What follows belongs to an exercise in optimizing a design on an open flow for small area; a production flow would make more cautious choices. At most, simulation tests tie the RTL to the original design; equivalence was not proved. The series may have gaps, and a smaller design here may also do less where the tests do not look. Only the layout flow was run in run 8; the RTL was not checked for function there.

## design/flow/constraint.sdc

```tcl
create_clock -name core_clock -period 80.0 [get_ports {main_clk}]
set_input_delay 16.0000 -clock core_clock [delete_from_list [all_inputs] [get_ports {main_clk}]]
set_output_delay 16.0000 -clock core_clock [all_outputs]
set_load 0.01 [all_outputs]
```

## design/flow/flow/abc_own.script

```
strash
&get -n
&deepsyn -T 300
&dch -f
&nf -R 1000
&put
topo
```

## design/flow/config.mk

```make
export PLATFORM = sky130hd
export DESIGN_NAME = top_module
export DESIGN_NICKNAME = top_module
export VERILOG_FILES = /design/flow/design.v
export SDC_FILE = /design/flow/constraint.sdc
export NUM_CORES = 4
export LEC_CHECK = 0
export CAP_MARGIN = 10
export CELL_PAD_IN_SITES_DETAIL_PLACEMENT = 1
export CELL_PAD_IN_SITES_GLOBAL_PLACEMENT = 1
export CORE_MARGIN = 2
export CORE_UTILIZATION = 45
export GPL_TIMING_DRIVEN = 0
export SLEW_MARGIN = 10
```

## design/flow/standard.sh

```bash
#!/bin/bash
# synth_recipe.tcl (not shown) runs the flow's synth.tcl, then flattens the netlist and writes it again
# the make line also repeats each setting of config.mk as NAME=value (left out here)
make -C /OpenROAD-flow-scripts/flow DESIGN_CONFIG=/design/flow/config.mk WORK_HOME=/design/flow/orfs CLKGATE_MAP_FILE= SYNTH_SCRIPT=/design/flow/synth_recipe.tcl "${@:-finish}"
```

## design/flow/flow/run.sh

```bash
#!/bin/bash
# Own layout flow: the standard flow (standard.sh, ORFS) with these changes:
#  - synthesis: the combinational logic is mapped by ABC with an area-oriented script
#    (flow/abc_own.script) instead of ORFS's, and Yosys's full/half-adder extraction is
#    skipped so that ABC sees all the logic; registers are mapped by the standard
#    synthesis unchanged (same cells and names);
#  - port buffers are sky130_fd_sc_hd__buf_1 (every input and output still gets one);
#  - CTS builds its tree from clkbuf_8 only and inserts no dummy loads.
# Each tool's log is in orfs/logs/; make's output is in own_flow.log.
set -euo pipefail
W=$(pwd)
cp flow/abc_own.script "$W/abc_own.script"
cat > "$W/own_synth.tcl" <<EOT
proc abc {args} {
  set i [lsearch -exact \$args -script]
  if {\$i >= 0} { set args [lreplace \$args [expr {\$i+1}] [expr {\$i+1}] $W/abc_own.script] }
  yosys abc {*}\$args
}
proc extract_fa {args} { }
source $W/synth_recipe.tcl
EOT
EXTRA="'BUFFER_PORTS_ARGS=-buffer_cell sky130_fd_sc_hd__buf_1' 'CTS_ARGS=-sink_clustering_enable -repair_clock_nets -dont_use_dummy_load -buf_list sky130_fd_sc_hd__clkbuf_8'"
sed -E "s#SYNTH_SCRIPT=[^ ]*synth_recipe.tcl'?#SYNTH_SCRIPT=$W/own_synth.tcl $EXTRA#" standard.sh > own_standard.sh
grep -q "own_synth.tcl" own_standard.sh
bash own_standard.sh > "$W/own_flow.log" 2>&1
```

## design/flow/design.v

```verilog
module thr_table(
    input [7:0] n,
    output [23:0] thr
);
    wire new_n33, new_n34, new_n35, new_n36, new_n39, new_n40, new_n41, new_n42, new_n43, new_n44, new_n45, new_n46, new_n47, new_n48, new_n49, new_n50, new_n51, new_n52, new_n53, new_n54, new_n55, new_n56, new_n57, new_n58, new_n59, new_n60, new_n61, new_n62, new_n63, new_n64, new_n65, new_n66, new_n67, new_n68, new_n69, new_n70, new_n71, new_n72, new_n73, new_n74, new_n75, new_n76, new_n77, new_n78, new_n79, new_n80, new_n81, new_n82, new_n83, new_n84, new_n85, new_n86, new_n87, new_n88, new_n89, new_n90, new_n91, new_n92, new_n93, new_n94, new_n95, new_n96, new_n97, new_n98, new_n99, new_n100, new_n101, new_n102, new_n103, new_n105, new_n106, new_n107, new_n108, new_n109, new_n110, new_n111, new_n112, new_n113, new_n114, new_n115, new_n116, new_n117, new_n119, new_n120, new_n121, new_n122, new_n123, new_n124, new_n125, new_n126, new_n127, new_n128, new_n129, new_n130, new_n131, new_n132, new_n133, new_n134, new_n135, new_n136, new_n138, new_n139, new_n140, new_n141, new_n142, new_n143, new_n144, new_n145, new_n146, new_n147, new_n149, new_n150, new_n151, new_n152, new_n153, new_n154, new_n155, new_n156, new_n157, new_n158, new_n159, new_n160, new_n161, new_n163, new_n164, new_n165, new_n166, new_n167, new_n168, new_n169, new_n170, new_n171, new_n172, new_n173, new_n174, new_n175, new_n176, new_n177, new_n178, new_n179, new_n180, new_n181, new_n182, new_n183, new_n184, new_n185, new_n186, new_n187, new_n188, new_n189, new_n190, new_n191, new_n192, new_n193, new_n194, new_n195, new_n196, new_n197, new_n198, new_n199, new_n200, new_n201, new_n202, new_n203, new_n204, new_n205, new_n206, new_n207, new_n208, new_n209, new_n210, new_n211, new_n212, new_n213, new_n214, new_n215, new_n216, new_n217, new_n218, new_n219, new_n220, new_n221, new_n222, new_n224, new_n225, new_n226, new_n227, new_n228, new_n229, new_n230, new_n231, new_n232, new_n233, new_n234, new_n235, new_n236, new_n237, new_n238, new_n239, new_n240, new_n241, new_n242, new_n243, new_n244, new_n245, new_n246, new_n247, new_n248, new_n250, new_n251, new_n252, new_n253, new_n254, new_n255, new_n256, new_n257, new_n258, new_n259, new_n260, new_n261, new_n262, new_n263, new_n264, new_n265, new_n266, new_n267, new_n268, new_n269, new_n270, new_n271, new_n272, new_n273, new_n274, new_n275, new_n276, new_n277, new_n279, new_n280, new_n281, new_n282, new_n283, new_n284, new_n285, new_n286, new_n287, new_n288, new_n289, new_n290, new_n291, new_n292, new_n293, new_n294, new_n295, new_n296, new_n297, new_n298, new_n299, new_n300, new_n301, new_n302, new_n303, new_n304, new_n305, new_n306, new_n307, new_n308, new_n309, new_n310, new_n311, new_n312, new_n313, new_n314, new_n316, new_n317, new_n318, new_n319, new_n320, new_n321, new_n322, new_n323, new_n324, new_n325, new_n326, new_n328, new_n329, new_n330, new_n331, new_n332, new_n333, new_n334, new_n335, new_n336, new_n337, new_n338, new_n339, new_n341, new_n342, new_n343, new_n344, new_n345, new_n346, new_n347, new_n348, new_n349, new_n350, new_n351, new_n352, new_n353, new_n354, new_n355, new_n356, new_n358, new_n359, new_n360, new_n361, new_n362, new_n363, new_n364, new_n365, new_n366, new_n367, new_n368, new_n369, new_n370, new_n371, new_n372, new_n373, new_n374, new_n375, new_n376, new_n377, new_n378, new_n379, new_n380, new_n381, new_n382, new_n383, new_n384, new_n385, new_n386, new_n387, new_n388, new_n389, new_n390, new_n391, new_n392, new_n394, new_n395, new_n396, new_n397, new_n398, new_n399, new_n400, new_n401, new_n402, new_n403, new_n405, new_n406, new_n407, new_n408, new_n409, new_n410, new_n411, new_n412, new_n413, new_n414, new_n415, new_n416, new_n417, new_n418, new_n419, new_n420, new_n421, new_n422, new_n423, new_n424, new_n425, new_n426, new_n427, new_n428, new_n429, new_n431, new_n432, new_n433, new_n434, new_n435, new_n436, new_n437, new_n438, new_n439, new_n440, new_n441, new_n442, new_n443, new_n444, new_n445, new_n446, new_n447, new_n448, new_n449, new_n450, new_n451, new_n452, new_n453, new_n454, new_n455, new_n456, new_n458, new_n459, new_n460, new_n461, new_n462, new_n463, new_n464, new_n465, new_n466, new_n467, new_n468, new_n469, new_n470, new_n471, new_n472, new_n473, new_n474, new_n475, new_n476, new_n477, new_n478, new_n479, new_n480, new_n481, new_n482, new_n484, new_n485, new_n486, new_n487, new_n488, new_n489, new_n490, new_n491, new_n492, new_n493, new_n494, new_n495, new_n496, new_n497, new_n498, new_n499, new_n500, new_n501, new_n502, new_n503, new_n504, new_n505, new_n506, new_n507, new_n508, new_n509, new_n511, new_n512, new_n513, new_n514, new_n515, new_n516, new_n517, new_n518, new_n519, new_n520, new_n521, new_n522, new_n523, new_n524, new_n525, new_n526, new_n527, new_n528, new_n529, new_n530, new_n531, new_n532, new_n534, new_n535, new_n536, new_n537, new_n538, new_n539, new_n540, new_n541, new_n542, new_n543, new_n544, new_n545, new_n546, new_n547, new_n548, new_n550, new_n551, new_n552, new_n553, new_n554, new_n555, new_n556, new_n557, new_n558, new_n559, new_n560, new_n561, new_n562, new_n563, new_n564, new_n565, new_n566, new_n567, new_n568, new_n569, new_n570, new_n571, new_n573, new_n574, new_n575, new_n576, new_n577, new_n578, new_n579, new_n580, new_n581, new_n582, new_n583, new_n584, new_n585, new_n586, new_n587, new_n588, new_n589, new_n590;
    assign new_n33 = ~n[3] & ~n[2];
    assign new_n34 = ~n[7] & ~n[6];
    assign new_n35 = ~n[5] & new_n34;
    assign new_n36 = ~n[4] & new_n33;
    assign thr[22] = new_n35 & new_n36;
    assign thr[23] = ~n[1] & thr[22];
    assign new_n39 = n[6] & ~new_n33;
    assign new_n40 = ~n[5] & ~n[1];
    assign new_n41 = new_n33 & ~new_n40;
    assign new_n42 = ~n[5] & n[4];
    assign new_n43 = ~new_n39 & ~new_n41;
    assign new_n44 = new_n42 & ~new_n43;
    assign new_n45 = n[4] & ~n[0];
    assign new_n46 = ~n[6] & ~n[3];
    assign new_n47 = n[2] & n[1];
    assign new_n48 = n[5] & n[4];
    assign new_n49 = ~n[4] & ~n[0];
    assign new_n50 = n[3] & ~new_n49;
    assign new_n51 = n[5] & ~new_n50;
    assign new_n52 = ~n[6] & new_n50;
    assign new_n53 = ~new_n51 & ~new_n52;
    assign new_n54 = ~new_n48 & ~new_n53;
    assign new_n55 = new_n46 & ~new_n47;
    assign new_n56 = new_n54 & ~new_n55;
    assign new_n57 = ~n[6] & ~n[5];
    assign new_n58 = ~n[1] & ~new_n45;
    assign new_n59 = new_n57 & new_n58;
    assign new_n60 = ~new_n56 & ~new_n59;
    assign new_n61 = n[6] & ~n[0];
    assign new_n62 = n[4] & new_n61;
    assign new_n63 = ~n[3] & n[2];
    assign new_n64 = ~new_n45 & new_n57;
    assign new_n65 = ~new_n63 & new_n64;
    assign new_n66 = ~new_n33 & new_n62;
    assign new_n67 = ~new_n65 & ~new_n66;
    assign new_n68 = ~n[3] & ~n[1];
    assign new_n69 = n[4] & new_n33;
    assign new_n70 = ~n[0] & new_n68;
    assign new_n71 = ~new_n69 & ~new_n70;
    assign new_n72 = ~n[4] & n[0];
    assign new_n73 = ~n[6] & n[5];
    assign new_n74 = new_n71 & ~new_n72;
    assign new_n75 = new_n73 & new_n74;
    assign new_n76 = ~new_n60 & new_n67;
    assign new_n77 = ~new_n75 & ~new_n76;
    assign new_n78 = ~new_n44 & new_n77;
    assign new_n79 = ~n[5] & new_n78;
    assign new_n80 = ~n[3] & n[0];
    assign new_n81 = n[1] & n[0];
    assign new_n82 = new_n33 & ~new_n81;
    assign new_n83 = ~new_n61 & ~new_n80;
    assign new_n84 = ~new_n82 & ~new_n83;
    assign new_n85 = ~n[1] & ~n[0];
    assign new_n86 = ~new_n81 & ~new_n85;
    assign new_n87 = new_n33 & new_n86;
    assign new_n88 = n[0] & ~new_n33;
    assign new_n89 = ~new_n87 & ~new_n88;
    assign new_n90 = ~n[6] & n[4];
    assign new_n91 = n[4] & ~new_n63;
    assign new_n92 = n[0] & new_n91;
    assign new_n93 = n[6] & n[5];
    assign new_n94 = ~new_n90 & ~new_n92;
    assign new_n95 = new_n68 & new_n93;
    assign new_n96 = ~new_n94 & ~new_n95;
    assign new_n97 = new_n79 & new_n84;
    assign new_n98 = new_n56 & ~new_n89;
    assign new_n99 = ~new_n97 & ~new_n98;
    assign new_n100 = ~new_n96 & new_n99;
    assign new_n101 = ~n[3] & n[1];
    assign new_n102 = ~new_n63 & ~new_n101;
    assign new_n103 = new_n35 & new_n100;
    assign thr[21] = ~new_n102 & new_n103;
    assign new_n105 = ~n[2] & ~n[1];
    assign new_n106 = ~new_n47 & ~new_n105;
    assign new_n107 = ~n[0] & new_n106;
    assign new_n108 = n[4] & ~n[3];
    assign new_n109 = ~new_n47 & ~new_n107;
    assign new_n110 = new_n108 & ~new_n109;
    assign new_n111 = n[4] & ~new_n39;
    assign new_n112 = ~new_n82 & new_n111;
    assign new_n113 = ~n[3] & new_n86;
    assign new_n114 = ~new_n91 & ~new_n110;
    assign new_n115 = new_n113 & new_n114;
    assign new_n116 = ~new_n112 & ~new_n115;
    assign new_n117 = new_n35 & ~new_n36;
    assign thr[20] = new_n116 & new_n117;
    assign new_n119 = n[3] & new_n73;
    assign new_n120 = new_n100 & ~new_n119;
    assign new_n121 = n[6] & n[0];
    assign new_n122 = ~n[5] & ~new_n121;
    assign new_n123 = n[5] & new_n121;
    assign new_n124 = ~new_n122 & ~new_n123;
    assign new_n125 = ~new_n33 & ~new_n124;
    assign new_n126 = ~new_n42 & ~new_n125;
    assign new_n127 = ~new_n82 & ~new_n126;
    assign new_n128 = n[5] & ~n[0];
    assign new_n129 = ~new_n47 & new_n128;
    assign new_n130 = new_n49 & ~new_n129;
    assign new_n131 = ~new_n102 & new_n130;
    assign new_n132 = n[3] & n[0];
    assign new_n133 = ~n[4] & new_n132;
    assign new_n134 = new_n34 & ~new_n133;
    assign new_n135 = ~new_n120 & ~new_n127;
    assign new_n136 = new_n134 & ~new_n135;
    assign thr[19] = ~new_n131 & new_n136;
    assign new_n138 = ~n[6] & ~new_n72;
    assign new_n139 = ~new_n33 & ~new_n68;
    assign new_n140 = ~n[4] & ~new_n139;
    assign new_n141 = new_n79 & ~new_n138;
    assign new_n142 = new_n73 & ~new_n140;
    assign new_n143 = ~new_n141 & ~new_n142;
    assign new_n144 = n[4] & new_n46;
    assign new_n145 = ~new_n87 & new_n144;
    assign new_n146 = new_n143 & ~new_n145;
    assign new_n147 = ~n[7] & ~new_n146;
    assign thr[18] = thr[22] | new_n147;
    assign new_n149 = new_n79 & thr[21];
    assign new_n150 = n[6] & ~new_n79;
    assign new_n151 = ~n[5] & ~n[2];
    assign new_n152 = n[4] & n[0];
    assign new_n153 = ~n[4] & n[2];
    assign new_n154 = new_n151 & ~new_n152;
    assign new_n155 = n[5] & new_n153;
    assign new_n156 = ~new_n154 & ~new_n155;
    assign new_n157 = ~n[6] & new_n156;
    assign new_n158 = ~new_n71 & new_n157;
    assign new_n159 = ~n[7] & ~new_n158;
    assign new_n160 = ~new_n56 & ~new_n149;
    assign new_n161 = ~new_n150 & new_n160;
    assign thr[17] = ~new_n159 | ~new_n161;
    assign new_n163 = ~n[5] & n[3];
    assign new_n164 = n[6] & ~n[5];
    assign new_n165 = new_n102 & ~new_n164;
    assign new_n166 = ~new_n39 & ~new_n46;
    assign new_n167 = new_n165 & ~new_n166;
    assign new_n168 = n[4] & ~n[1];
    assign new_n169 = ~n[4] & n[1];
    assign new_n170 = ~new_n168 & ~new_n169;
    assign new_n171 = new_n63 & new_n170;
    assign new_n172 = new_n56 & ~new_n68;
    assign new_n173 = ~n[2] & ~n[0];
    assign new_n174 = n[2] & n[0];
    assign new_n175 = ~new_n173 & ~new_n174;
    assign new_n176 = ~n[3] & new_n175;
    assign new_n177 = ~new_n101 & ~new_n176;
    assign new_n178 = ~new_n49 & new_n106;
    assign new_n179 = ~new_n177 & new_n178;
    assign new_n180 = ~new_n126 & ~new_n172;
    assign new_n181 = ~new_n179 & new_n180;
    assign new_n182 = ~n[3] & new_n106;
    assign new_n183 = ~n[4] & ~new_n101;
    assign new_n184 = ~new_n45 & ~new_n110;
    assign new_n185 = ~new_n182 & new_n184;
    assign new_n186 = ~new_n183 & new_n185;
    assign new_n187 = ~n[2] & new_n72;
    assign new_n188 = ~new_n47 & ~new_n187;
    assign new_n189 = ~n[3] & new_n188;
    assign new_n190 = new_n164 & ~new_n186;
    assign new_n191 = ~new_n189 & new_n190;
    assign new_n192 = new_n101 & new_n191;
    assign new_n193 = new_n45 & new_n73;
    assign new_n194 = ~new_n192 & ~new_n193;
    assign new_n195 = ~new_n181 & new_n194;
    assign new_n196 = n[5] & new_n195;
    assign new_n197 = new_n167 & ~new_n196;
    assign new_n198 = new_n143 & ~new_n167;
    assign new_n199 = ~new_n91 & new_n198;
    assign new_n200 = ~new_n171 & ~new_n199;
    assign new_n201 = ~new_n197 & new_n200;
    assign new_n202 = ~n[6] & ~new_n151;
    assign new_n203 = ~new_n163 & new_n202;
    assign new_n204 = new_n201 & new_n203;
    assign new_n205 = ~n[5] & new_n204;
    assign new_n206 = ~n[6] & ~n[2];
    assign new_n207 = ~new_n61 & ~new_n206;
    assign new_n208 = ~n[6] & ~new_n152;
    assign new_n209 = new_n46 & new_n81;
    assign new_n210 = new_n163 & new_n208;
    assign new_n211 = ~new_n95 & ~new_n210;
    assign new_n212 = ~new_n209 & new_n211;
    assign new_n213 = ~n[3] & ~new_n207;
    assign new_n214 = ~n[5] & new_n213;
    assign new_n215 = new_n212 & ~new_n214;
    assign new_n216 = ~n[2] & new_n68;
    assign new_n217 = new_n72 & new_n216;
    assign new_n218 = new_n102 & ~new_n215;
    assign new_n219 = new_n49 & new_n218;
    assign new_n220 = ~new_n217 & ~new_n219;
    assign new_n221 = ~new_n205 & new_n220;
    assign new_n222 = new_n78 & new_n221;
    assign thr[16] = ~n[7] & ~new_n222;
    assign new_n224 = new_n36 & ~new_n81;
    assign new_n225 = new_n67 & ~new_n93;
    assign new_n226 = ~new_n95 & ~new_n209;
    assign new_n227 = n[4] & new_n226;
    assign new_n228 = ~new_n73 & ~new_n227;
    assign new_n229 = ~n[1] & new_n138;
    assign new_n230 = new_n188 & ~new_n229;
    assign new_n231 = ~n[3] & ~new_n228;
    assign new_n232 = ~new_n230 & new_n231;
    assign new_n233 = ~n[3] & ~new_n106;
    assign new_n234 = new_n48 & ~new_n182;
    assign new_n235 = ~new_n48 & ~new_n233;
    assign new_n236 = ~new_n234 & ~new_n235;
    assign new_n237 = ~new_n163 & ~new_n232;
    assign new_n238 = ~n[6] & new_n237;
    assign new_n239 = new_n128 & new_n236;
    assign new_n240 = ~new_n238 & ~new_n239;
    assign new_n241 = new_n164 & new_n182;
    assign new_n242 = ~new_n232 & ~new_n241;
    assign new_n243 = ~n[1] & ~new_n240;
    assign new_n244 = ~new_n242 & ~new_n243;
    assign new_n245 = ~n[7] & ~new_n244;
    assign new_n246 = new_n77 & ~new_n225;
    assign new_n247 = new_n245 & ~new_n246;
    assign new_n248 = n[7] & ~new_n224;
    assign thr[15] = ~new_n247 & ~new_n248;
    assign new_n250 = new_n72 & new_n167;
    assign new_n251 = ~new_n45 & ~new_n72;
    assign new_n252 = new_n68 & new_n143;
    assign new_n253 = ~new_n251 & new_n252;
    assign new_n254 = new_n120 & ~new_n253;
    assign new_n255 = ~new_n62 & ~new_n163;
    assign new_n256 = ~new_n254 & ~new_n255;
    assign new_n257 = new_n49 & ~new_n240;
    assign new_n258 = new_n34 & new_n257;
    assign new_n259 = ~n[7] & ~new_n258;
    assign new_n260 = n[5] & n[2];
    assign new_n261 = ~new_n152 & ~new_n260;
    assign new_n262 = ~n[3] & new_n261;
    assign new_n263 = ~n[5] & ~new_n47;
    assign new_n264 = ~new_n62 & ~new_n263;
    assign new_n265 = new_n41 & ~new_n73;
    assign new_n266 = ~new_n208 & new_n265;
    assign new_n267 = new_n75 & ~new_n101;
    assign new_n268 = new_n262 & new_n264;
    assign new_n269 = ~new_n267 & ~new_n268;
    assign new_n270 = ~new_n266 & new_n269;
    assign new_n271 = ~new_n256 & new_n259;
    assign new_n272 = new_n270 & new_n271;
    assign new_n273 = ~n[1] & new_n69;
    assign new_n274 = n[7] & ~new_n273;
    assign new_n275 = ~n[4] & ~new_n82;
    assign new_n276 = new_n274 & ~new_n275;
    assign new_n277 = ~new_n250 & new_n272;
    assign thr[14] = ~new_n276 & ~new_n277;
    assign new_n279 = new_n152 & ~new_n233;
    assign new_n280 = ~new_n63 & ~new_n78;
    assign new_n281 = new_n279 & ~new_n280;
    assign new_n282 = ~n[5] & ~n[4];
    assign new_n283 = ~new_n46 & ~new_n48;
    assign new_n284 = ~new_n282 & new_n283;
    assign new_n285 = n[6] & ~new_n63;
    assign new_n286 = ~new_n266 & ~new_n284;
    assign new_n287 = ~new_n285 & ~new_n286;
    assign new_n288 = ~new_n91 & new_n113;
    assign new_n289 = ~new_n281 & ~new_n287;
    assign new_n290 = ~new_n274 & new_n289;
    assign new_n291 = ~new_n288 & ~new_n290;
    assign new_n292 = ~new_n127 & ~new_n139;
    assign new_n293 = n[5] & ~n[2];
    assign new_n294 = new_n108 & ~new_n293;
    assign new_n295 = ~new_n86 & new_n294;
    assign new_n296 = n[2] & new_n68;
    assign new_n297 = new_n128 & new_n139;
    assign new_n298 = n[4] & new_n297;
    assign new_n299 = ~n[7] & ~new_n298;
    assign new_n300 = ~new_n128 & new_n296;
    assign new_n301 = ~n[6] & new_n300;
    assign new_n302 = new_n299 & ~new_n301;
    assign new_n303 = new_n46 & new_n86;
    assign new_n304 = ~new_n143 & new_n303;
    assign new_n305 = new_n302 & ~new_n304;
    assign new_n306 = ~new_n215 & ~new_n295;
    assign new_n307 = new_n305 & ~new_n306;
    assign new_n308 = n[2] & ~new_n291;
    assign new_n309 = n[7] & ~new_n308;
    assign new_n310 = new_n182 & new_n291;
    assign new_n311 = new_n309 & ~new_n310;
    assign new_n312 = ~new_n291 & ~new_n292;
    assign new_n313 = new_n121 & new_n312;
    assign new_n314 = ~new_n307 & ~new_n311;
    assign thr[13] = new_n313 | new_n314;
    assign new_n316 = n[6] & ~new_n80;
    assign new_n317 = new_n201 & ~new_n316;
    assign new_n318 = ~new_n128 & ~new_n153;
    assign new_n319 = new_n101 & ~new_n318;
    assign new_n320 = n[6] & ~new_n69;
    assign new_n321 = ~new_n319 & new_n320;
    assign new_n322 = n[0] & ~new_n51;
    assign new_n323 = new_n321 & ~new_n322;
    assign new_n324 = ~new_n281 & new_n323;
    assign new_n325 = ~n[7] & ~new_n324;
    assign new_n326 = ~new_n317 & new_n325;
    assign thr[12] = new_n291 | new_n326;
    assign new_n328 = ~n[0] & ~new_n91;
    assign new_n329 = n[7] & ~new_n132;
    assign new_n330 = new_n204 & new_n262;
    assign new_n331 = new_n86 & ~new_n195;
    assign new_n332 = ~n[3] & new_n331;
    assign new_n333 = ~new_n240 & ~new_n332;
    assign new_n334 = ~new_n195 & new_n240;
    assign new_n335 = ~new_n333 & ~new_n334;
    assign new_n336 = ~new_n330 & new_n335;
    assign new_n337 = ~n[7] & ~new_n336;
    assign new_n338 = ~new_n328 & new_n329;
    assign new_n339 = ~new_n92 & new_n338;
    assign thr[11] = new_n337 | new_n339;
    assign new_n341 = n[4] & new_n163;
    assign new_n342 = new_n49 & new_n68;
    assign new_n343 = new_n46 & ~new_n151;
    assign new_n344 = ~new_n342 & ~new_n343;
    assign new_n345 = ~new_n341 & new_n344;
    assign new_n346 = new_n77 & ~new_n345;
    assign new_n347 = ~n[7] & ~new_n346;
    assign new_n348 = ~n[3] & ~n[0];
    assign new_n349 = ~new_n132 & ~new_n348;
    assign new_n350 = n[4] & ~new_n101;
    assign new_n351 = new_n349 & new_n350;
    assign new_n352 = ~new_n36 & ~new_n351;
    assign new_n353 = ~new_n133 & new_n352;
    assign new_n354 = ~new_n70 & new_n353;
    assign new_n355 = n[7] & ~new_n354;
    assign new_n356 = ~new_n254 & new_n347;
    assign thr[10] = ~new_n355 & ~new_n356;
    assign new_n358 = n[0] & new_n42;
    assign new_n359 = ~new_n93 & ~new_n358;
    assign new_n360 = ~new_n39 & new_n359;
    assign new_n361 = ~new_n284 & ~new_n360;
    assign new_n362 = ~new_n153 & ~new_n206;
    assign new_n363 = ~new_n282 & ~new_n362;
    assign new_n364 = n[5] & ~new_n349;
    assign new_n365 = new_n68 & ~new_n363;
    assign new_n366 = ~new_n364 & ~new_n365;
    assign new_n367 = thr[12] & ~new_n366;
    assign new_n368 = new_n361 & ~new_n367;
    assign new_n369 = ~new_n361 & ~new_n366;
    assign new_n370 = ~new_n179 & ~new_n369;
    assign new_n371 = ~new_n368 & new_n370;
    assign new_n372 = ~new_n119 & ~new_n309;
    assign new_n373 = n[4] & new_n348;
    assign new_n374 = new_n102 & ~new_n348;
    assign new_n375 = ~new_n263 & ~new_n374;
    assign new_n376 = ~n[4] & ~new_n375;
    assign new_n377 = ~n[6] & ~new_n376;
    assign new_n378 = ~new_n110 & new_n377;
    assign new_n379 = new_n63 & new_n72;
    assign new_n380 = ~new_n328 & ~new_n379;
    assign new_n381 = ~n[4] & ~new_n380;
    assign new_n382 = ~new_n39 & ~new_n93;
    assign new_n383 = ~new_n381 & ~new_n382;
    assign new_n384 = ~new_n75 & ~new_n378;
    assign new_n385 = ~new_n383 & new_n384;
    assign new_n386 = ~new_n281 & ~new_n385;
    assign new_n387 = ~n[7] & ~new_n386;
    assign new_n388 = ~new_n372 & ~new_n373;
    assign new_n389 = ~new_n132 & new_n388;
    assign new_n390 = ~new_n387 & ~new_n389;
    assign new_n391 = new_n152 & ~new_n371;
    assign new_n392 = new_n68 & new_n391;
    assign thr[9] = ~new_n390 | new_n392;
    assign new_n394 = ~n[7] & new_n371;
    assign new_n395 = ~new_n90 & ~new_n153;
    assign new_n396 = new_n128 & ~new_n395;
    assign new_n397 = ~new_n75 & new_n396;
    assign new_n398 = ~new_n50 & ~new_n379;
    assign new_n399 = n[7] & new_n398;
    assign new_n400 = ~new_n397 & ~new_n399;
    assign new_n401 = new_n106 & new_n254;
    assign new_n402 = ~new_n77 & new_n401;
    assign new_n403 = ~new_n394 & ~new_n402;
    assign thr[8] = ~new_n400 | ~new_n403;
    assign new_n405 = n[4] & n[1];
    assign new_n406 = n[0] & new_n405;
    assign new_n407 = new_n63 & new_n406;
    assign new_n408 = new_n70 & ~new_n276;
    assign new_n409 = new_n329 & ~new_n408;
    assign new_n410 = ~new_n63 & new_n143;
    assign new_n411 = ~new_n317 & new_n410;
    assign new_n412 = new_n63 & ~new_n143;
    assign new_n413 = ~new_n411 & ~new_n412;
    assign new_n414 = new_n68 & new_n260;
    assign new_n415 = new_n212 & ~new_n296;
    assign new_n416 = new_n254 & ~new_n415;
    assign new_n417 = ~new_n138 & ~new_n236;
    assign new_n418 = ~new_n45 & ~new_n417;
    assign new_n419 = ~n[5] & ~new_n116;
    assign new_n420 = new_n72 & ~new_n419;
    assign new_n421 = ~new_n330 & new_n418;
    assign new_n422 = ~new_n420 & ~new_n421;
    assign new_n423 = ~new_n414 & new_n416;
    assign new_n424 = ~new_n422 & ~new_n423;
    assign new_n425 = new_n45 & ~new_n413;
    assign new_n426 = ~new_n424 & ~new_n425;
    assign new_n427 = ~new_n245 & ~new_n302;
    assign new_n428 = ~new_n426 & ~new_n427;
    assign new_n429 = ~new_n407 & new_n409;
    assign thr[7] = ~new_n428 & ~new_n429;
    assign new_n431 = n[7] & ~new_n139;
    assign new_n432 = ~n[5] & new_n132;
    assign new_n433 = ~n[7] & new_n432;
    assign new_n434 = ~new_n431 & ~new_n433;
    assign new_n435 = n[5] & ~new_n107;
    assign new_n436 = new_n206 & new_n435;
    assign new_n437 = ~new_n49 & ~new_n106;
    assign new_n438 = ~new_n107 & ~new_n437;
    assign new_n439 = ~n[5] & ~new_n438;
    assign new_n440 = ~new_n164 & ~new_n170;
    assign new_n441 = ~n[7] & ~new_n440;
    assign new_n442 = ~n[3] & new_n441;
    assign new_n443 = ~new_n439 & new_n442;
    assign new_n444 = n[3] & ~n[0];
    assign new_n445 = ~new_n259 & ~new_n444;
    assign new_n446 = ~n[4] & ~new_n445;
    assign new_n447 = new_n259 & new_n282;
    assign new_n448 = ~new_n373 & ~new_n447;
    assign new_n449 = ~new_n106 & ~new_n448;
    assign new_n450 = thr[12] & new_n446;
    assign new_n451 = ~new_n449 & ~new_n450;
    assign new_n452 = ~new_n165 & new_n347;
    assign new_n453 = ~new_n451 & ~new_n452;
    assign new_n454 = thr[14] & ~new_n434;
    assign new_n455 = ~new_n436 & new_n443;
    assign new_n456 = ~new_n454 & ~new_n455;
    assign thr[6] = new_n453 | ~new_n456;
    assign new_n458 = n[1] & ~new_n42;
    assign new_n459 = new_n82 & ~new_n164;
    assign new_n460 = new_n458 & new_n459;
    assign new_n461 = ~new_n45 & ~new_n460;
    assign new_n462 = new_n79 & ~new_n461;
    assign new_n463 = ~n[1] & ~new_n93;
    assign new_n464 = new_n176 & ~new_n463;
    assign new_n465 = ~new_n42 & ~new_n164;
    assign new_n466 = n[1] & new_n465;
    assign new_n467 = ~new_n191 & ~new_n464;
    assign new_n468 = ~new_n466 & ~new_n467;
    assign new_n469 = new_n52 & ~new_n282;
    assign new_n470 = ~new_n75 & ~new_n266;
    assign new_n471 = new_n236 & ~new_n470;
    assign new_n472 = ~n[7] & ~new_n471;
    assign new_n473 = ~new_n462 & ~new_n468;
    assign new_n474 = ~new_n469 & new_n473;
    assign new_n475 = new_n472 & new_n474;
    assign new_n476 = new_n63 & ~new_n168;
    assign new_n477 = n[0] & new_n476;
    assign new_n478 = n[7] & ~new_n477;
    assign new_n479 = ~new_n71 & ~new_n175;
    assign new_n480 = new_n478 & ~new_n479;
    assign new_n481 = ~new_n186 & new_n480;
    assign new_n482 = ~new_n330 & new_n475;
    assign thr[5] = ~new_n481 & ~new_n482;
    assign new_n484 = ~new_n183 & ~new_n352;
    assign new_n485 = n[1] & new_n348;
    assign new_n486 = new_n86 & new_n143;
    assign new_n487 = ~new_n67 & new_n350;
    assign new_n488 = ~new_n42 & ~new_n54;
    assign new_n489 = new_n121 & new_n488;
    assign new_n490 = ~new_n182 & new_n489;
    assign new_n491 = ~new_n287 & new_n487;
    assign new_n492 = ~new_n490 & ~new_n491;
    assign new_n493 = ~n[1] & new_n93;
    assign new_n494 = new_n492 & ~new_n493;
    assign new_n495 = new_n49 & new_n63;
    assign new_n496 = ~new_n380 & ~new_n495;
    assign new_n497 = ~n[4] & ~new_n163;
    assign new_n498 = ~new_n486 & new_n494;
    assign new_n499 = new_n496 & new_n498;
    assign new_n500 = new_n497 & new_n499;
    assign new_n501 = new_n69 & ~new_n242;
    assign new_n502 = new_n67 & ~new_n501;
    assign new_n503 = new_n494 & new_n502;
    assign new_n504 = ~new_n496 & ~new_n503;
    assign new_n505 = ~new_n167 & new_n504;
    assign new_n506 = new_n305 & ~new_n505;
    assign new_n507 = ~new_n484 & ~new_n485;
    assign new_n508 = n[7] & new_n507;
    assign new_n509 = ~new_n500 & new_n506;
    assign thr[4] = ~new_n508 & ~new_n509;
    assign new_n511 = ~n[2] & n[0];
    assign new_n512 = ~new_n169 & ~new_n511;
    assign new_n513 = ~new_n293 & ~new_n512;
    assign new_n514 = ~n[3] & ~new_n513;
    assign new_n515 = new_n34 & ~new_n514;
    assign new_n516 = n[4] & ~new_n272;
    assign new_n517 = ~new_n515 & ~new_n516;
    assign new_n518 = ~new_n355 & new_n517;
    assign new_n519 = ~n[4] & n[3];
    assign new_n520 = n[7] & new_n519;
    assign new_n521 = ~new_n518 & ~new_n520;
    assign new_n522 = ~new_n110 & new_n521;
    assign new_n523 = n[5] & new_n85;
    assign new_n524 = ~new_n287 & new_n523;
    assign new_n525 = n[1] & new_n138;
    assign new_n526 = ~n[7] & ~new_n525;
    assign new_n527 = ~new_n131 & new_n514;
    assign new_n528 = ~new_n524 & new_n527;
    assign new_n529 = new_n526 & new_n528;
    assign new_n530 = new_n106 & new_n529;
    assign new_n531 = new_n522 & ~new_n530;
    assign new_n532 = ~new_n522 & new_n529;
    assign thr[3] = new_n531 | new_n532;
    assign new_n534 = new_n128 & new_n182;
    assign new_n535 = ~new_n121 & new_n251;
    assign new_n536 = ~new_n534 & ~new_n535;
    assign new_n537 = ~new_n254 & new_n266;
    assign new_n538 = new_n536 & ~new_n537;
    assign new_n539 = new_n80 & new_n164;
    assign new_n540 = new_n538 & ~new_n539;
    assign new_n541 = ~new_n330 & new_n540;
    assign new_n542 = new_n36 & new_n93;
    assign new_n543 = ~new_n419 & ~new_n542;
    assign new_n544 = new_n105 & new_n189;
    assign new_n545 = ~new_n133 & ~new_n544;
    assign new_n546 = new_n478 & new_n545;
    assign new_n547 = ~new_n541 & new_n543;
    assign new_n548 = new_n259 & new_n547;
    assign thr[2] = ~new_n546 & ~new_n548;
    assign new_n550 = ~n[6] & ~n[0];
    assign new_n551 = n[5] & ~new_n550;
    assign new_n552 = ~new_n485 & new_n551;
    assign new_n553 = ~new_n45 & ~new_n183;
    assign new_n554 = ~new_n552 & ~new_n553;
    assign new_n555 = ~new_n419 & new_n554;
    assign new_n556 = ~new_n256 & new_n555;
    assign new_n557 = n[5] & ~new_n63;
    assign new_n558 = ~new_n108 & new_n557;
    assign new_n559 = new_n63 & new_n164;
    assign new_n560 = ~n[6] & ~new_n294;
    assign new_n561 = ~new_n559 & ~new_n560;
    assign new_n562 = ~new_n558 & ~new_n561;
    assign new_n563 = new_n472 & ~new_n562;
    assign new_n564 = ~new_n91 & ~new_n407;
    assign new_n565 = ~new_n71 & ~new_n107;
    assign new_n566 = ~new_n437 & new_n565;
    assign new_n567 = ~new_n140 & new_n564;
    assign new_n568 = ~new_n566 & ~new_n567;
    assign new_n569 = ~new_n556 & new_n563;
    assign new_n570 = ~new_n281 & new_n569;
    assign new_n571 = n[7] & ~new_n568;
    assign thr[1] = ~new_n570 & ~new_n571;
    assign new_n573 = ~n[4] & ~new_n177;
    assign new_n574 = new_n139 & new_n485;
    assign new_n575 = ~new_n573 & ~new_n574;
    assign new_n576 = n[7] & new_n575;
    assign new_n577 = new_n42 & new_n101;
    assign new_n578 = ~new_n287 & ~new_n577;
    assign new_n579 = new_n240 & ~new_n578;
    assign new_n580 = new_n73 & ~new_n102;
    assign new_n581 = ~new_n153 & new_n580;
    assign new_n582 = ~n[0] & new_n240;
    assign new_n583 = ~new_n579 & ~new_n581;
    assign new_n584 = ~new_n582 & ~new_n583;
    assign new_n585 = ~n[7] & new_n492;
    assign new_n586 = ~new_n584 & new_n585;
    assign new_n587 = new_n34 & new_n49;
    assign new_n588 = ~new_n131 & ~new_n587;
    assign new_n589 = ~new_n143 & ~new_n588;
    assign new_n590 = ~new_n576 & ~new_n586;
    assign thr[0] = ~new_n589 & ~new_n590;
endmodule
module top_module(
    input main_clk,
    input rst,
    input btn_up, btn_dwn,
    output [6:0] leds,
    output [1:0] segment,
    output out_pulse
);
    reg [11:0] up_d;
    reg up_s, up_o;
    wire up_diff = btn_up ^ up_s;
    wire up_lim = ~up_d[0] & ~up_d[1] & ~up_d[3] & up_d[4] & up_d[6] & ~up_d[8] & up_d[9] & up_d[10] & ~up_d[11];
    wire up_flip = up_diff & up_lim;
    wire up_sn = up_s ^ up_flip;
    always @(posedge main_clk) begin
        if (rst | up_flip) up_d <= 12'b000000000001;
        else if (up_diff) up_d <= {up_d[10:0], ~(up_d[10] ^ up_d[11])};
    end
    reg [11:0] dn_d;
    reg dn_s, dn_o;
    wire dn_diff = btn_dwn ^ dn_s;
    wire dn_lim = ~dn_d[0] & ~dn_d[1] & ~dn_d[3] & dn_d[4] & dn_d[6] & ~dn_d[8] & dn_d[9] & dn_d[10] & ~dn_d[11];
    wire dn_flip = dn_diff & dn_lim;
    wire dn_sn = dn_s ^ dn_flip;
    always @(posedge main_clk) begin
        if (rst | dn_flip) dn_d <= 12'b000000000001;
        else if (dn_diff) dn_d <= {dn_d[10:0], ~(dn_d[10] ^ dn_d[11])};
    end
    reg [3:0] pt, pu;
    reg si, sd;
    wire plus = si & ~sd;
    wire minus = sd & ~si;
    wire pu9 = (pu == 4'd9);
    wire pu0 = (pu == 4'd0);
    wire [3:0] nu = plus ? (pu9 ? 4'd0 : pu + 4'd1) : minus ? (pu0 ? 4'd9 : pu - 4'd1) : pu;
    wire [3:0] nt = (plus & pu9) ? pt + 4'd1 : (minus & pu0) ? pt - 4'd1 : pt;
    wire at_max = (nt == 4'd9) & (nu == 4'd9);
    wire at_one = (nt == 4'd0) & (nu == 4'd1);
    wire inc = up_sn & ~up_o & ~at_max;
    wire up_on = up_sn & (up_o | ~at_max);
    wire dn_lock = at_one & ~inc;
    wire dec = dn_sn & ~dn_o & ~dn_lock;
    wire dn_on = dn_sn & (dn_o | ~dn_lock);
    reg toggle;
    always @(posedge main_clk) begin
        if (rst) begin
            up_s <= 1'b0; dn_s <= 1'b0; up_o <= 1'b0; dn_o <= 1'b0;
            pt <= 4'd0; pu <= 4'd0; si <= 1'b1; sd <= 1'b0;
            toggle <= 1'b0;
        end else begin
            up_s <= up_sn; dn_s <= dn_sn; up_o <= up_on; dn_o <= dn_on;
            pt <= nt; pu <= nu; si <= inc; sd <= dec;
            toggle <= ~toggle;
        end
    end
    wire [23:0] thr;
    thr_table u_thr (.n({nt, nu}), .thr(thr));
    reg [23:0] c;
    reg pulse;
    wire [24:0] ge;      
    wire [24:0] cy;      
    wire [23:0] c1;
    assign ge[0] = 1'b1;
    assign cy[0] = 1'b1;
    genvar i;
    generate for (i = 0; i < 24; i = i + 1) begin : g
        assign ge[i+1] = (c[i] & ~thr[i]) | (~(c[i] ^ thr[i]) & ge[i]);
        assign c1[i] = c[i] ^ cy[i];
        assign cy[i+1] = c[i] & cy[i];
    end endgenerate
    wire wrap = ge[24];
    always @(posedge main_clk) begin
        if (rst | wrap) c <= 24'd0;
        else c <= c1;
        if (rst) pulse <= 1'b0;
        else if (wrap) pulse <= ~pulse;
    end
    assign out_pulse = pulse;
    wire [3:0] digit = toggle ? pt : pu;
    reg [6:0] seg;
    always @(*) begin
        case (digit)
            4'd0: seg = 7'b0111111;
            4'd1: seg = 7'b0000110;
            4'd2: seg = 7'b1011011;
            4'd3: seg = 7'b1001111;
            4'd4: seg = 7'b1100110;
            4'd5: seg = 7'b1101101;
            4'd6: seg = 7'b1111101;
            4'd7: seg = 7'b0000111;
            4'd8: seg = 7'b1111111;
            4'd9: seg = 7'b1101111;
            default: seg = 7'b0000000;
        endcase
    end
    assign leds = seg;
    assign segment = {~toggle, toggle};
endmodule
```

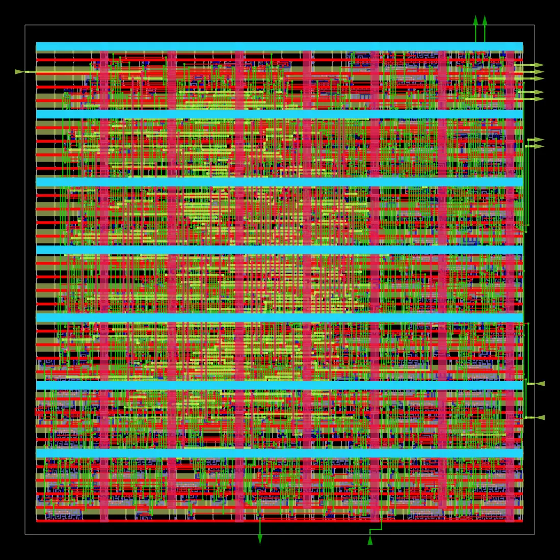
(run_1/chip.png)
Final Cell Area: 0.00482 mm^2
Die ar.: 0.0104 mm^2
Die X: 102 um

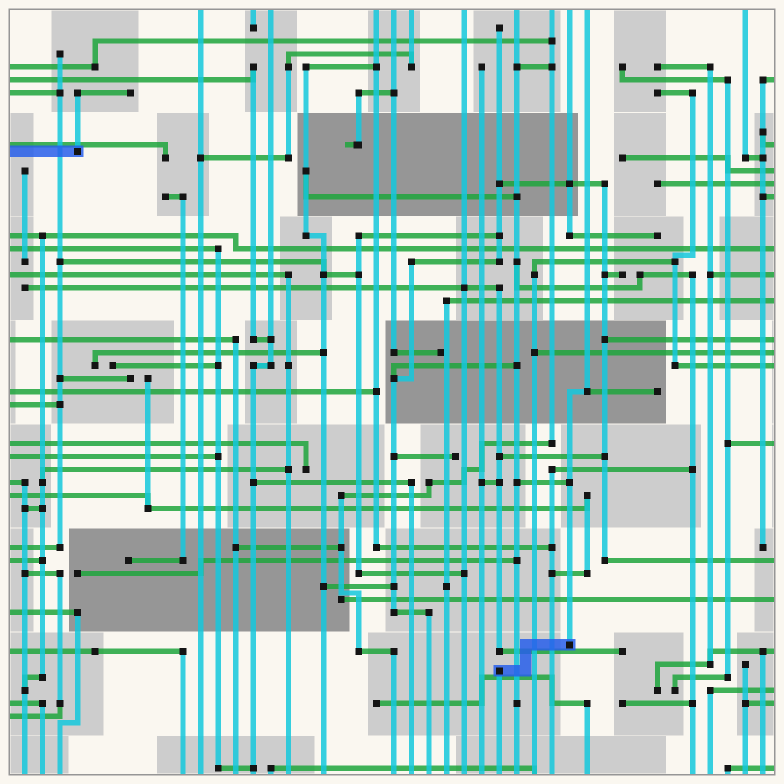
(run_1/detail.png)
Window x 67 to 87, y 67 to 87 um. Cells in grey, sequential cells in the stronger grey; small squares are vias.
[green] metal 1
[blue] metal 3
[cyan] metal 2
netlist names of flops here include: pu (2), pt (1)
sequential cells in the window: 3
cells with their middle in the window: 23
most frequent: nand2_1 (3), nor2_1 (3), dfxtp_1 (3)

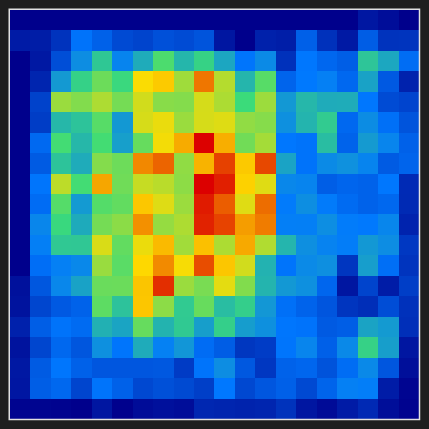
(run_1/metal_density.png)
Drawn at 4 px/um. 20 x 20 tiles, from dark blue (low) to red (high), scaled to the fullest tile. Values are wire area over tile area, all layers added.
densest ninth of the die: centre
emptiest ninth of the die: lower right
tiles over half the peak: 26%
fullest tile: 0.98
Vias: 5268
total routed wirelength: 19.5 mm
post-DR wirelength/cell: 25.9 um
Tot GR Track Use: 37.9%

==> flow_summary.ini, run 1 <==
[status]
outcome = no timing/DRC/antenna violations

[grt]
antenna_found_initial = 0
grt_overflow = 0
grt_max_degree = 25
first_global_vias = 5370
grt_pass1_wl_mm = 29.4

[timing]
hold_viol = 0
period_share_pct = 23.2
slew_headroom_pct = 2.23
grt_setup_unrepaired = no
finalSetupTns_ns = 0
fin_worst_skew_ns = 0.0295
setup_violations = 0
max_freq_mhz = 53.9
fin_crit_ns = 18.54
setup_ws_ns = 61.46
tightestPinTransition_ns = 1.47
slew_viol_final = 0

[worst_setup_path]
critPathMaxStageDelay_ns = 0.93
reg2reg_slack_ns = 65.07
cp.arrival_ns = 2.54
path_cells = mux2_1 > nor2_1 > xnor2_1 > o21a_1 > nor2_1 > a21oi_1 > buf_1
crit_fanout = 16
worstSetupPathType = reg -> out
critPathCaptureType = output pin
crit_path_frequent_cell = nor2_1
cp_num_buf_inv = 1
slowest_stage = dfxtp_1
critPathRequiredTime_ns = 64.00
path_delay_family = flip-flops
startpoint_type = flop

[route]
drtAntennaViolNets = 0
drtIter0Drc = 745
dr.pass1.iters = 5
via_per_inst = 7.00
drc_errors = 0

[logic_synthesis]
ys_async_sr_fraction_pct = 0
synth_fp_nets = 599
synth_top_area_share_pct = 29.5
yosysWarnings = 1
yosysMostFrequentCell = nor2_1
ys_seq_area_share_pct = 29.5
synth_edf_count = 0
synth_cell_types = 53
synth_area_mm2 = 0.00434
syn-mean-instance-area_um2 = 7.29
synth_seq_cells = 64
synth_area_leaders = dfxtp_1, nor2_1, nand2_1
synth.top_cells.by_count = nor2_1, nand2_1, dfxtp_1
yosysTopAreaCell = dfxtp_1

[finish]
layout-drive-gt1-share_pct = 4.01
final_cells = 753
post-route-util_pct = 51.9
nets = 630
n_antenna_cell = 0
area_delta_synth_final_pct = 11.0

[cts]
postCtsSetupBuffers = 0
cts_resized = 0
clk_path_buf_depth = 2
cts_tree = built
cts.sinks = 64
cts-buffers-inserted = 9
clkLatencyLatePin_ns = 0.36
cts_max_level = 3
postCtsHoldBufs = 0

[die]
rows = 35
core-area_mm2 = 0.00928
io_pins = 14

[place]
dpl.cell_count = 744
pre_cts_slack_ns = 61.84
hpwl_mm = 14.6
gp_congestion = 1.05
io_buffers = 13

[hold_path]
hold_path_class = reg -> reg

[job]
maxCapViolations = 0
[run 1: worst reg2reg max path: cells and delay by family, from the launching register on]
family	cells	cell delay, ns
compound gates	24	6.85
xor+xnor	1	0.80
fa+ha+maj	5	0.94
flops	1	0.40
simple gates	18	5.53
mux	1	0.25
[run 1: routing by layer]
layer	routed length, um	vias up	global-route usage, %	part of all wire [%]
li1	-	2305	-	-
met4	1330	0	22.9	6.8
met1	7590	2492	44.9	39
met5	0	-	0	0
met2	8670	368	61.9	44
met3	1930	103	9.64	9.9
[run 1: cell usage in the layout, fill, tap and decap left out, types with 5 or more instances in the layout]
cell type	synthesis	layout
xnor2_1	25	21
a221oi_1	6	6
clkbuf_8	0	9
mux2i_1	5	5
o211ai_1	7	7
dfxtp_1	64	64
nor4_1	5	5
xor2_1	11	9
o221ai_1	5	5
a22o_1	23	23
o31ai_1	9	9
and3_1	11	11
nand3_1	17	17
a21oi_1	51	50
maj3_1	5	5
nand2_1	75	75
a22oi_1	10	10
o22ai_1	13	13
nor3_1	28	28
buf_1	0	13
nor2b_1	5	5
nor2_1	105	105
o21ai_0	36	36
a31oi_1	12	11
and2_0	8	8
[run 1: kinds of logic (layout without fill, tap and decap cells)]
family / Yosys count / count (layout) / synth area share, %
simple gates: 271 / 271 / 27.8
compound gates: 206 / 206 / 31.7
flops: 64 / 64 / 29.5
xor+xnor: 36 / 36 / 7.26
mux: 9 / 9 / 2.19
fa+ha+maj: 5 / 5 / 1.15
buf+inv: 4 / 33 / 0.432
[run 1: worst paths after layout]
kind,startpoint,to,cells after the start
worst max-delay path,pt[1],leds[1],7
worst min-delay path,dn_o,sd,1
worst max register to register,si,c[18],49
worst min register to register,dn_o,sd,1
[run 1: flip-flops by register name (all words and copies together), names as in the netlist]
register  flops
up_d         12
dn_s          1
dn_o          1
sd            1
si            1
pt            4
dn_d         12
c            24
toggle        1
up_o          1
pu            4
up_s          1
pulse         1
[run 1: cell type report]
class                      instances  area [um^2]
clock buffer                       9          124
timing repair buffer              20          139
fill                            1236         4460
inverter                           3         11.3
buffer                             1         7.51
multi-input combinational        527         3100
sequential                        64         1280
tap                              129          161
[run 1: per-stage QoR]
step	hold WS [ns]	area (um^2)
floorplan	0.391	4340
global placement	0.424	4550
detailed placement	0.423	4700
CTS	0.437	4820
global route	0.452	4820
finish	0.433	4820
## Run 2: what changed since run 1
--- a/design/flow/config.mk
+++ b/design/flow/config.mk
@@ -11,4 +11,5 @@
 export CORE_MARGIN = 2
-export CORE_UTILIZATION = 45
+export CORE_UTILIZATION = 40
 export GPL_TIMING_DRIVEN = 0
+export PLACE_DENSITY = 0.45
 export SLEW_MARGIN = 10
==> flow_summary.ini, run 2 <==
[logic_synthesis]
yosysTopAreaCell = dfxtp_1
synth_seq_cells = 64
synth_fp_nets = 599
syn-mean-instance-area_um2 = 7.29
synth.top_cells.by_count = nor2_1, nand2_1, dfxtp_1
netlist_instances = 595
ys_seq_area_share_pct = 29.5
synth_top_area_share_pct = 29.5
ys_async_sr_fraction_pct = 0
yosysWarnings = 1
synth_ff_type = dfxtp_1
synth_edf_count = 0
synth_area_leaders = dfxtp_1, nor2_1, nand2_1
synth_cell_types = 53
synth_area_mm2 = 0.00434
yosysMostFrequentCell = nor2_1

[worst_setup_path]
critPathRequiredTime_ns = 64.00
path_delay_family = flip-flops
cp_num_buf_inv = 1
path_cells = mux2_1 > nor2_1 > xnor2_1 > o21a_1 > nor2_1 > a21oi_1 > buf_1
worstSetupPathType = reg -> out
crit_path_frequent_cell = nor2_1
r2r_end = c[12]
cp.arrival_ns = 2.50
reg2reg_depth = 49
slowest_stage = dfxtp_1
startpoint_type = flop
critPathMaxStageDelay_ns = 0.95
reg2reg_slack_ns = 64.73
crit_fanout = 16
critPathCaptureType = output pin
regToRegStartpoint = si

[timing]
max_freq_mhz = 54.0
fin_worst_skew_ns = 0.0270
hold_viol = 0
setup_violations = 0
tightestPinTransition_ns = 1.27
slew_headroom_pct = 14.7
finalSetupTns_ns = 0
grt_setup_unrepaired = no
fin_crit_ns = 18.50
slew_viol_final = 0
period_share_pct = 23.1

[cts]
cts-buffers-inserted = 9
postCtsHoldBufs = 0
clk_pin_slew_ns = 0.07
cts_tree = built
postCtsSetupBuffers = 0
clkLatencyLatePin_ns = 0.36
cts.sinks = 64
cts-root-buf = clkbuf_8
cts_resized = 0
clk_path_buf_depth = 2
cts_max_level = 3

[die]
core-area_mm2 = 0.0107
die_w_um = 108
die_area_mm2 = 0.0117
io_pins = 14

[finish]
top_register = c
post-route-util_pct = 45.1
fillers = 1374
largest_register_ffs = 24
final_common_cell = nor2_1
layout-drive-gt1-share_pct = 4.01
most-common-layout-cells = nor2_1, nand2_1, dfxtp_1, a21oi_1, o21ai_0
ff_latch_area_mm2 = 0.00128
area_delta_synth_final_pct = 11.3
reg_top3 = c x24, dn_d x12, up_d x12
n_antenna_cell = 0
nets = 630
multi_input_area_mm2 = 0.00310

[hold_path]
min_to = sd
min_from = dn_o
hold_path_class = reg -> reg
min_delay_path_depth = 1

[place]
gp_congestion = 1.05
hpwl_mm = 14.2
io_buffers = 13

[route]
routedWlPerCell_um = 24.7
drtIter0Drc = 562
drc_errors = 0
dr.pass1.iters = 5
via_per_inst = 6.75
drtAntennaViolNets = 0
vias = 5160
routed_wirelength_mm = 18.9

[grt]
grt_max_degree = 25
antenna_found_initial = 0
first_global_vias = 5129
grt_util_all_layers_pct = 33.0
grt_pass1_wl_mm = 29.0
grt_overflow = 0

[job]
maxCapViolations = 0

[status]
outcome = no timing/DRC/antenna violations
## run 2: cell counts after synthesis
Identical to the previous run, type by type.
## run 2: area by class of cell
cell class | count | share of cell area (%)
multi-input combinational | 527 | 64.1
sequential | 64 | 26.5
tap | 140 | 3.63
timing repair buffer | 20 | 2.80
clock buffer | 9 | 2.56
inverter | 3 | 0.233
buffer | 1 | 0.155
## run 2: routing by layer
layer / vias up / track usage, % / wire (um)
met2: 277 / 52.2 / 8410
met5: - / 0 / 0
met4: 0 / 19.0 / 1140
li1: 2308 / - / -
met1: 2493 / 40.5 / 7780
met3: 82 / 8.74 / 1560
## run 2: worst max-delay path by stage
| stage | from | endpoint | cells after the start |
|---|---|---|---|
| floorplan | toggle | leds[1] | 6 |
| global placement | pt[1] | leds[1] | 7 |
| detailed placement | rst | c[12] | 3 |
| CTS | pt[1] | leds[1] | 7 |
| global route | pt[1] | leds[1] | 7 |
| finish | pt[1] | leds[1] | 7 |
## run 2: logic make-up after synthesis
kind of cell	after synthesis	share of synthesized area (%)
XOR/XNOR	36	7.26
multiplexers	9	2.19
adder cells (fa/ha/maj)	5	1.15
AND/OR/NAND/NOR	271	27.8
buffers and inverters	4	0.432
flip-flops	64	29.5
AO/OA/AOI/OAI	206	31.7
## run 2: per-stage QoR
stage          hold WS (ns)  setup WS, ns  instance area, um^2  std cells
2_1_floorplan         0.391         62.31                 4340        595
5_1_grt               0.465         61.42                 4830        764
3_5_place_dp          0.444         61.90                 4710        755
3_3_place_gp          0.426         62.01                 4560        748
6_report              0.449         61.50                 4830        764
4_1_cts               0.454         61.56                 4830        764
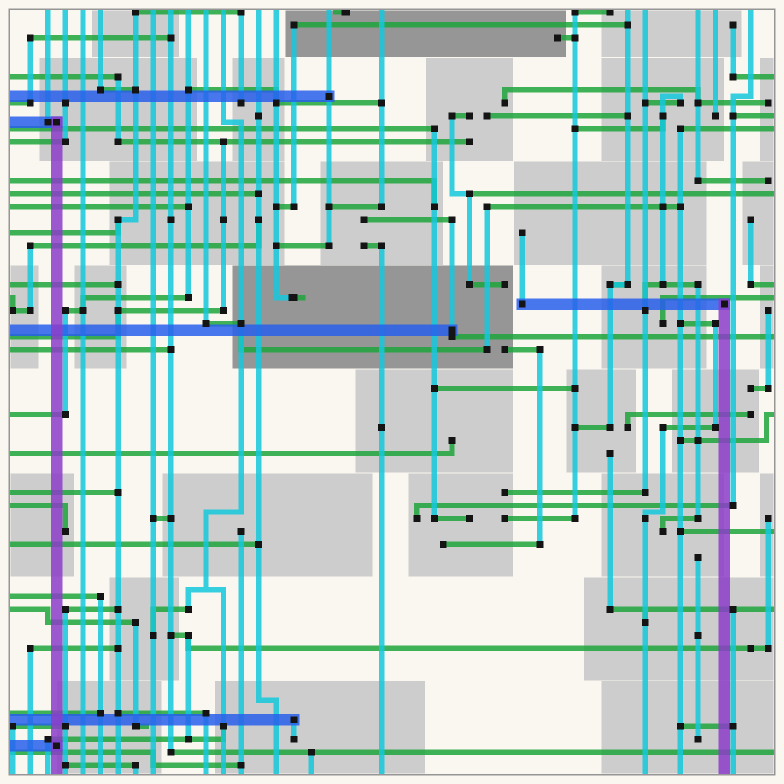
(run_2/detail.png)
Window x 71 to 91, y 71 to 91 um. Cells in grey, sequential cells in the stronger grey; small squares are vias.
[green] metal 1
[cyan] metal 2
[purple] metal 4
[blue] metal 3
sequential cells in the window: 1
most frequent: nand2_1 (3)
netlist names of flops here include: pu (1)
cells with their middle in the window: 23

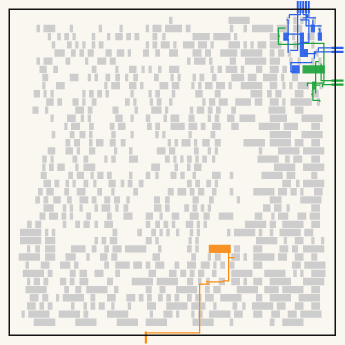
(run_2/io_fan.png)
Drawn at 3 px/um.
[blue] leds | bits: 7 | direction: output | end cells: 7 | buffers: 7 | wire: 105 um
[orange] out_pulse | bits: 1 | direction: output | end cells: 1 | buffers: 1 | wire: 57.8 um
[green] segment | bits: 2 | direction: output | end cells: 2 | buffers: 3 | wire: 79.3 um

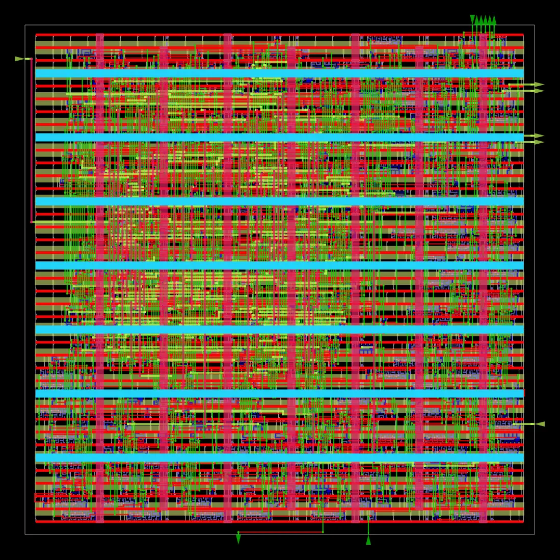
(run_2/chip.png)
Rows: 38
Die Height: 108 um

## Run 3: what changed since run 2
==> design/flow/flow/abc_own.script (replaced) <==
strash
&get -n
&deepsyn -T 600
&dch -f
&nf -R 1000
&put
topo
--- a/design/flow/config.mk
+++ b/design/flow/config.mk
@@ -7,3 +7,3 @@
 export LEC_CHECK = 0
-export CAP_MARGIN = 10
+export CAP_MARGIN = 0
 export CELL_PAD_IN_SITES_DETAIL_PLACEMENT = 1
@@ -11,5 +11,5 @@
 export CORE_MARGIN = 2
-export CORE_UTILIZATION = 40
+export CORE_UTILIZATION = 45
 export GPL_TIMING_DRIVEN = 0
-export PLACE_DENSITY = 0.45
-export SLEW_MARGIN = 10
+export PLACE_DENSITY = 0.5
+export SLEW_MARGIN = 0
==> flow_summary.ini, run 3 <==
[worst_setup_path]
startpoint_type = flop
cp.depth = 7
path_delay_family = flip-flops
reg2reg_depth = 49
cp.arrival_ns = 2.59
crit_path_frequent_cell = nor2_1
slowest_stage = dfxtp_1
regToRegStartpoint = si
reg2reg_slack_ns = 64.93
worstSetupPathType = reg -> out
critPathMaxStageDelay_ns = 0.98
critPathCaptureType = output pin
cp_num_buf_inv = 1
crit_fanout = 16
critPathRequiredTime_ns = 64.00
path_cells = mux2_1 > nor2_1 > xnor2_1 > o21a_1 > nor2_1 > a21oi_1 > buf_1
r2r_end = c[6]
crit_end = leds[1]
cp-startpoint = pt[1]

[cts]
cts_resized = 0
cts-buffers-inserted = 9
clk_pin_slew_ns = 0.07
cts_tree = built
clkLatencyLatePin_ns = 0.34
postCtsSetupBuffers = 0
clk_path_buf_depth = 2
cts.sinks = 64
postCtsHoldBufs = 0
cts-root-buf = clkbuf_8
cts_max_level = 3

[finish]
area_delta_synth_final_pct = 10.8
post-route-util_pct = 51.8
most-common-layout-cells = nor2_1, nand2_1, dfxtp_1, a21oi_1, o21ai_0
final_area_mm2 = 0.00481
reg_top3 = c x24, dn_d x12, up_d x12
final_cells = 751
ff_latch_area_mm2 = 0.00128
multi_input_area_mm2 = 0.00310
largest_register_ffs = 24
layout-drive-gt1-share_pct = 3.86
final_common_cell = nor2_1
nets = 628
n_antenna_cell = 0
fillers = 1201
top_register = c

[route]
drtAntennaViolNets = 0
drtIter0Drc = 737
dr.pass1.iters = 6
via_per_inst = 7.12
routedWlPerCell_um = 25.8
drc_errors = 0

[logic_synthesis]
synth_ff_type = dfxtp_1
yosysMostFrequentCell = nor2_1
synth_fp_nets = 599
synth_edf_count = 0
ys_seq_area_share_pct = 29.5
synth_area_leaders = dfxtp_1, nor2_1, nand2_1
synth_seq_cells = 64
synth.top_cells.by_count = nor2_1, nand2_1, dfxtp_1
ys_async_sr_fraction_pct = 0
syn-mean-instance-area_um2 = 7.29
synth_area_mm2 = 0.00434
netlist_instances = 595
yosysTopAreaCell = dfxtp_1
synth_top_area_share_pct = 29.5
synth_cell_types = 53
yosysWarnings = 1

[grt]
grt_max_degree = 25
grt_util_all_layers_pct = 37.2
grt_pass1_wl_mm = 29.4
antenna_found_initial = 0
first_global_vias = 5289
grt_overflow = 0

[status]
outcome = complete, but fails checks
so.violations = capacitance limit, slew limit

[timing]
max_freq_mhz = 53.8
grt_setup_unrepaired = no
whs_ns = 0.453
hold_viol = 0
fin_worst_skew_ns = 0.0219
tightestPinTransition_ns = 1.53
slew_headroom_pct = -4.79
finalSetupTns_ns = 0
setup_violations = 0
period_share_pct = 23.2
fin_crit_ns = 18.59
setup_ws_ns = 61.41
slew_viol_final = 4

[die]
die_h_um = 102
start_util_pct = 46.8
rows = 35
die_area_mm2 = 0.0104
core-area_mm2 = 0.00928
die_w_um = 102

[place]
hpwl_mm = 14.4
gp_congestion = 1.05
pre_cts_slack_ns = 61.82
dpl.cell_count = 742
place_area_mm2 = 0.00467

[hold_path]
min_from = dn_o
hold_path_class = reg -> reg

[job]
maxCapViolations = 1
==> run 3: cell counts after synthesis <==
No cell type changed its count.
==> run 3: cell type report <==
class	count	share of cell area, %
plain buffers	1	0.156
well taps	129	3.36
multi-input cells	527	64.5
repair buffers	18	2.50
clock buffers	9	2.58
inverters	3	0.234
flip-flops and latches	64	26.6
==> run 3: kinds of logic after synthesis <==
family	Yosys count	synth area share, %
flip-flops	64	29.5
buffers and inverters	4	0.432
adder cells (fa/ha/maj)	5	1.15
AND/OR/NAND/NOR	271	27.8
multiplexers	9	2.19
XOR/XNOR	36	7.26
AO/OA/AOI/OAI	206	31.7
==> run 3: worst min-delay path by stage <==
stage / end / slack, ns / cells past startpoint
final: sd / 0.45 / 1
after detailed placement: sd / 0.44 / 1
after global routing: sd / 0.46 / 1
after global placement: sd / 0.42 / 1
after floorplan: sd / 0.39 / 1
after CTS: sd / 0.44 / 1
==> run 3: metal layers <==
metal	vias to the layer above	wire length [um]	share of wire, %	GRT usage [%]
met3	112	2110	11	7.25
met5	-	0	0	0
met2	399	8650	45	60.8
met4	0	1270	6.6	20.8
met1	2529	7310	38	45.8
li1	2308	-	-	-
==> run 3: worst reg2reg max path: cells and delay by family, from the launching register on <==
kind	cells	cell delay, ns
xor+xnor	1	0.83
flops	1	0.39
compound gates	24	7.11
simple gates	18	5.40
mux	1	0.22
fa+ha+maj	5	0.94
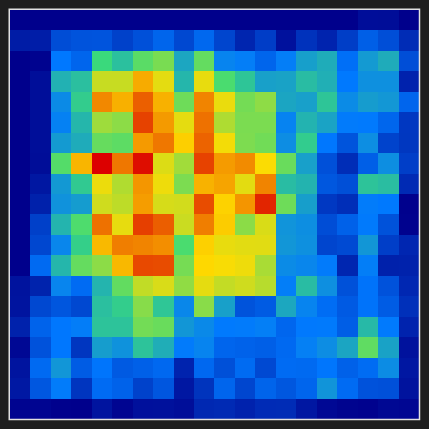
(run_3/metal_density.png)
Drawn at 4 px/um. 20 x 20 tiles, from dark blue (low) to red (high), scaled to the fullest tile. Values are wire area over tile area, all layers added.
nearly empty tiles: 11%
densest ninth of the die: centre
tiles over half the peak: 27%
fullest tile: 0.96
mean over tiles: 0.33

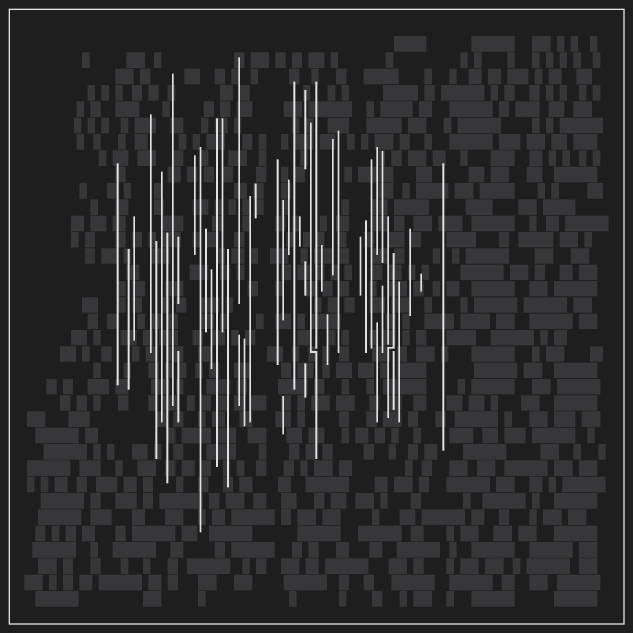
(run_3/layer_met4.png)
Drawn at 6 px/um. Cells faint in the background.
main direction: vertical
longest straight run: 63.9 um
nets with wire on the layer: 42
wire length on this layer: 1270 um
share of all routed wire: 6.6%
total routed wirelength: 19.3 mm
Vias: 5348

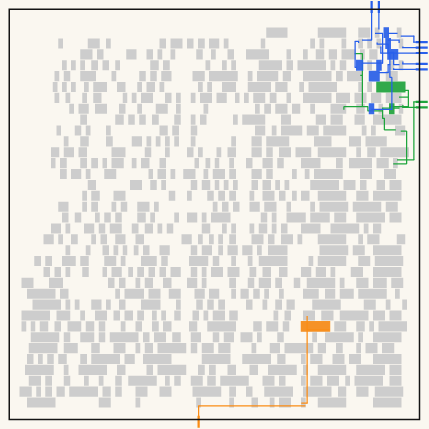
(run_3/io_fan.png)
Drawn at 4 px/um.
[orange] out_pulse | bits: 1 | direction: output | end cells: 1 | buffers: 1 | wire: 58.2 um
[blue] leds | bits: 7 | direction: output | end cells: 7 | buffers: 7 | wire: 108 um
[green] segment | bits: 2 | direction: output | end cells: 2 | buffers: 3 | wire: 87.0 um
Port Buffers: 13
io pins: 14

## Run 4: what changed since run 3
--- a/design/flow/design.v
+++ b/design/flow/design.v
@@ -643,19 +643,11 @@
     assign out_pulse = pulse;
-    wire [3:0] digit = toggle ? pt : pu;
-    reg [6:0] seg;
-    always @(*) begin
-        case (digit)
-            4'd0: seg = 7'b0111111;
-            4'd1: seg = 7'b0000110;
-            4'd2: seg = 7'b1011011;
-            4'd3: seg = 7'b1001111;
-            4'd4: seg = 7'b1100110;
-            4'd5: seg = 7'b1101101;
-            4'd6: seg = 7'b1111101;
-            4'd7: seg = 7'b0000111;
-            4'd8: seg = 7'b1111111;
-            4'd9: seg = 7'b1101111;
-            default: seg = 7'b0000000;
-        endcase
-    end
+    wire [3:0] d = toggle ? pt : pu;
+    wire [6:0] seg;
+    assign seg[6] = ~((~d[3] & ~d[2] & ~d[1]) | (d[2] & d[1] & d[0]));
+    assign seg[5] = d[3] | (d[2] & ~d[1]) | (d[2] & ~d[0]) | (~d[1] & ~d[0]);
+    assign seg[4] = ~((d[2] & ~d[1]) | d[0]);
+    assign seg[3] = d[3] | (~d[2] & d[1]) | (~d[2] & ~d[0]) | (d[2] & ~d[1] & d[0]) | (d[1] & ~d[0]);
+    assign seg[2] = d[2] | ~d[1] | d[0];
+    assign seg[1] = ~d[2] | (~d[1] & ~d[0]) | (d[1] & d[0]);
+    assign seg[0] = d[3] | (~d[2] & ~d[0]) | (d[2] & d[0]) | d[1];
     assign leds = seg;
==> design/flow/flow/run.sh (replaced) <==
#!/bin/bash
# Own layout flow: the standard flow (standard.sh, ORFS) with these changes:
#  - synthesis runs four times in parallel, each mapping the combinational logic with ABC's
#    &deepsyn (random seed 1..4, flow/abc_own.script) instead of ORFS's ABC script and
#    without Yosys's full/half-adder extraction; the run with the smallest cell area is
#    kept and the layout continues from it. Registers are mapped by the standard
#    synthesis unchanged (same cells and names);
#  - port buffers are sky130_fd_sc_hd__buf_1 (every input and output still gets one);
#  - CTS builds its tree from clkbuf_8 only and inserts no dummy loads.
# Each tool's log is in orfs/logs/ (and orfs_s<seed>/logs/ for the synthesis runs);
# make's output is in own_flow.log and synth_s<seed>.log.
set -euo pipefail
W=$(pwd)
EXTRA="'BUFFER_PORTS_ARGS=-buffer_cell sky130_fd_sc_hd__buf_1' 'CTS_ARGS=-sink_clustering_enable -repair_clock_nets -dont_use_dummy_load -buf_list sky130_fd_sc_hd__clkbuf_8'"
for s in 1 2 3 4; do
  sed "s/@SEED@/$s/" flow/abc_own.script > "$W/abc_own_s$s.script"
  cat > "$W/own_synth_s$s.tcl" <<EOT
proc abc {args} {
  set i [lsearch -exact \$args -script]
  if {\$i >= 0} { set args [lreplace \$args [expr {\$i+1}] [expr {\$i+1}] $W/abc_own_s$s.script] }
  yosys abc {*}\$args
}
proc extract_fa {args} { }
source $W/synth_recipe.tcl
EOT
  sed -E "s#SYNTH_SCRIPT=[^ ]*synth_recipe.tcl'?#SYNTH_SCRIPT=$W/own_synth_s$s.tcl $EXTRA#; s#WORK_HOME=[^ ]*#WORK_HOME=$W/orfs_s$s#" standard.sh > "own_standard_s$s.sh"
  grep -q "own_synth_s$s.tcl" "own_standard_s$s.sh"
  (bash "own_standard_s$s.sh" synth > "$W/synth_s$s.log" 2>&1 || true) &
done
wait
best=""; bestarea=""
for s in 1 2 3 4; do
  f="$W/orfs_s$s/reports/sky130hd/top_module/base/synth_stat.txt"
  [[ -f "$f" && -f "$W/orfs_s$s/results/sky130hd/top_module/base/1_synth.odb" ]] || continue
  a=$(grep -o "Chip area for module '\\\\top_module': [0-9.]*" "$f" | awk '{print $NF}')
  echo "seed $s: synthesis area $a"
  if [[ -z "$best" ]] || awk "BEGIN{exit !($a < $bestarea)}"; then best=$s; bestarea=$a; fi
done
[[ -n "$best" ]]
echo "using seed $best ($bestarea)"
rm -rf "$W/orfs"
cp -a "$W/orfs_s$best" "$W/orfs"
sed -E "s#SYNTH_SCRIPT=[^ ]*synth_recipe.tcl'?#SYNTH_SCRIPT=$W/own_synth_s$best.tcl $EXTRA#" standard.sh > own_standard.sh
grep -q "own_synth_s$best.tcl" own_standard.sh
bash own_standard.sh > "$W/own_flow.log" 2>&1
==> design/flow/flow/abc_own.script (replaced) <==
strash
&get -n
&deepsyn -T 450 -S @SEED@
&dch -f
&nf -R 1000
&put
topo
--- a/design/flow/config.mk
+++ b/design/flow/config.mk
@@ -7,3 +7,3 @@
 export LEC_CHECK = 0
-export CAP_MARGIN = 0
+export CAP_MARGIN = 10
 export CELL_PAD_IN_SITES_DETAIL_PLACEMENT = 1
@@ -14,2 +14,2 @@
 export PLACE_DENSITY = 0.5
-export SLEW_MARGIN = 0
+export SLEW_MARGIN = 10
==> flow_summary.ini, run 4 <==
[die]
start_util_pct = 46.7
rows = 35
io_pins = 14
die_area_mm2 = 0.0104
core-area_mm2 = 0.00928

[timing]
max_freq_mhz = 54.9
grt_setup_unrepaired = no
fin_worst_skew_ns = 0.0306
hold_viol = 0
setup_violations = 0
slew_viol_final = 0
slew_headroom_pct = 10.5
period_share_pct = 22.8
whs_ns = 0.415
tightestPinTransition_ns = 1.34
finalSetupTns_ns = 0
fin_crit_ns = 18.22

[logic_synthesis]
synth_seq_cells = 64
yosysMostFrequentCell = nor2_1
synth_cell_types = 53
synth_ff_type = dfxtp_1
synth_area_leaders = dfxtp_1, nor2_1, a21oi_1
yosysWarnings = 1
synth_edf_count = 0
ys_seq_area_share_pct = 29.5
synth_area_mm2 = 0.00434
ys_async_sr_fraction_pct = 0
yosysTopAreaCell = dfxtp_1
synth_top_area_share_pct = 29.5
synth.top_cells.by_count = nor2_1, dfxtp_1, a21oi_1, nand2_1, o21ai_0
syn-mean-instance-area_um2 = 7.25
netlist_instances = 598
synth_fp_nets = 602

[finish]
ff_latch_area_mm2 = 0.00128
multi_input_area_mm2 = 0.00309
fillers = 1195
final_common_cell = nor2_1
top_register = c
layout-drive-gt1-share_pct = 4.62
reg_top3 = c x24, dn_d x12, up_d x12
most-common-layout-cells = nor2_1, dfxtp_1, nand2_1, a21oi_1, o21ai_0
nets = 634
n_antenna_cell = 0
area_delta_synth_final_pct = 12.0
largest_register_ffs = 24
final_cells = 757

[grt]
antenna_found_initial = 0
first_global_vias = 5420
grt_pass1_wl_mm = 30.3
grt_util_all_layers_pct = 38.2
grt_overflow = 0
grt_max_degree = 25

[place]
dpl.cell_count = 748
hpwl_mm = 14.4
place_area_mm2 = 0.00473
gp_congestion = 1.07
io_buffers = 13

[cts]
clk_path_buf_depth = 2
cts-root-buf = clkbuf_8
postCtsSetupBuffers = 0
cts_tree = built
postCtsHoldBufs = 0
clkLatencyLatePin_ns = 0.34
cts_resized = 0
clk_pin_slew_ns = 0.07
cts_max_level = 3
cts-buffers-inserted = 9
cts.sinks = 64

[worst_setup_path]
crit_path_frequent_cell = nor2_1
critPathMaxStageDelay_ns = 0.55
cp.arrival_ns = 2.22
reg2reg_slack_ns = 67.14
path_cells = mux2i_1 > clkinv_1 > nor2_1 > nor2_1 > a21o_1 > nand3b_1 > a21boi_0 > buf_1
startpoint_type = flop
slowest_stage = dfxtp_1
worstSetupPathType = reg -> out
critPathCaptureType = output pin
crit_fanout = 7
critPathRequiredTime_ns = 64.00

[route]
via_per_inst = 7.07
drc_errors = 0
drtAntennaViolNets = 0
dr.pass1.iters = 5
routedWlPerCell_um = 25.3
drtIter0Drc = 649

[hold_path]
hold_path_class = reg -> reg

[status]
outcome = no timing/DRC/antenna violations

[job]
maxCapViolations = 0
## run 4: changes by cell type after synthesis, sizes merged, moves of 4 or more
cell	change
nand2	-16
o21ai	+14
nand3	-9
a21oi	+8
clkinv	+7
o22ai	+5
o31ai	-5
a311oi	+4
a32oi	+4
nor2b	+4
o221ai	-4
## run 4: final timing paths
check,cells after the start,end,startpoint
min reg2reg,1,sd,dn_o
max reg2reg,45,c[5],si
max,8,leds[3],toggle
min,1,sd,dn_o
## run 4: metal layers
metal	track usage, %	vias to the layer above	wire length, um
li1	-	2315	-
met1	50.5	2611	7790
met2	59.3	341	8460
met3	7.80	86	1990
met4	19.6	0	948
met5	0	-	0
## run 4: final cells by class
class	instances	share of cell area, %
Buffer	1	0.155
Clock buffer	9	2.55
Inverter	10	0.773
Multi-Input combinational cell	523	63.7
Sequential cell	64	26.4
Tap cell	129	3.32
Timing Repair Buffer	21	3.09
## run 4: stage by stage
step           setup WS [ns]  util [%]
3_3_place_gp           62.08      49.0
6_report               61.78      52.3
4_1_cts                61.80      52.3
2_1_floorplan          62.31         -
3_5_place_dp           61.93      51.0
5_1_grt                61.58      52.3
## run 4: logic make-up (layout without fill, tap and decap cells)
logic type | after synthesis | in the layout | share of synthesized area, %
AO/OA/AOI/OAI | 221 | 221 | 33.0
flip-flops | 64 | 64 | 29.5
XOR/XNOR | 35 | 35 | 7.07
buffers and inverters | 11 | 41 | 1.04
adder cells (fa/ha/maj) | 4 | 4 | 0.923
multiplexers | 7 | 7 | 1.64
AND/OR/NAND/NOR | 256 | 256 | 26.8
## run 4: critical path: cells and delay by family, from the launching register on
kind	cells	cell delay (ns)
flip-flops	1	0.55
AO/OA/AOI/OAI	2	0.36
multiplexers	1	0.34
buffers and inverters	2	0.32
AND/OR/NAND/NOR	3	0.31
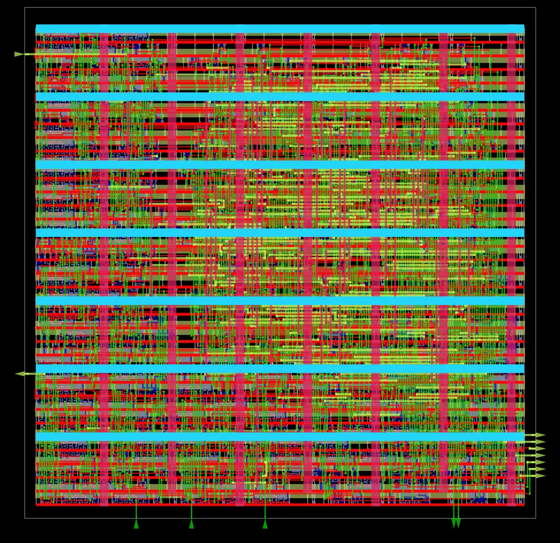
(run_4/chip.png)
Final Cell Area: 0.00486 mm^2
Die X: 102 um

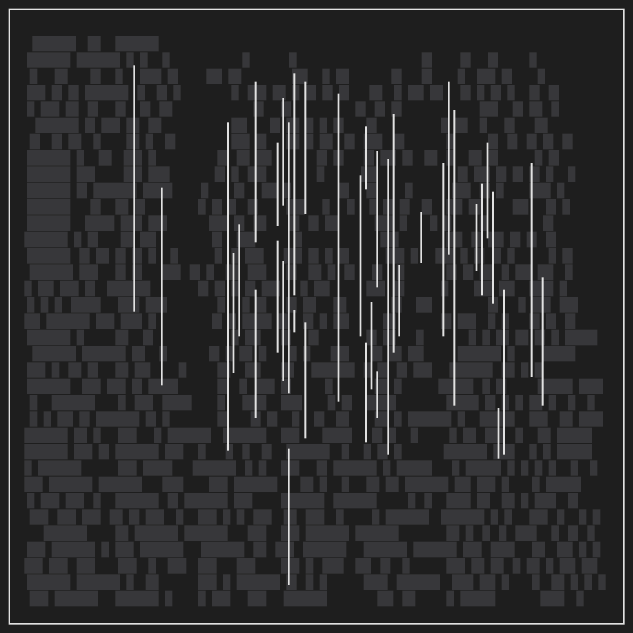
(run_4/layer_met4.png)
Drawn at 6 px/um. Cells faint in the background.
share of all routed wire: 4.9%
longest straight run: 54.4 um
nets with wire on the layer: 29
total routed wirelength: 19.2 mm
Vias: 5353

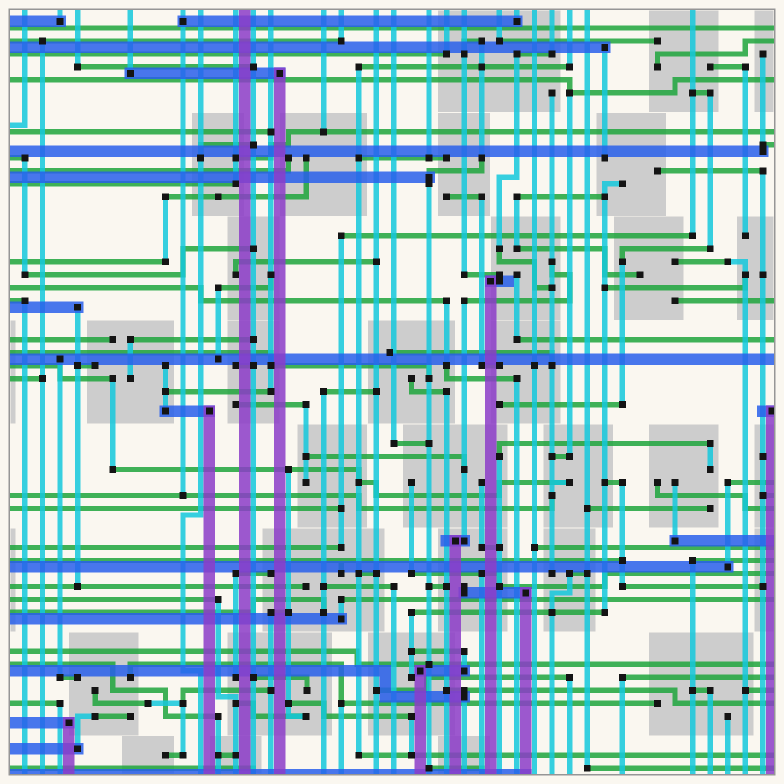
(run_4/detail.png)
Window x 67 to 87, y 67 to 87 um. Cells in grey, sequential cells in the stronger grey; small squares are vias.
[green] metal 1
[purple] metal 4
[blue] metal 3
[cyan] metal 2
sequential cells in the window: 0
most frequent: o21ai_0 (5), a21oi_1 (4), nor2_1 (3)
cells with their middle in the window: 25

## Run 5: what changed since run 4
--- a/design/flow/design.v
+++ b/design/flow/design.v
@@ -597,3 +597,3 @@
     wire minus = sd & ~si;
-    wire pu9 = (pu == 4'd9);
+    wire pu9 = pu[3] & pu[0];
     wire pu0 = (pu == 4'd0);
@@ -601,3 +601,3 @@
     wire [3:0] nt = (plus & pu9) ? pt + 4'd1 : (minus & pu0) ? pt - 4'd1 : pt;
-    wire at_max = (nt == 4'd9) & (nu == 4'd9);
+    wire at_max = nt[3] & nt[0] & nu[3] & nu[0];
     wire at_one = (nt == 4'd0) & (nu == 4'd1);
==> flow_summary.ini, run 5 <==
[status]
outcome = no timing/DRC/antenna violations

[finish]
reg_top3 = c x24, dn_d x12, up_d x12
final_common_cell = nor2_1
multi_input_area_mm2 = 0.00314
area_delta_synth_final_pct = 11.9
n_antenna_cell = 0
largest_register_ffs = 24
fillers = 1227
ff_latch_area_mm2 = 0.00128
nets = 650
layout-drive-gt1-share_pct = 4.66

[logic_synthesis]
synth_fp_nets = 618
syn-mean-instance-area_um2 = 7.10
synth_area_mm2 = 0.00436
synth_edf_count = 0
ys_seq_area_share_pct = 29.4
yosysWarnings = 1
synth_area_leaders = dfxtp_1, nor2_1, nand2_1
synth.top_cells.by_count = nor2_1, nand2_1, dfxtp_1
yosysTopAreaCell = dfxtp_1

[route]
routedWlPerCell_um = 26.3
drtAntennaViolNets = 0
drc_errors = 0
drtIter0Drc = 647
via_per_inst = 7.15
vias = 5529

[timing]
setup_violations = 0
max_freq_mhz = 55.1
finalSetupTns_ns = 0
grt_setup_unrepaired = no
slew_viol_final = 0
period_share_pct = 22.7
hold_viol = 0
fin_worst_skew_ns = 0.0342
slew_headroom_pct = 15.0
fin_crit_ns = 18.16

[die]
die_h_um = 102
start_util_pct = 46.7
core-area_mm2 = 0.00933
io_pins = 14

[grt]
grt_util_all_layers_pct = 40.3
grt_overflow = 0
grt_max_degree = 25
first_global_vias = 5604
grt_pass1_wl_mm = 31.7

[cts]
postCtsSetupBuffers = 0
cts-root-buf = clkbuf_8
clk_path_buf_depth = 2
cts_resized = 0
clk_pin_slew_ns = 0.09
clkLatencyLatePin_ns = 0.36
postCtsHoldBufs = 0

[worst_setup_path]
reg2reg_depth = 47
startpoint_type = flop
worstSetupPathType = reg -> out
critPathCaptureType = output pin

[place]
gp_congestion = 1.06

[hold_path]
min_delay_path_depth = 1
hold_path_class = reg -> reg

[job]
maxCapViolations = 0
[run 5: cell types whose count changed after synthesis, sizes merged, moves of 5 or more]
cell,change
nand2,+19
nor2,+17
nand3,+11
a21oi,-9
nor3,-7
a221oi,+6
xnor2,-6
clkinv,-5
[run 5: worst paths after layout]
kind	start	slack [ns]	end
setup / recovery	toggle	61.84	leds[3]
hold / removal	dn_o	0.43	sd
setup reg to reg	pu[0]	66.70	c[19]
hold reg to reg	dn_o	0.43	sd
[run 5: area by class of cell]
cell class	instances	share of cell area (%)
Tap cell	129	3.31
Inverter	5	0.385
Clock buffer	9	2.54
Buffer	1	0.154
Sequential cell	64	26.3
Multi-Input combinational cell	544	64.3
Timing Repair Buffer	21	3.00
[run 5: critical path: stages (launching register included)]
cell and delay, ns:
dfxtp_1 0.58, mux2_1 0.39, o21ai_0 0.21, nand2_1 0.09, or2_0 0.23, o21a_1 0.18, buf_1 0.12
[run 5: stage by stage]
stage / worst slack (ns) / hold slack, ns / cell area, um^2 / std cells
after floorplan: 62.44 / 0.392 / 4360 / 614
after global placement: 62.14 / 0.401 / 4570 / 756
after detailed placement: 61.84 / 0.422 / 4750 / 764
after CTS: 61.83 / 0.445 / 4880 / 773
after global routing: 61.71 / 0.460 / 4880 / 773
final: 61.84 / 0.433 / 4880 / 773
[run 5: logic make-up after synthesis]
group	synth area share [%]
buf+inv	0.603
compound gates	32.9
xor+xnor	5.43
simple gates	28.8
fa+ha+maj	0.689
flops	29.4
mux	2.15
[run 5: routing by layer]
metal,global-route usage (%),routed length [um],vias up
met5,0,0,-
met3,12.8,2330,132
met4,20.4,1220,0
met2,62.7,8860,382
met1,50.1,7930,2649
li1,-,-,2366
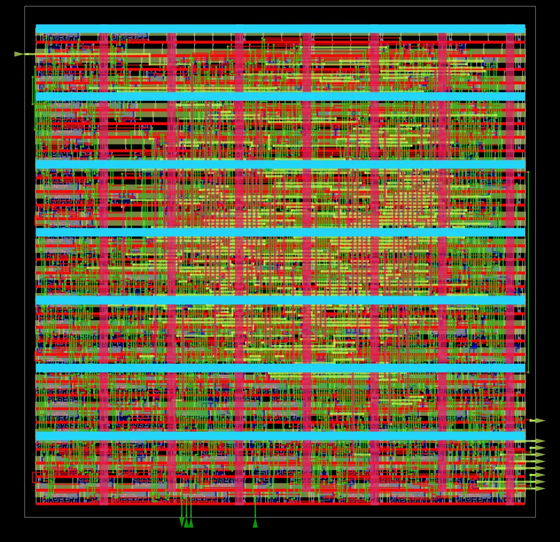
(run_5/chip.png)
non-filler instance count after layout: 773
Rows: 35
Post-Route Utilization: 52.3%

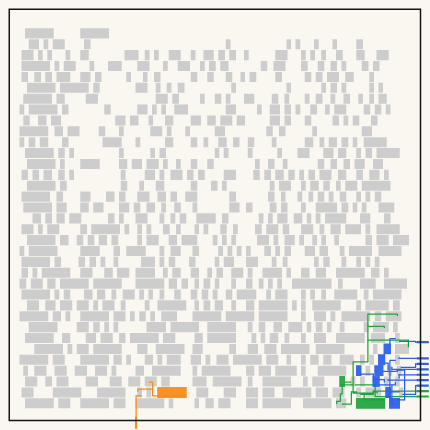
(run_5/io_fan.png)
Drawn at 4 px/um.
[blue] leds | bits: 7 | direction: output | end cells: 7 | buffers: 7 | wire: 92.4 um
[green] segment | bits: 2 | direction: output | end cells: 2 | buffers: 3 | wire: 112 um
[orange] out_pulse | bits: 1 | direction: output | end cells: 1 | buffers: 1 | wire: 24.0 um

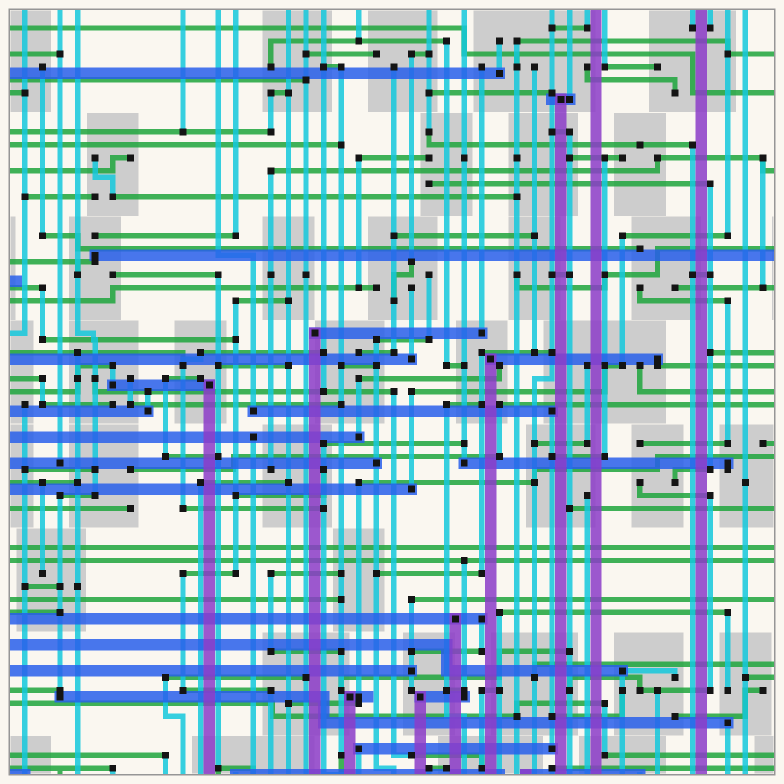
(run_5/detail.png)
Window x 67 to 87, y 67 to 87 um. Cells in grey, sequential cells in the stronger grey; small squares are vias.
[blue] metal 3
[cyan] metal 2
[green] metal 1
[purple] metal 4
sequential cells in the window: 0
most frequent: o21ai_0 (7), nand2_1 (7), nor2_1 (5)
cells with their middle in the window: 31

## Run 6: what changed since run 5
--- a/design/flow/flow/run.sh
+++ b/design/flow/flow/run.sh
@@ -8,3 +8,3 @@
 #  - port buffers are sky130_fd_sc_hd__buf_1 (every input and output still gets one);
-#  - CTS builds its tree from clkbuf_8 only and inserts no dummy loads.
+#  - CTS builds its tree from clkbuf_4 only and inserts no dummy loads.
 # Each tool's log is in orfs/logs/ (and orfs_s<seed>/logs/ for the synthesis runs);
@@ -13,3 +13,3 @@
 W=$(pwd)
-EXTRA="'BUFFER_PORTS_ARGS=-buffer_cell sky130_fd_sc_hd__buf_1' 'CTS_ARGS=-sink_clustering_enable -repair_clock_nets -dont_use_dummy_load -buf_list sky130_fd_sc_hd__clkbuf_8'"
+EXTRA="'BUFFER_PORTS_ARGS=-buffer_cell sky130_fd_sc_hd__buf_1' 'CTS_ARGS=-sink_clustering_enable -repair_clock_nets -dont_use_dummy_load -buf_list sky130_fd_sc_hd__clkbuf_4'"
 for s in 1 2 3 4; do
--- a/design/flow/config.mk
+++ b/design/flow/config.mk
@@ -11,5 +11,5 @@
 export CORE_MARGIN = 2
-export CORE_UTILIZATION = 45
+export CORE_UTILIZATION = 40
 export GPL_TIMING_DRIVEN = 0
-export PLACE_DENSITY = 0.5
+export PLACE_DENSITY = 0.45
 export SLEW_MARGIN = 10
==> flow_summary.ini, run 6 <==
[logic_synthesis]
synthXorXnorAreaFrac_pct = 5.43
synth_area_mm2 = 0.00436
synth_top_family_by_area = compound AO/OA/AOI/OAI gates
synth.top_cells.by_count = nor2_1, nand2_1, dfxtp_1
synth_ff_type = dfxtp_1
synth_edf_count = 0
synthMuxAreaShare_pct = 2.15
synth_area_leaders = dfxtp_1, nor2_1, nand2_1
syn-mean-instance-area_um2 = 7.10
yosysMostFrequentCell = nor2_1
synth_top_area_share_pct = 29.4
yosys.area_share.adder_pct = 0.689
ys_seq_area_share_pct = 29.4
ys_async_sr_fraction_pct = 0
yosysWarnings = 1
netlist_instances = 614
synth_compound_area_share_pct = 32.9
synth_fp_nets = 618
yosysTopAreaCell = dfxtp_1
synth_cell_types = 51
synthSimpleGateAreaFrac_pct = 28.8
synth_seq_cells = 64

[grt]
antenna_found_initial = 0
first_global_vias = 5148
grt_overflow = 0
grt_max_degree = 25
grt_pass1_wl_mm = 29.5
grt_util_all_layers_pct = 33.8

[die]
start_util_pct = 40.6
io_pins = 14
core-area_mm2 = 0.0107
die_w_um = 108

[timing]
max_freq_mhz = 54.9
finalSetupTns_ns = 0
slew_viol_final = 0
period_share_pct = 22.8
setup_violations = 0
grt_setup_unrepaired = no
hold_viol = 0
fin_crit_ns = 18.23
tightestPinTransition_ns = 1.24
slew_headroom_pct = 16.3
fin_worst_skew_ns = 0.0361

[cts]
cts-root-buf = clkbuf_4
cts-buffers-inserted = 9
postCtsHoldBufs = 0
clk_pin_slew_ns = 0.11
cts_max_level = 3
cts_tree = built
clk_path_buf_depth = 2
cts.sinks = 64
postCtsSetupBuffers = 0
clkLatencyLatePin_ns = 0.44
cts_resized = 0

[route]
drc_errors = 0
drtAntennaViolNets = 0
drtIter0Drc = 618
via_per_inst = 6.79
dr.pass1.iters = 5
routedWlPerCell_um = 24.5
routed_wirelength_mm = 19.3
vias = 5336

[worst_setup_path]
startpoint_type = flop
path_cells = mux2_1 > o21ai_0 > nand2_1 > or2_0 > o21a_1 > buf_1
regToRegStartpoint = pu[0]
reg2reg_depth = 48
cp_num_buf_inv = 1
cp-startpoint = toggle
critPathCaptureType = output pin
worstSetupPathType = reg -> out
slowest_stage = dfxtp_1
critPathMaxStageDelay_ns = 0.58
reg2reg_slack_ns = 66.72
cp.arrival_ns = 2.23
path_delay_family = flip-flops
critPathRequiredTime_ns = 64.00
crit_fanout = 9
r2r_end = c[7]

[finish]
top_register = c
n_antenna_cell = 0
reg_top3 = c x24, dn_d x12, up_d x12
largest_register_ffs = 24
area_delta_synth_final_pct = 11.7
layout-drive-gt1-share_pct = 4.95
nets = 652
most-common-layout-cells = nor2_1, nand2_1, dfxtp_1, o21ai_0, a21oi_1
final_common_cell = nor2_1

[hold_path]
min_delay_path_depth = 1
min_from = dn_o
min_to = sd
hold_path_class = reg -> reg

[status]
outcome = no timing/DRC/antenna violations

[place]
hpwl_mm = 14.1
io_buffers = 13
gp_congestion = 1.10

[job]
maxCapViolations = 0
-- run 6: cell count changes in the layout (fill, tap and decap cells not counted) --
cell and change:
o32ai_4 -1, buf_6 +1, clkbuf_4 +9, buf_8 +2, xor2_2 -1, xor2_4 +1, o32ai_2 +1, buf_4 -1
clkbuf_8 -9
-- run 6: area by class of cell --
type / instances / area (um^2)
Buffer: 1 / 7.51
Sequential cell: 64 / 1280
Clock buffer: 9 / 67.6
Inverter: 5 / 18.8
Tap cell: 140 / 175
Fill cell: 1416 / 5880
Multi-Input combinational cell: 544 / 3140
Timing Repair Buffer: 23 / 180
-- run 6: how the worst max path moves through the flow --
stage | cells after the start | to | slack (ns)
6_report | 6 | leds[3] | 61.77
3_3_place_gp | 3 | c[5] | 62.06
4_1_cts | 6 | leds[3] | 61.75
3_5_place_dp | 3 | c[3] | 61.93
5_1_grt | 7 | leds[3] | 61.62
2_1_floorplan | 5 | leds[3] | 62.44
-- run 6: worst reg2reg max path, delay by kind of cell, from the launching register on --
family,cells,cell delay [ns]
AND/OR/NAND/NOR,19,5.47
AO/OA/AOI/OAI,22,4.49
XOR/XNOR,4,1.90
buffers and inverters,2,0.52
flip-flops,1,0.40
adder cells (fa/ha/maj),1,0.38
-- run 6: per-layer routing --
| layer | up-vias | track usage [%] | wire, um |
|---|---|---|---|
| li1 | 2382 | - | - |
| met1 | 2506 | 45.0 | 8130 |
| met2 | 337 | 49.2 | 8060 |
| met3 | 111 | 8.86 | 2010 |
| met4 | 0 | 19.5 | 1090 |
| met5 | - | 0 | 0 |
-- run 6: cells by family (layout without fill, tap and decap cells) --
family,Yosys count,in the layout
muxes,9,9
and+or+nand+nor,286,286
AOI/OAI and AO/OA,219,219
DFF,64,64
buffers and inverters,6,38
xor gates and xnor gates,27,27
adders and majority gates,3,3
-- run 6: through the flow --
stage	area [um^2]	hold WS, ns	util [%]	setup slack, ns	instances
after floorplan	4360	0.392	-	62.44	614
after global placement	4580	0.400	42.6	62.06	767
after detailed placement	4800	0.406	44.7	61.93	777
after CTS	4870	0.423	45.3	61.75	786
after global routing	4870	0.449	45.3	61.62	786
final	4870	0.427	45.3	61.77	786
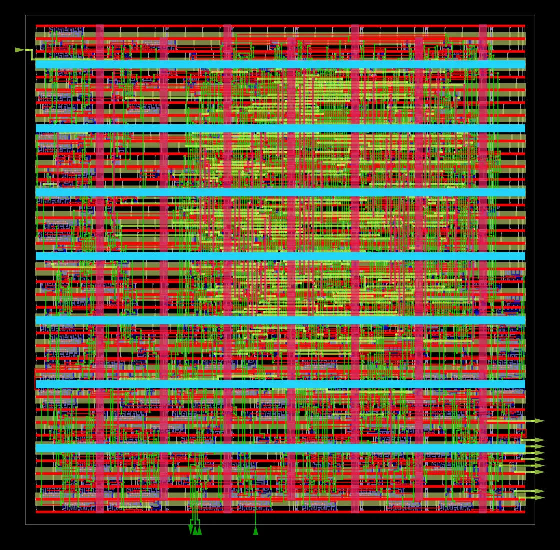
(run_6/chip.png)
Die ar.: 0.0117 mm^2
Die Height: 108 um
Rows: 38

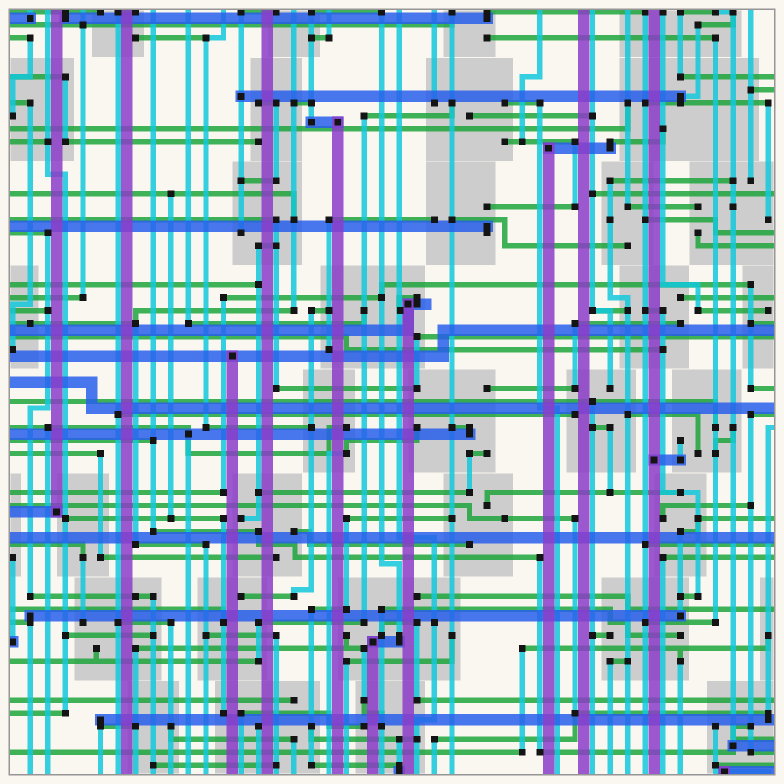
(run_6/detail.png)
Window x 71 to 91, y 71 to 91 um. Cells in grey, sequential cells in the stronger grey; small squares are vias.
[green] metal 1
[purple] metal 4
[blue] metal 3
[cyan] metal 2
most frequent: o21ai_0 (6), nand2_1 (3)
cells with their middle in the window: 26
sequential cells in the window: 0

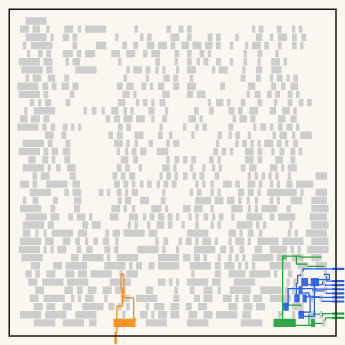
(run_6/io_fan.png)
Drawn at 3 px/um.
[blue] leds | bits: 7 | direction: output | end cells: 7 | buffers: 7 | wire: 115 um
[orange] out_pulse | bits: 1 | direction: output | end cells: 1 | buffers: 1 | wire: 42.8 um
[green] segment | bits: 2 | direction: output | end cells: 2 | buffers: 3 | wire: 81.8 um

## Run 7: what changed since run 6
--- a/design/flow/flow/run.sh
+++ b/design/flow/flow/run.sh
@@ -2,4 +2,4 @@
 # Own layout flow: the standard flow (standard.sh, ORFS) with these changes:
-#  - synthesis runs four times in parallel, each mapping the combinational logic with ABC's
-#    &deepsyn (random seed 1..4, flow/abc_own.script) instead of ORFS's ABC script and
+#  - synthesis runs sixteen times, four at a time, each mapping the combinational logic with
+#    ABC's &deepsyn (random seed 1..16, flow/abc_own.script) instead of ORFS's ABC script and
 #    without Yosys's full/half-adder extraction; the run with the smallest cell area is
@@ -14,3 +14,5 @@
 EXTRA="'BUFFER_PORTS_ARGS=-buffer_cell sky130_fd_sc_hd__buf_1' 'CTS_ARGS=-sink_clustering_enable -repair_clock_nets -dont_use_dummy_load -buf_list sky130_fd_sc_hd__clkbuf_4'"
-for s in 1 2 3 4; do
+SEEDS=$(seq 1 16)
+n=0
+for s in $SEEDS; do
   sed "s/@SEED@/$s/" flow/abc_own.script > "$W/abc_own_s$s.script"
@@ -28,2 +30,4 @@
   (bash "own_standard_s$s.sh" synth > "$W/synth_s$s.log" 2>&1 || true) &
+  n=$((n + 1))
+  if (( n % 4 == 0 )); then wait; fi
 done
@@ -31,3 +35,3 @@
 best=""; bestarea=""
-for s in 1 2 3 4; do
+for s in $SEEDS; do
   f="$W/orfs_s$s/reports/sky130hd/top_module/base/synth_stat.txt"
==> design/flow/flow/abc_own.script (replaced) <==
strash
&get -n
&deepsyn -T 60 -S @SEED@
&dch -f
&nf -R 1000
&put
topo
==> flow_summary.ini, run 7 <==
[logic_synthesis]
syn-mean-instance-area_um2 = 7.14
synth_cell_types = 53
netlist_instances = 602
yosysMostFrequentCell = nor2_1
ys_async_sr_fraction_pct = 0
yosysWarnings = 1
yosysTopAreaCell = dfxtp_1
synth.top_cells.by_count = nor2_1, nand2_1, dfxtp_1
synth_top_area_share_pct = 29.8
synth_area_leaders = dfxtp_1, nor2_1, nand2_1
synth_ff_type = dfxtp_1
synth_area_mm2 = 0.00430
ys_seq_area_share_pct = 29.8
synth_fp_nets = 606
synth_edf_count = 0

[die]
io_pins = 14
rows = 37
start_util_pct = 41.4
core-area_mm2 = 0.0104

[cts]
postCtsSetupBuffers = 0
postCtsHoldBufs = 0
cts_resized = 0
cts-root-buf = clkbuf_4
clk_pin_slew_ns = 0.12
clk_path_buf_depth = 2
cts_tree = built
cts-buffers-inserted = 9
cts_max_level = 3
cts.sinks = 64
clkLatencyLatePin_ns = 0.43

[grt]
grt_max_degree = 25
antenna_found_initial = 0
first_global_vias = 5353
grt_util_all_layers_pct = 34.9
grt_pass1_wl_mm = 30.7
grt_overflow = 0

[finish]
top_register = c
reg_top3 = c x24, dn_d x12, up_d x12
n_antenna_cell = 0
nets = 639
area_delta_synth_final_pct = 11.1
final_common_cell = nor2_1
largest_register_ffs = 24
most-common-layout-cells = nor2_1, nand2_1, dfxtp_1, a21oi_1, o21ai_0
layout-drive-gt1-share_pct = 4.58

[place]
gp_congestion = 1.05
io_buffers = 13
hpwl_mm = 14.9

[route]
drtAntennaViolNets = 0
via_per_inst = 7.05
drtIter0Drc = 692
routedWlPerCell_um = 25.5
dr.pass1.iters = 6
drc_errors = 0

[hold_path]
min_to = sd
min_delay_path_depth = 1
min_from = dn_o
hold_path_class = reg -> reg

[timing]
fin_crit_ns = 18.24
hold_viol = 0
finalSetupTns_ns = 0
period_share_pct = 22.8
setup_violations = 0
tightestPinTransition_ns = 1.12
grt_setup_unrepaired = no
slew_viol_final = 0
slew_headroom_pct = 25.3
fin_worst_skew_ns = 0.0448
max_freq_mhz = 54.8

[worst_setup_path]
critPathMaxStageDelay_ns = 0.59
critPathCaptureType = output pin
startpoint_type = flop
regToRegStartpoint = pu[0]
r2r_end = c[1]
reg2reg_depth = 48
path_cells = mux2i_1 > o21ai_0 > nand2b_1 > nand3b_1 > and2_0 > buf_1
critPathRequiredTime_ns = 64.00
crit_fanout = 5
reg2reg_slack_ns = 66.74
worstSetupPathType = reg -> out
slowest_stage = dfxtp_1
cp.arrival_ns = 2.24

[job]
maxCapViolations = 0

[status]
outcome = no timing/DRC/antenna violations
run 7: how the worst max path moves through the flow:
stage	startpoint	endpoint	slack (ns)
floorplan	toggle	leds[3]	62.37
global placement	rst	c[5]	62.35
detailed placement	rst	c[7]	62.23
CTS	toggle	leds[3]	61.79
global route	toggle	leds[3]	61.57
finish	pt[1]	leds[3]	61.76
run 7: metal layers:
layer | GRT usage [%] | up-vias | routed length (um)
met5 | 0 | - | 0
met4 | 14.7 | 0 | 968
met3 | 10.3 | 96 | 2060
met2 | 54.4 | 349 | 8520
met1 | 44.8 | 2623 | 8080
li1 | - | 2356 | -
run 7: worst max-delay path, delay by kind of cell, from the launching register on:
family          cells  cell delay (ns)
flops               1             0.59
compound gates      1             0.37
buf+inv             1             0.12
simple gates        3             0.50
mux                 1             0.23
run 7: cells by family (layout without fill, tap and decap cells):
kind of cell / Yosys count / in the layout / synth area share (%)
buf+inv: 4 / 35 / 0.437
fa+ha+maj: 1 / 1 / 0.233
mux: 6 / 6 / 1.43
compound gates: 225 / 225 / 34.3
flops: 64 / 64 / 29.8
xor+xnor: 26 / 26 / 5.30
simple gates: 276 / 276 / 28.5
run 7: layout make-up:
type,instances,area (um^2)
plain buffers,1,7.51
flip-flops and latches,64,1280
well taps,136,170
inverters,3,11.3
clock buffers,9,67.6
multi-input cells,534,3080
repair buffers,22,155
fillers,1354,5600
run 7: per-stage QoR:
stage	setup slack (ns)	hold WS (ns)	cells	area, um^2
after floorplan	62.37	0.390	602	4300
after global placement	62.35	0.399	751	4520
after detailed placement	62.23	0.407	760	4690
after CTS	61.79	0.427	769	4760
after global routing	61.57	0.444	769	4770
final	61.76	0.425	769	4770
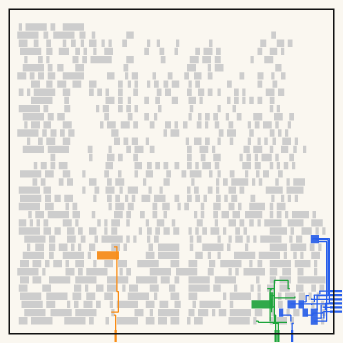
(run_7/io_fan.png)
Drawn at 3 px/um.
[blue] leds | bits: 7 | direction: output | end cells: 7 | buffers: 7 | wire: 162 um
[green] segment | bits: 2 | direction: output | end cells: 2 | buffers: 3 | wire: 69.8 um
[orange] out_pulse | bits: 1 | direction: output | end cells: 1 | buffers: 1 | wire: 32.0 um

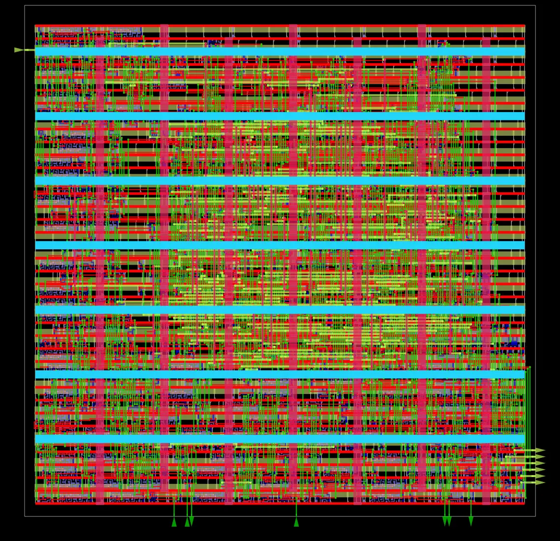
(run_7/chip.png)
Die ar.: 0.0116 mm^2
Die X: 108 um
Post-Route Utilization: 46.0%

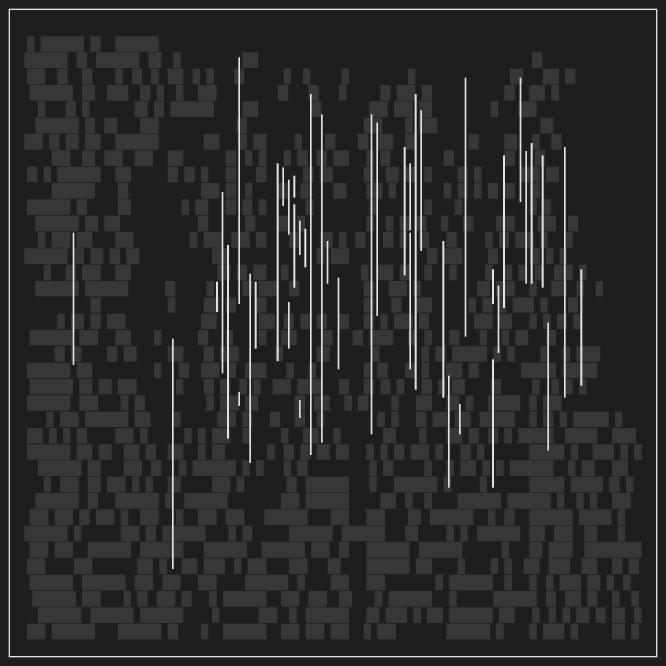
(run_7/layer_met4.png)
Drawn at 6 px/um. Cells faint in the background.
main direction: vertical
share of all routed wire: 4.9%
total routed wirelength: 19.6 mm
Vias: 5424

--- run 8 (changed files replaced; the others as in run 7) ---
removed: design/flow/flow/run.sh
removed: design/flow/flow/abc_own.script
removed: design/flow/standard.sh
==> design/flow/design.v <==
module chia_xung (
    input main_clk,
    input rst,
    input [6:0]count_set,
    output reg out
);
parameter Clock_frequency  = 27_000_000;
reg [24:0] count;
always @(posedge main_clk)
begin
    if (rst) begin
        count <= 0;
        out <= 1'b0;
    end
    else if(count <= ((((Clock_frequency/2)-1) / count_set)-1)) count <= count + 1'b1;
    else begin
        count <= 0;
        out <= ~out;
    end
end
endmodule
module dieu_khien_nut(
    input main_clk,
    input rst,
    input btn_up, btn_dwn,
    output reg [6:0] count
);
reg btn_up_old, btn_dwn_old;
reg [19:0] debounce_counter_up, debounce_counter_dwn;
reg btn_up_stable, btn_dwn_stable;
reg [6:0] cnt;
parameter DEBOUNCE_LIMIT = 2700;   
always @(posedge main_clk)
begin
    if (rst) begin
        btn_up_old = 0;
        btn_dwn_old = 0;
        btn_up_stable = 0;
        btn_dwn_stable = 0;
        debounce_counter_up <= 0;
        debounce_counter_dwn <= 0;
        count <= 7'd1;
    end else begin
    cnt = count;
    if (btn_up != btn_up_stable) begin
        debounce_counter_up <= debounce_counter_up + 1;
        if (debounce_counter_up >= DEBOUNCE_LIMIT) begin
            btn_up_stable = btn_up;
            debounce_counter_up <= 0;
        end
    end
    if (btn_dwn != btn_dwn_stable) begin
        debounce_counter_dwn <= debounce_counter_dwn + 1;
        if (debounce_counter_dwn >= DEBOUNCE_LIMIT) begin
            btn_dwn_stable = btn_dwn;
            debounce_counter_dwn <= 0;
        end
    end 
    if (cnt < 99 && btn_up_stable) begin
        if (btn_up_old == 0) begin
            cnt = cnt + 1'b1;
            btn_up_old = 1;
        end
    end else if (btn_up_stable == 0) begin
        btn_up_old = 0;
    end
    if (cnt > 1 && btn_dwn_stable) begin
        if (btn_dwn_old == 0) begin
            cnt = cnt - 1'b1;
            btn_dwn_old = 1;
        end
    end else if (btn_dwn_stable == 0) begin
        btn_dwn_old = 0;
    end
    count <= cnt;
    end
end
endmodule
module led_7_doan(
    input wire clk,                
    input wire rst,                
    input wire [6:0] value,        
    output reg [6:0] seg,          
    output reg [1:0] led_select    
);
    reg [3:0] tens;                
    reg [3:0] units;               
    reg toggle;
    always @(posedge clk) begin
        if (rst) begin
            tens   <= 4'd0;
            units  <= 4'd0;
            toggle <= 1'b0;
        end else begin
            tens  <= value / 10;        
            units <= value % 10;        
            toggle <= ~toggle;          
        end
    end
    always @(*) begin
        case (toggle)
            1'b0: begin
                seg = decode(units);   
                led_select[0] = 0;
                led_select[1] = 1;
            end
            1'b1: begin
                seg = decode(tens);    
                led_select[0] = 1;
                led_select[1] = 0;
            end
        endcase
    end
    function [6:0] decode;
        input [3:0] num;
        case (num)
            4'd0: decode = 7'b0111111;
            4'd1: decode = 7'b0000110;
            4'd2: decode = 7'b1011011;
            4'd3: decode = 7'b1001111;
            4'd4: decode = 7'b1100110;
            4'd5: decode = 7'b1101101;
            4'd6: decode = 7'b1111101;
            4'd7: decode = 7'b0000111;
            4'd8: decode = 7'b1111111;
            4'd9: decode = 7'b1101111;
            default: decode = 7'b0000000;
        endcase
    endfunction
endmodule
module top_module(
    input main_clk,
    input rst,
    input btn_up, btn_dwn,
    output [6:0] leds,
    output [1:0] segment,
    output out_pulse
);
wire [6:0] count; 
dieu_khien_nut u0 (main_clk, rst, btn_up, btn_dwn, count);
chia_xung u1 (main_clk, rst, count, out_pulse);
led_7_doan u2 (main_clk, rst, count, leds, segment);
endmodule
==> design/flow/run.sh <==
#!/bin/bash
# synth_recipe.tcl (not shown) runs the flow's synth.tcl, then flattens the netlist and writes it again
# the make line also repeats each setting of config.mk as NAME=value (left out here)
make -C /OpenROAD-flow-scripts/flow DESIGN_CONFIG=/design/flow/config.mk WORK_HOME=/design/flow/orfs CLKGATE_MAP_FILE= SYNTH_SCRIPT=/design/flow/synth_recipe.tcl finish
==> design/flow/config.mk <==
export PLATFORM = sky130hd
export DESIGN_NAME = top_module
export DESIGN_NICKNAME = top_module
export VERILOG_FILES = /design/flow/design.v
export SDC_FILE = /design/flow/constraint.sdc
export NUM_CORES = 4
export LEC_CHECK = 0
export CAP_MARGIN = 20
export CORE_MARGIN = 2
export CORE_UTILIZATION = 40
export SLEW_MARGIN = 20
==> flow_summary.ini, run 8 <==
[timing]
finalSetupTns_ns = 0
period_share_pct = 92.6
setup_violations = 0
setup_ws_ns = 5.95
slew_headroom_pct = 28.9
fin_crit_ns = 74.05
max_freq_mhz = 13.5
slew_viol_final = 0
fin_worst_skew_ns = 0.0122
hold_viol = 0
tightestPinTransition_ns = 1.06

[finish]
most-common-layout-cells = nor2_1, nand2_1, a21oi_1, ha_1, xnor2_1
n_antenna_cell = 0
fillers = 7161
nets = 4111
layout-drive-gt1-share_pct = 11.9
post-route-util_pct = 43.5
area_delta_synth_final_pct = 7.50
final_common_cell = nor2_1

[worst_setup_path]
critPathRequiredTime_ns = 80.25
crit_path_frequent_cell = ha_1
startpoint_type = flop
cp.arrival_ns = 74.31
worstSetupPathType = reg -> reg
critPathCaptureType = flop
slowest_stage = nor4_1
crit_fanout = 26
critPathMaxStageDelay_ns = 0.63

[route]
routedWlPerCell_um = 18.0
via_per_inst = 6.26
dr.pass1.iters = 5
drtAntennaViolNets = 0
drtIter0Drc = 2383
drc_errors = 0

[logic_synthesis]
synth_edf_count = 0
yosysWarnings = 3
synth_cell_types = 154
yosysTopAreaCell = ha_1
synth_ff_type = dfxtp_1
syn-mean-instance-area_um2 = 7.16
synth_area_mm2 = 0.0278
synth.top_cells.by_count = nor2_1, nand2_1, a21oi_1
ys_async_sr_fraction_pct = 0
yosysMostFrequentCell = nor2_1
synth_seq_cells = 92
synth_fp_nets = 4104
synth_area_leaders = ha_1, dfxtp_1, nor2_1
netlist_instances = 3875
synth_top_area_share_pct = 10.1
ys_seq_area_share_pct = 6.64

[cts]
postCtsHoldBufs = 0
clk_pin_slew_ns = 0.08
cts_max_level = 3
clkLatencyLatePin_ns = 0.36
cts_tree = built
cts-buffers-inserted = 9
cts.sinks = 92
cts-root-buf = clkbuf_16
clk_path_buf_depth = 2

[place]
pre_cts_slack_ns = -1.34
io_buffers = 13
hpwl_mm = 66.8
gp_congestion = 0.957

[grt]
antenna_found_initial = 0
grt_overflow = 0
grt_pass1_wl_mm = 140
first_global_vias = 27536
grt_max_degree = 60
grt_util_all_layers_pct = 22.8

[job]
maxCapViolations = 0

[die]
start_util_pct = 40.5
rows = 96
core-area_mm2 = 0.0686
die_h_um = 267
die_w_um = 267
die_area_mm2 = 0.0715
io_pins = 14

[hold_path]
hold_path_class = reg -> reg

[status]
outcome = no timing/DRC/antenna violations
-- run 8: cell types whose count changed in the layout (fill, tap and decap cells not counted), moves of 95 or more --
| cell | before | now |
|---|---|---|
| nor2_1 | 106 | 449 |
| ha_1 | 0 | 225 |
| a21oi_1 | 57 | 248 |
| nand2_1 | 84 | 266 |
| xnor2_1 | 10 | 178 |
| a21o_1 | 3 | 123 |
| o21ai_0 | 49 | 160 |
| nand3_1 | 13 | 113 |
| xor2_1 | 8 | 105 |
| nor3_1 | 28 | 123 |
-- run 8: cells by family (layout without fill, tap and decap cells) --
| kind of cell | Yosys count | in the layout | share of synthesized area [%] |
|---|---|---|---|
| fa+ha+maj | 227 | 227 | 10.2 |
| xor+xnor | 290 | 290 | 9.45 |
| mux | 104 | 104 | 4.05 |
| simple gates | 1622 | 1627 | 31.3 |
| compound gates | 1317 | 1317 | 34.3 |
| buf+inv | 223 | 230 | 4.02 |
| flops | 92 | 92 | 6.64 |
-- run 8: layer usage --
layer  up-vias  track usage [%]  part of all wire (%)
li1      14953                -                     -
met1     14243             32.4                    49
met2       861             37.8                    45
met3       116             1.59                   4.5
met4         0             4.65                   1.6
met5         -                0                     0
-- run 8: worst max-delay path, delay by kind of cell (launching register included) --
| kind | cells | cell delay (ns) |
|---|---|---|
| adders and majority gates | 33 | 10.02 |
| buffers and inverters | 29 | 4.04 |
| AOI/OAI and AO/OA | 168 | 32.99 |
| and+or+nand+nor | 141 | 24.93 |
| muxes | 3 | 0.99 |
| xor gates and xnor gates | 1 | 0.17 |
| DFF | 1 | 0.57 |
-- run 8: cell type report --
class	count	area (um^2)	area share (%)
Clock inverter	7	88.8	0.298
Tap cell	931	1160	3.90
Timing Repair Buffer	109	851	2.85
Inverter	105	400	1.34
Multi-Input combinational cell	3565	25300	84.7
Sequential cell	92	1840	6.18
Clock buffer	9	225	0.755
-- run 8: through the flow --
stage,cells,instance area [um^2],hold WS [ns]
finish,4818,29800,0.473
global route,4818,29800,0.507
CTS,4771,29100,0.478
detailed placement,4754,28700,0.458
global placement,4754,28700,0.447
floorplan,3875,27800,0.437
-- run 8: timing repair --
item	in CTS	in global routing
setup buffers	1	42
pin swaps	2	14
endpoints found under the setup margin	26	26
gates resized for setup	12	89
hold endpoints to repair	0	0
cloned	0	5
-- run 8: worst paths after layout --
| path | start | endpoint | slack (ns) | cells past startpoint |
|---|---|---|---|---|
| worst min register to register | u0.debounce_counter_up[19] | u0.debounce_counter_up[19] | 0.47 | 2 |
| worst max-delay path | u0.count[4] | u1.count[8] | 5.95 | 375 |
| worst max register to register | u0.count[4] | u1.count[8] | 5.95 | 375 |
| worst min-delay path | u0.debounce_counter_up[19] | u0.debounce_counter_up[19] | 0.47 | 2 |
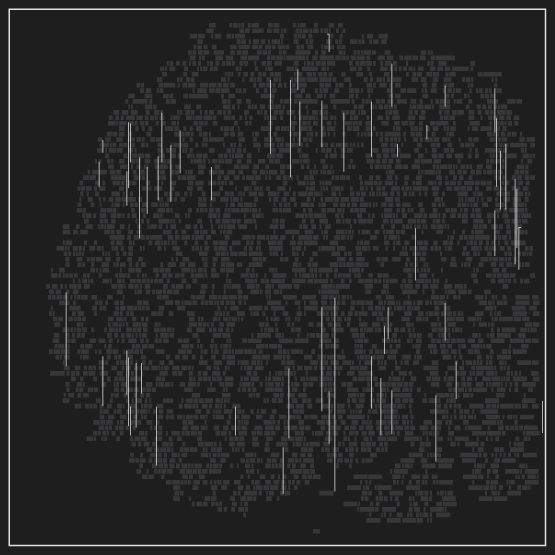
(run_8/layer_met4.png)
Drawn at 2 px/um. Cells faint in the background.
nets with wire on the layer: 53
main direction: vertical
wire length on this layer: 1420 um
Vias: 30173
total routed wirelength: 86.8 mm

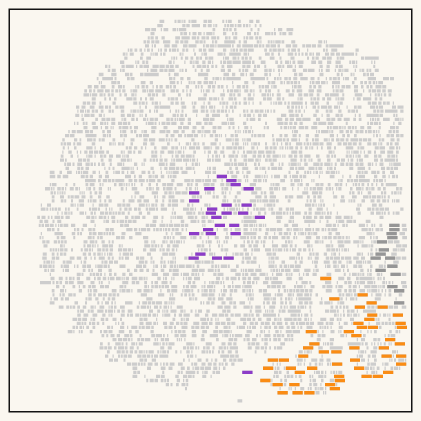
(run_8/by_instance.png)
Drawn at 1.5 px/um. Other sequential cells in the stronger grey, the rest of the logic in the fainter grey.
[purple] u1 | flops: 26 | where: centre
[orange] u0 | flops: 51 | where: lower right
not coloured: 15

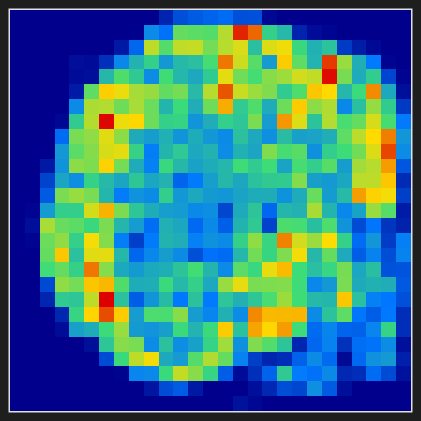
(run_8/metal_density.png)
Drawn at 1.5 px/um. 27 x 27 tiles, from dark blue (low) to red (high), scaled to the fullest tile. Values are wire area over tile area, all layers added.
nearly empty tiles: 22%
fullest tile: 0.57
mean over tiles: 0.19

-- what the ideal ports hide --
The flow's constraints put no driver on any port. The routed layouts listed below were extracted and timed again, unchanged, in two steps. Step 1 assumes that a clkbuf_16 drives the clock port and a buf_2 every other input. Step 2 times the ports against the registers' clock, not the clock port: input delays grow and output delays shrink by t, the midpoint of the rising clock arrivals with the driver on. a / b / c = no drivers / after step 1 / after step 2; a / b = the first two.
run | t, ns | slack for setup (ns) | cell pins on the clock port's net
run 1 | 0.379 | 61.458 / 61.423 / 61.801 | 1
run 2 | 0.378 | 61.498 / 61.465 / 61.842 | 1
run 3 | 0.365 | 61.415 / 61.380 / 61.745 | 1
run 4 | 0.361 | 61.777 / 61.744 / 62.105 | 1
run 5 | 0.374 | 61.837 / 61.802 / 62.177 | 1
run 6 | 0.451 | 61.772 / 61.739 / 62.190 | 1
run 7 | 0.439 | 61.758 / 61.724 / 62.163 | 1
run 8 | 0.394 | 5.947 / 5.947 / 5.947 | 1
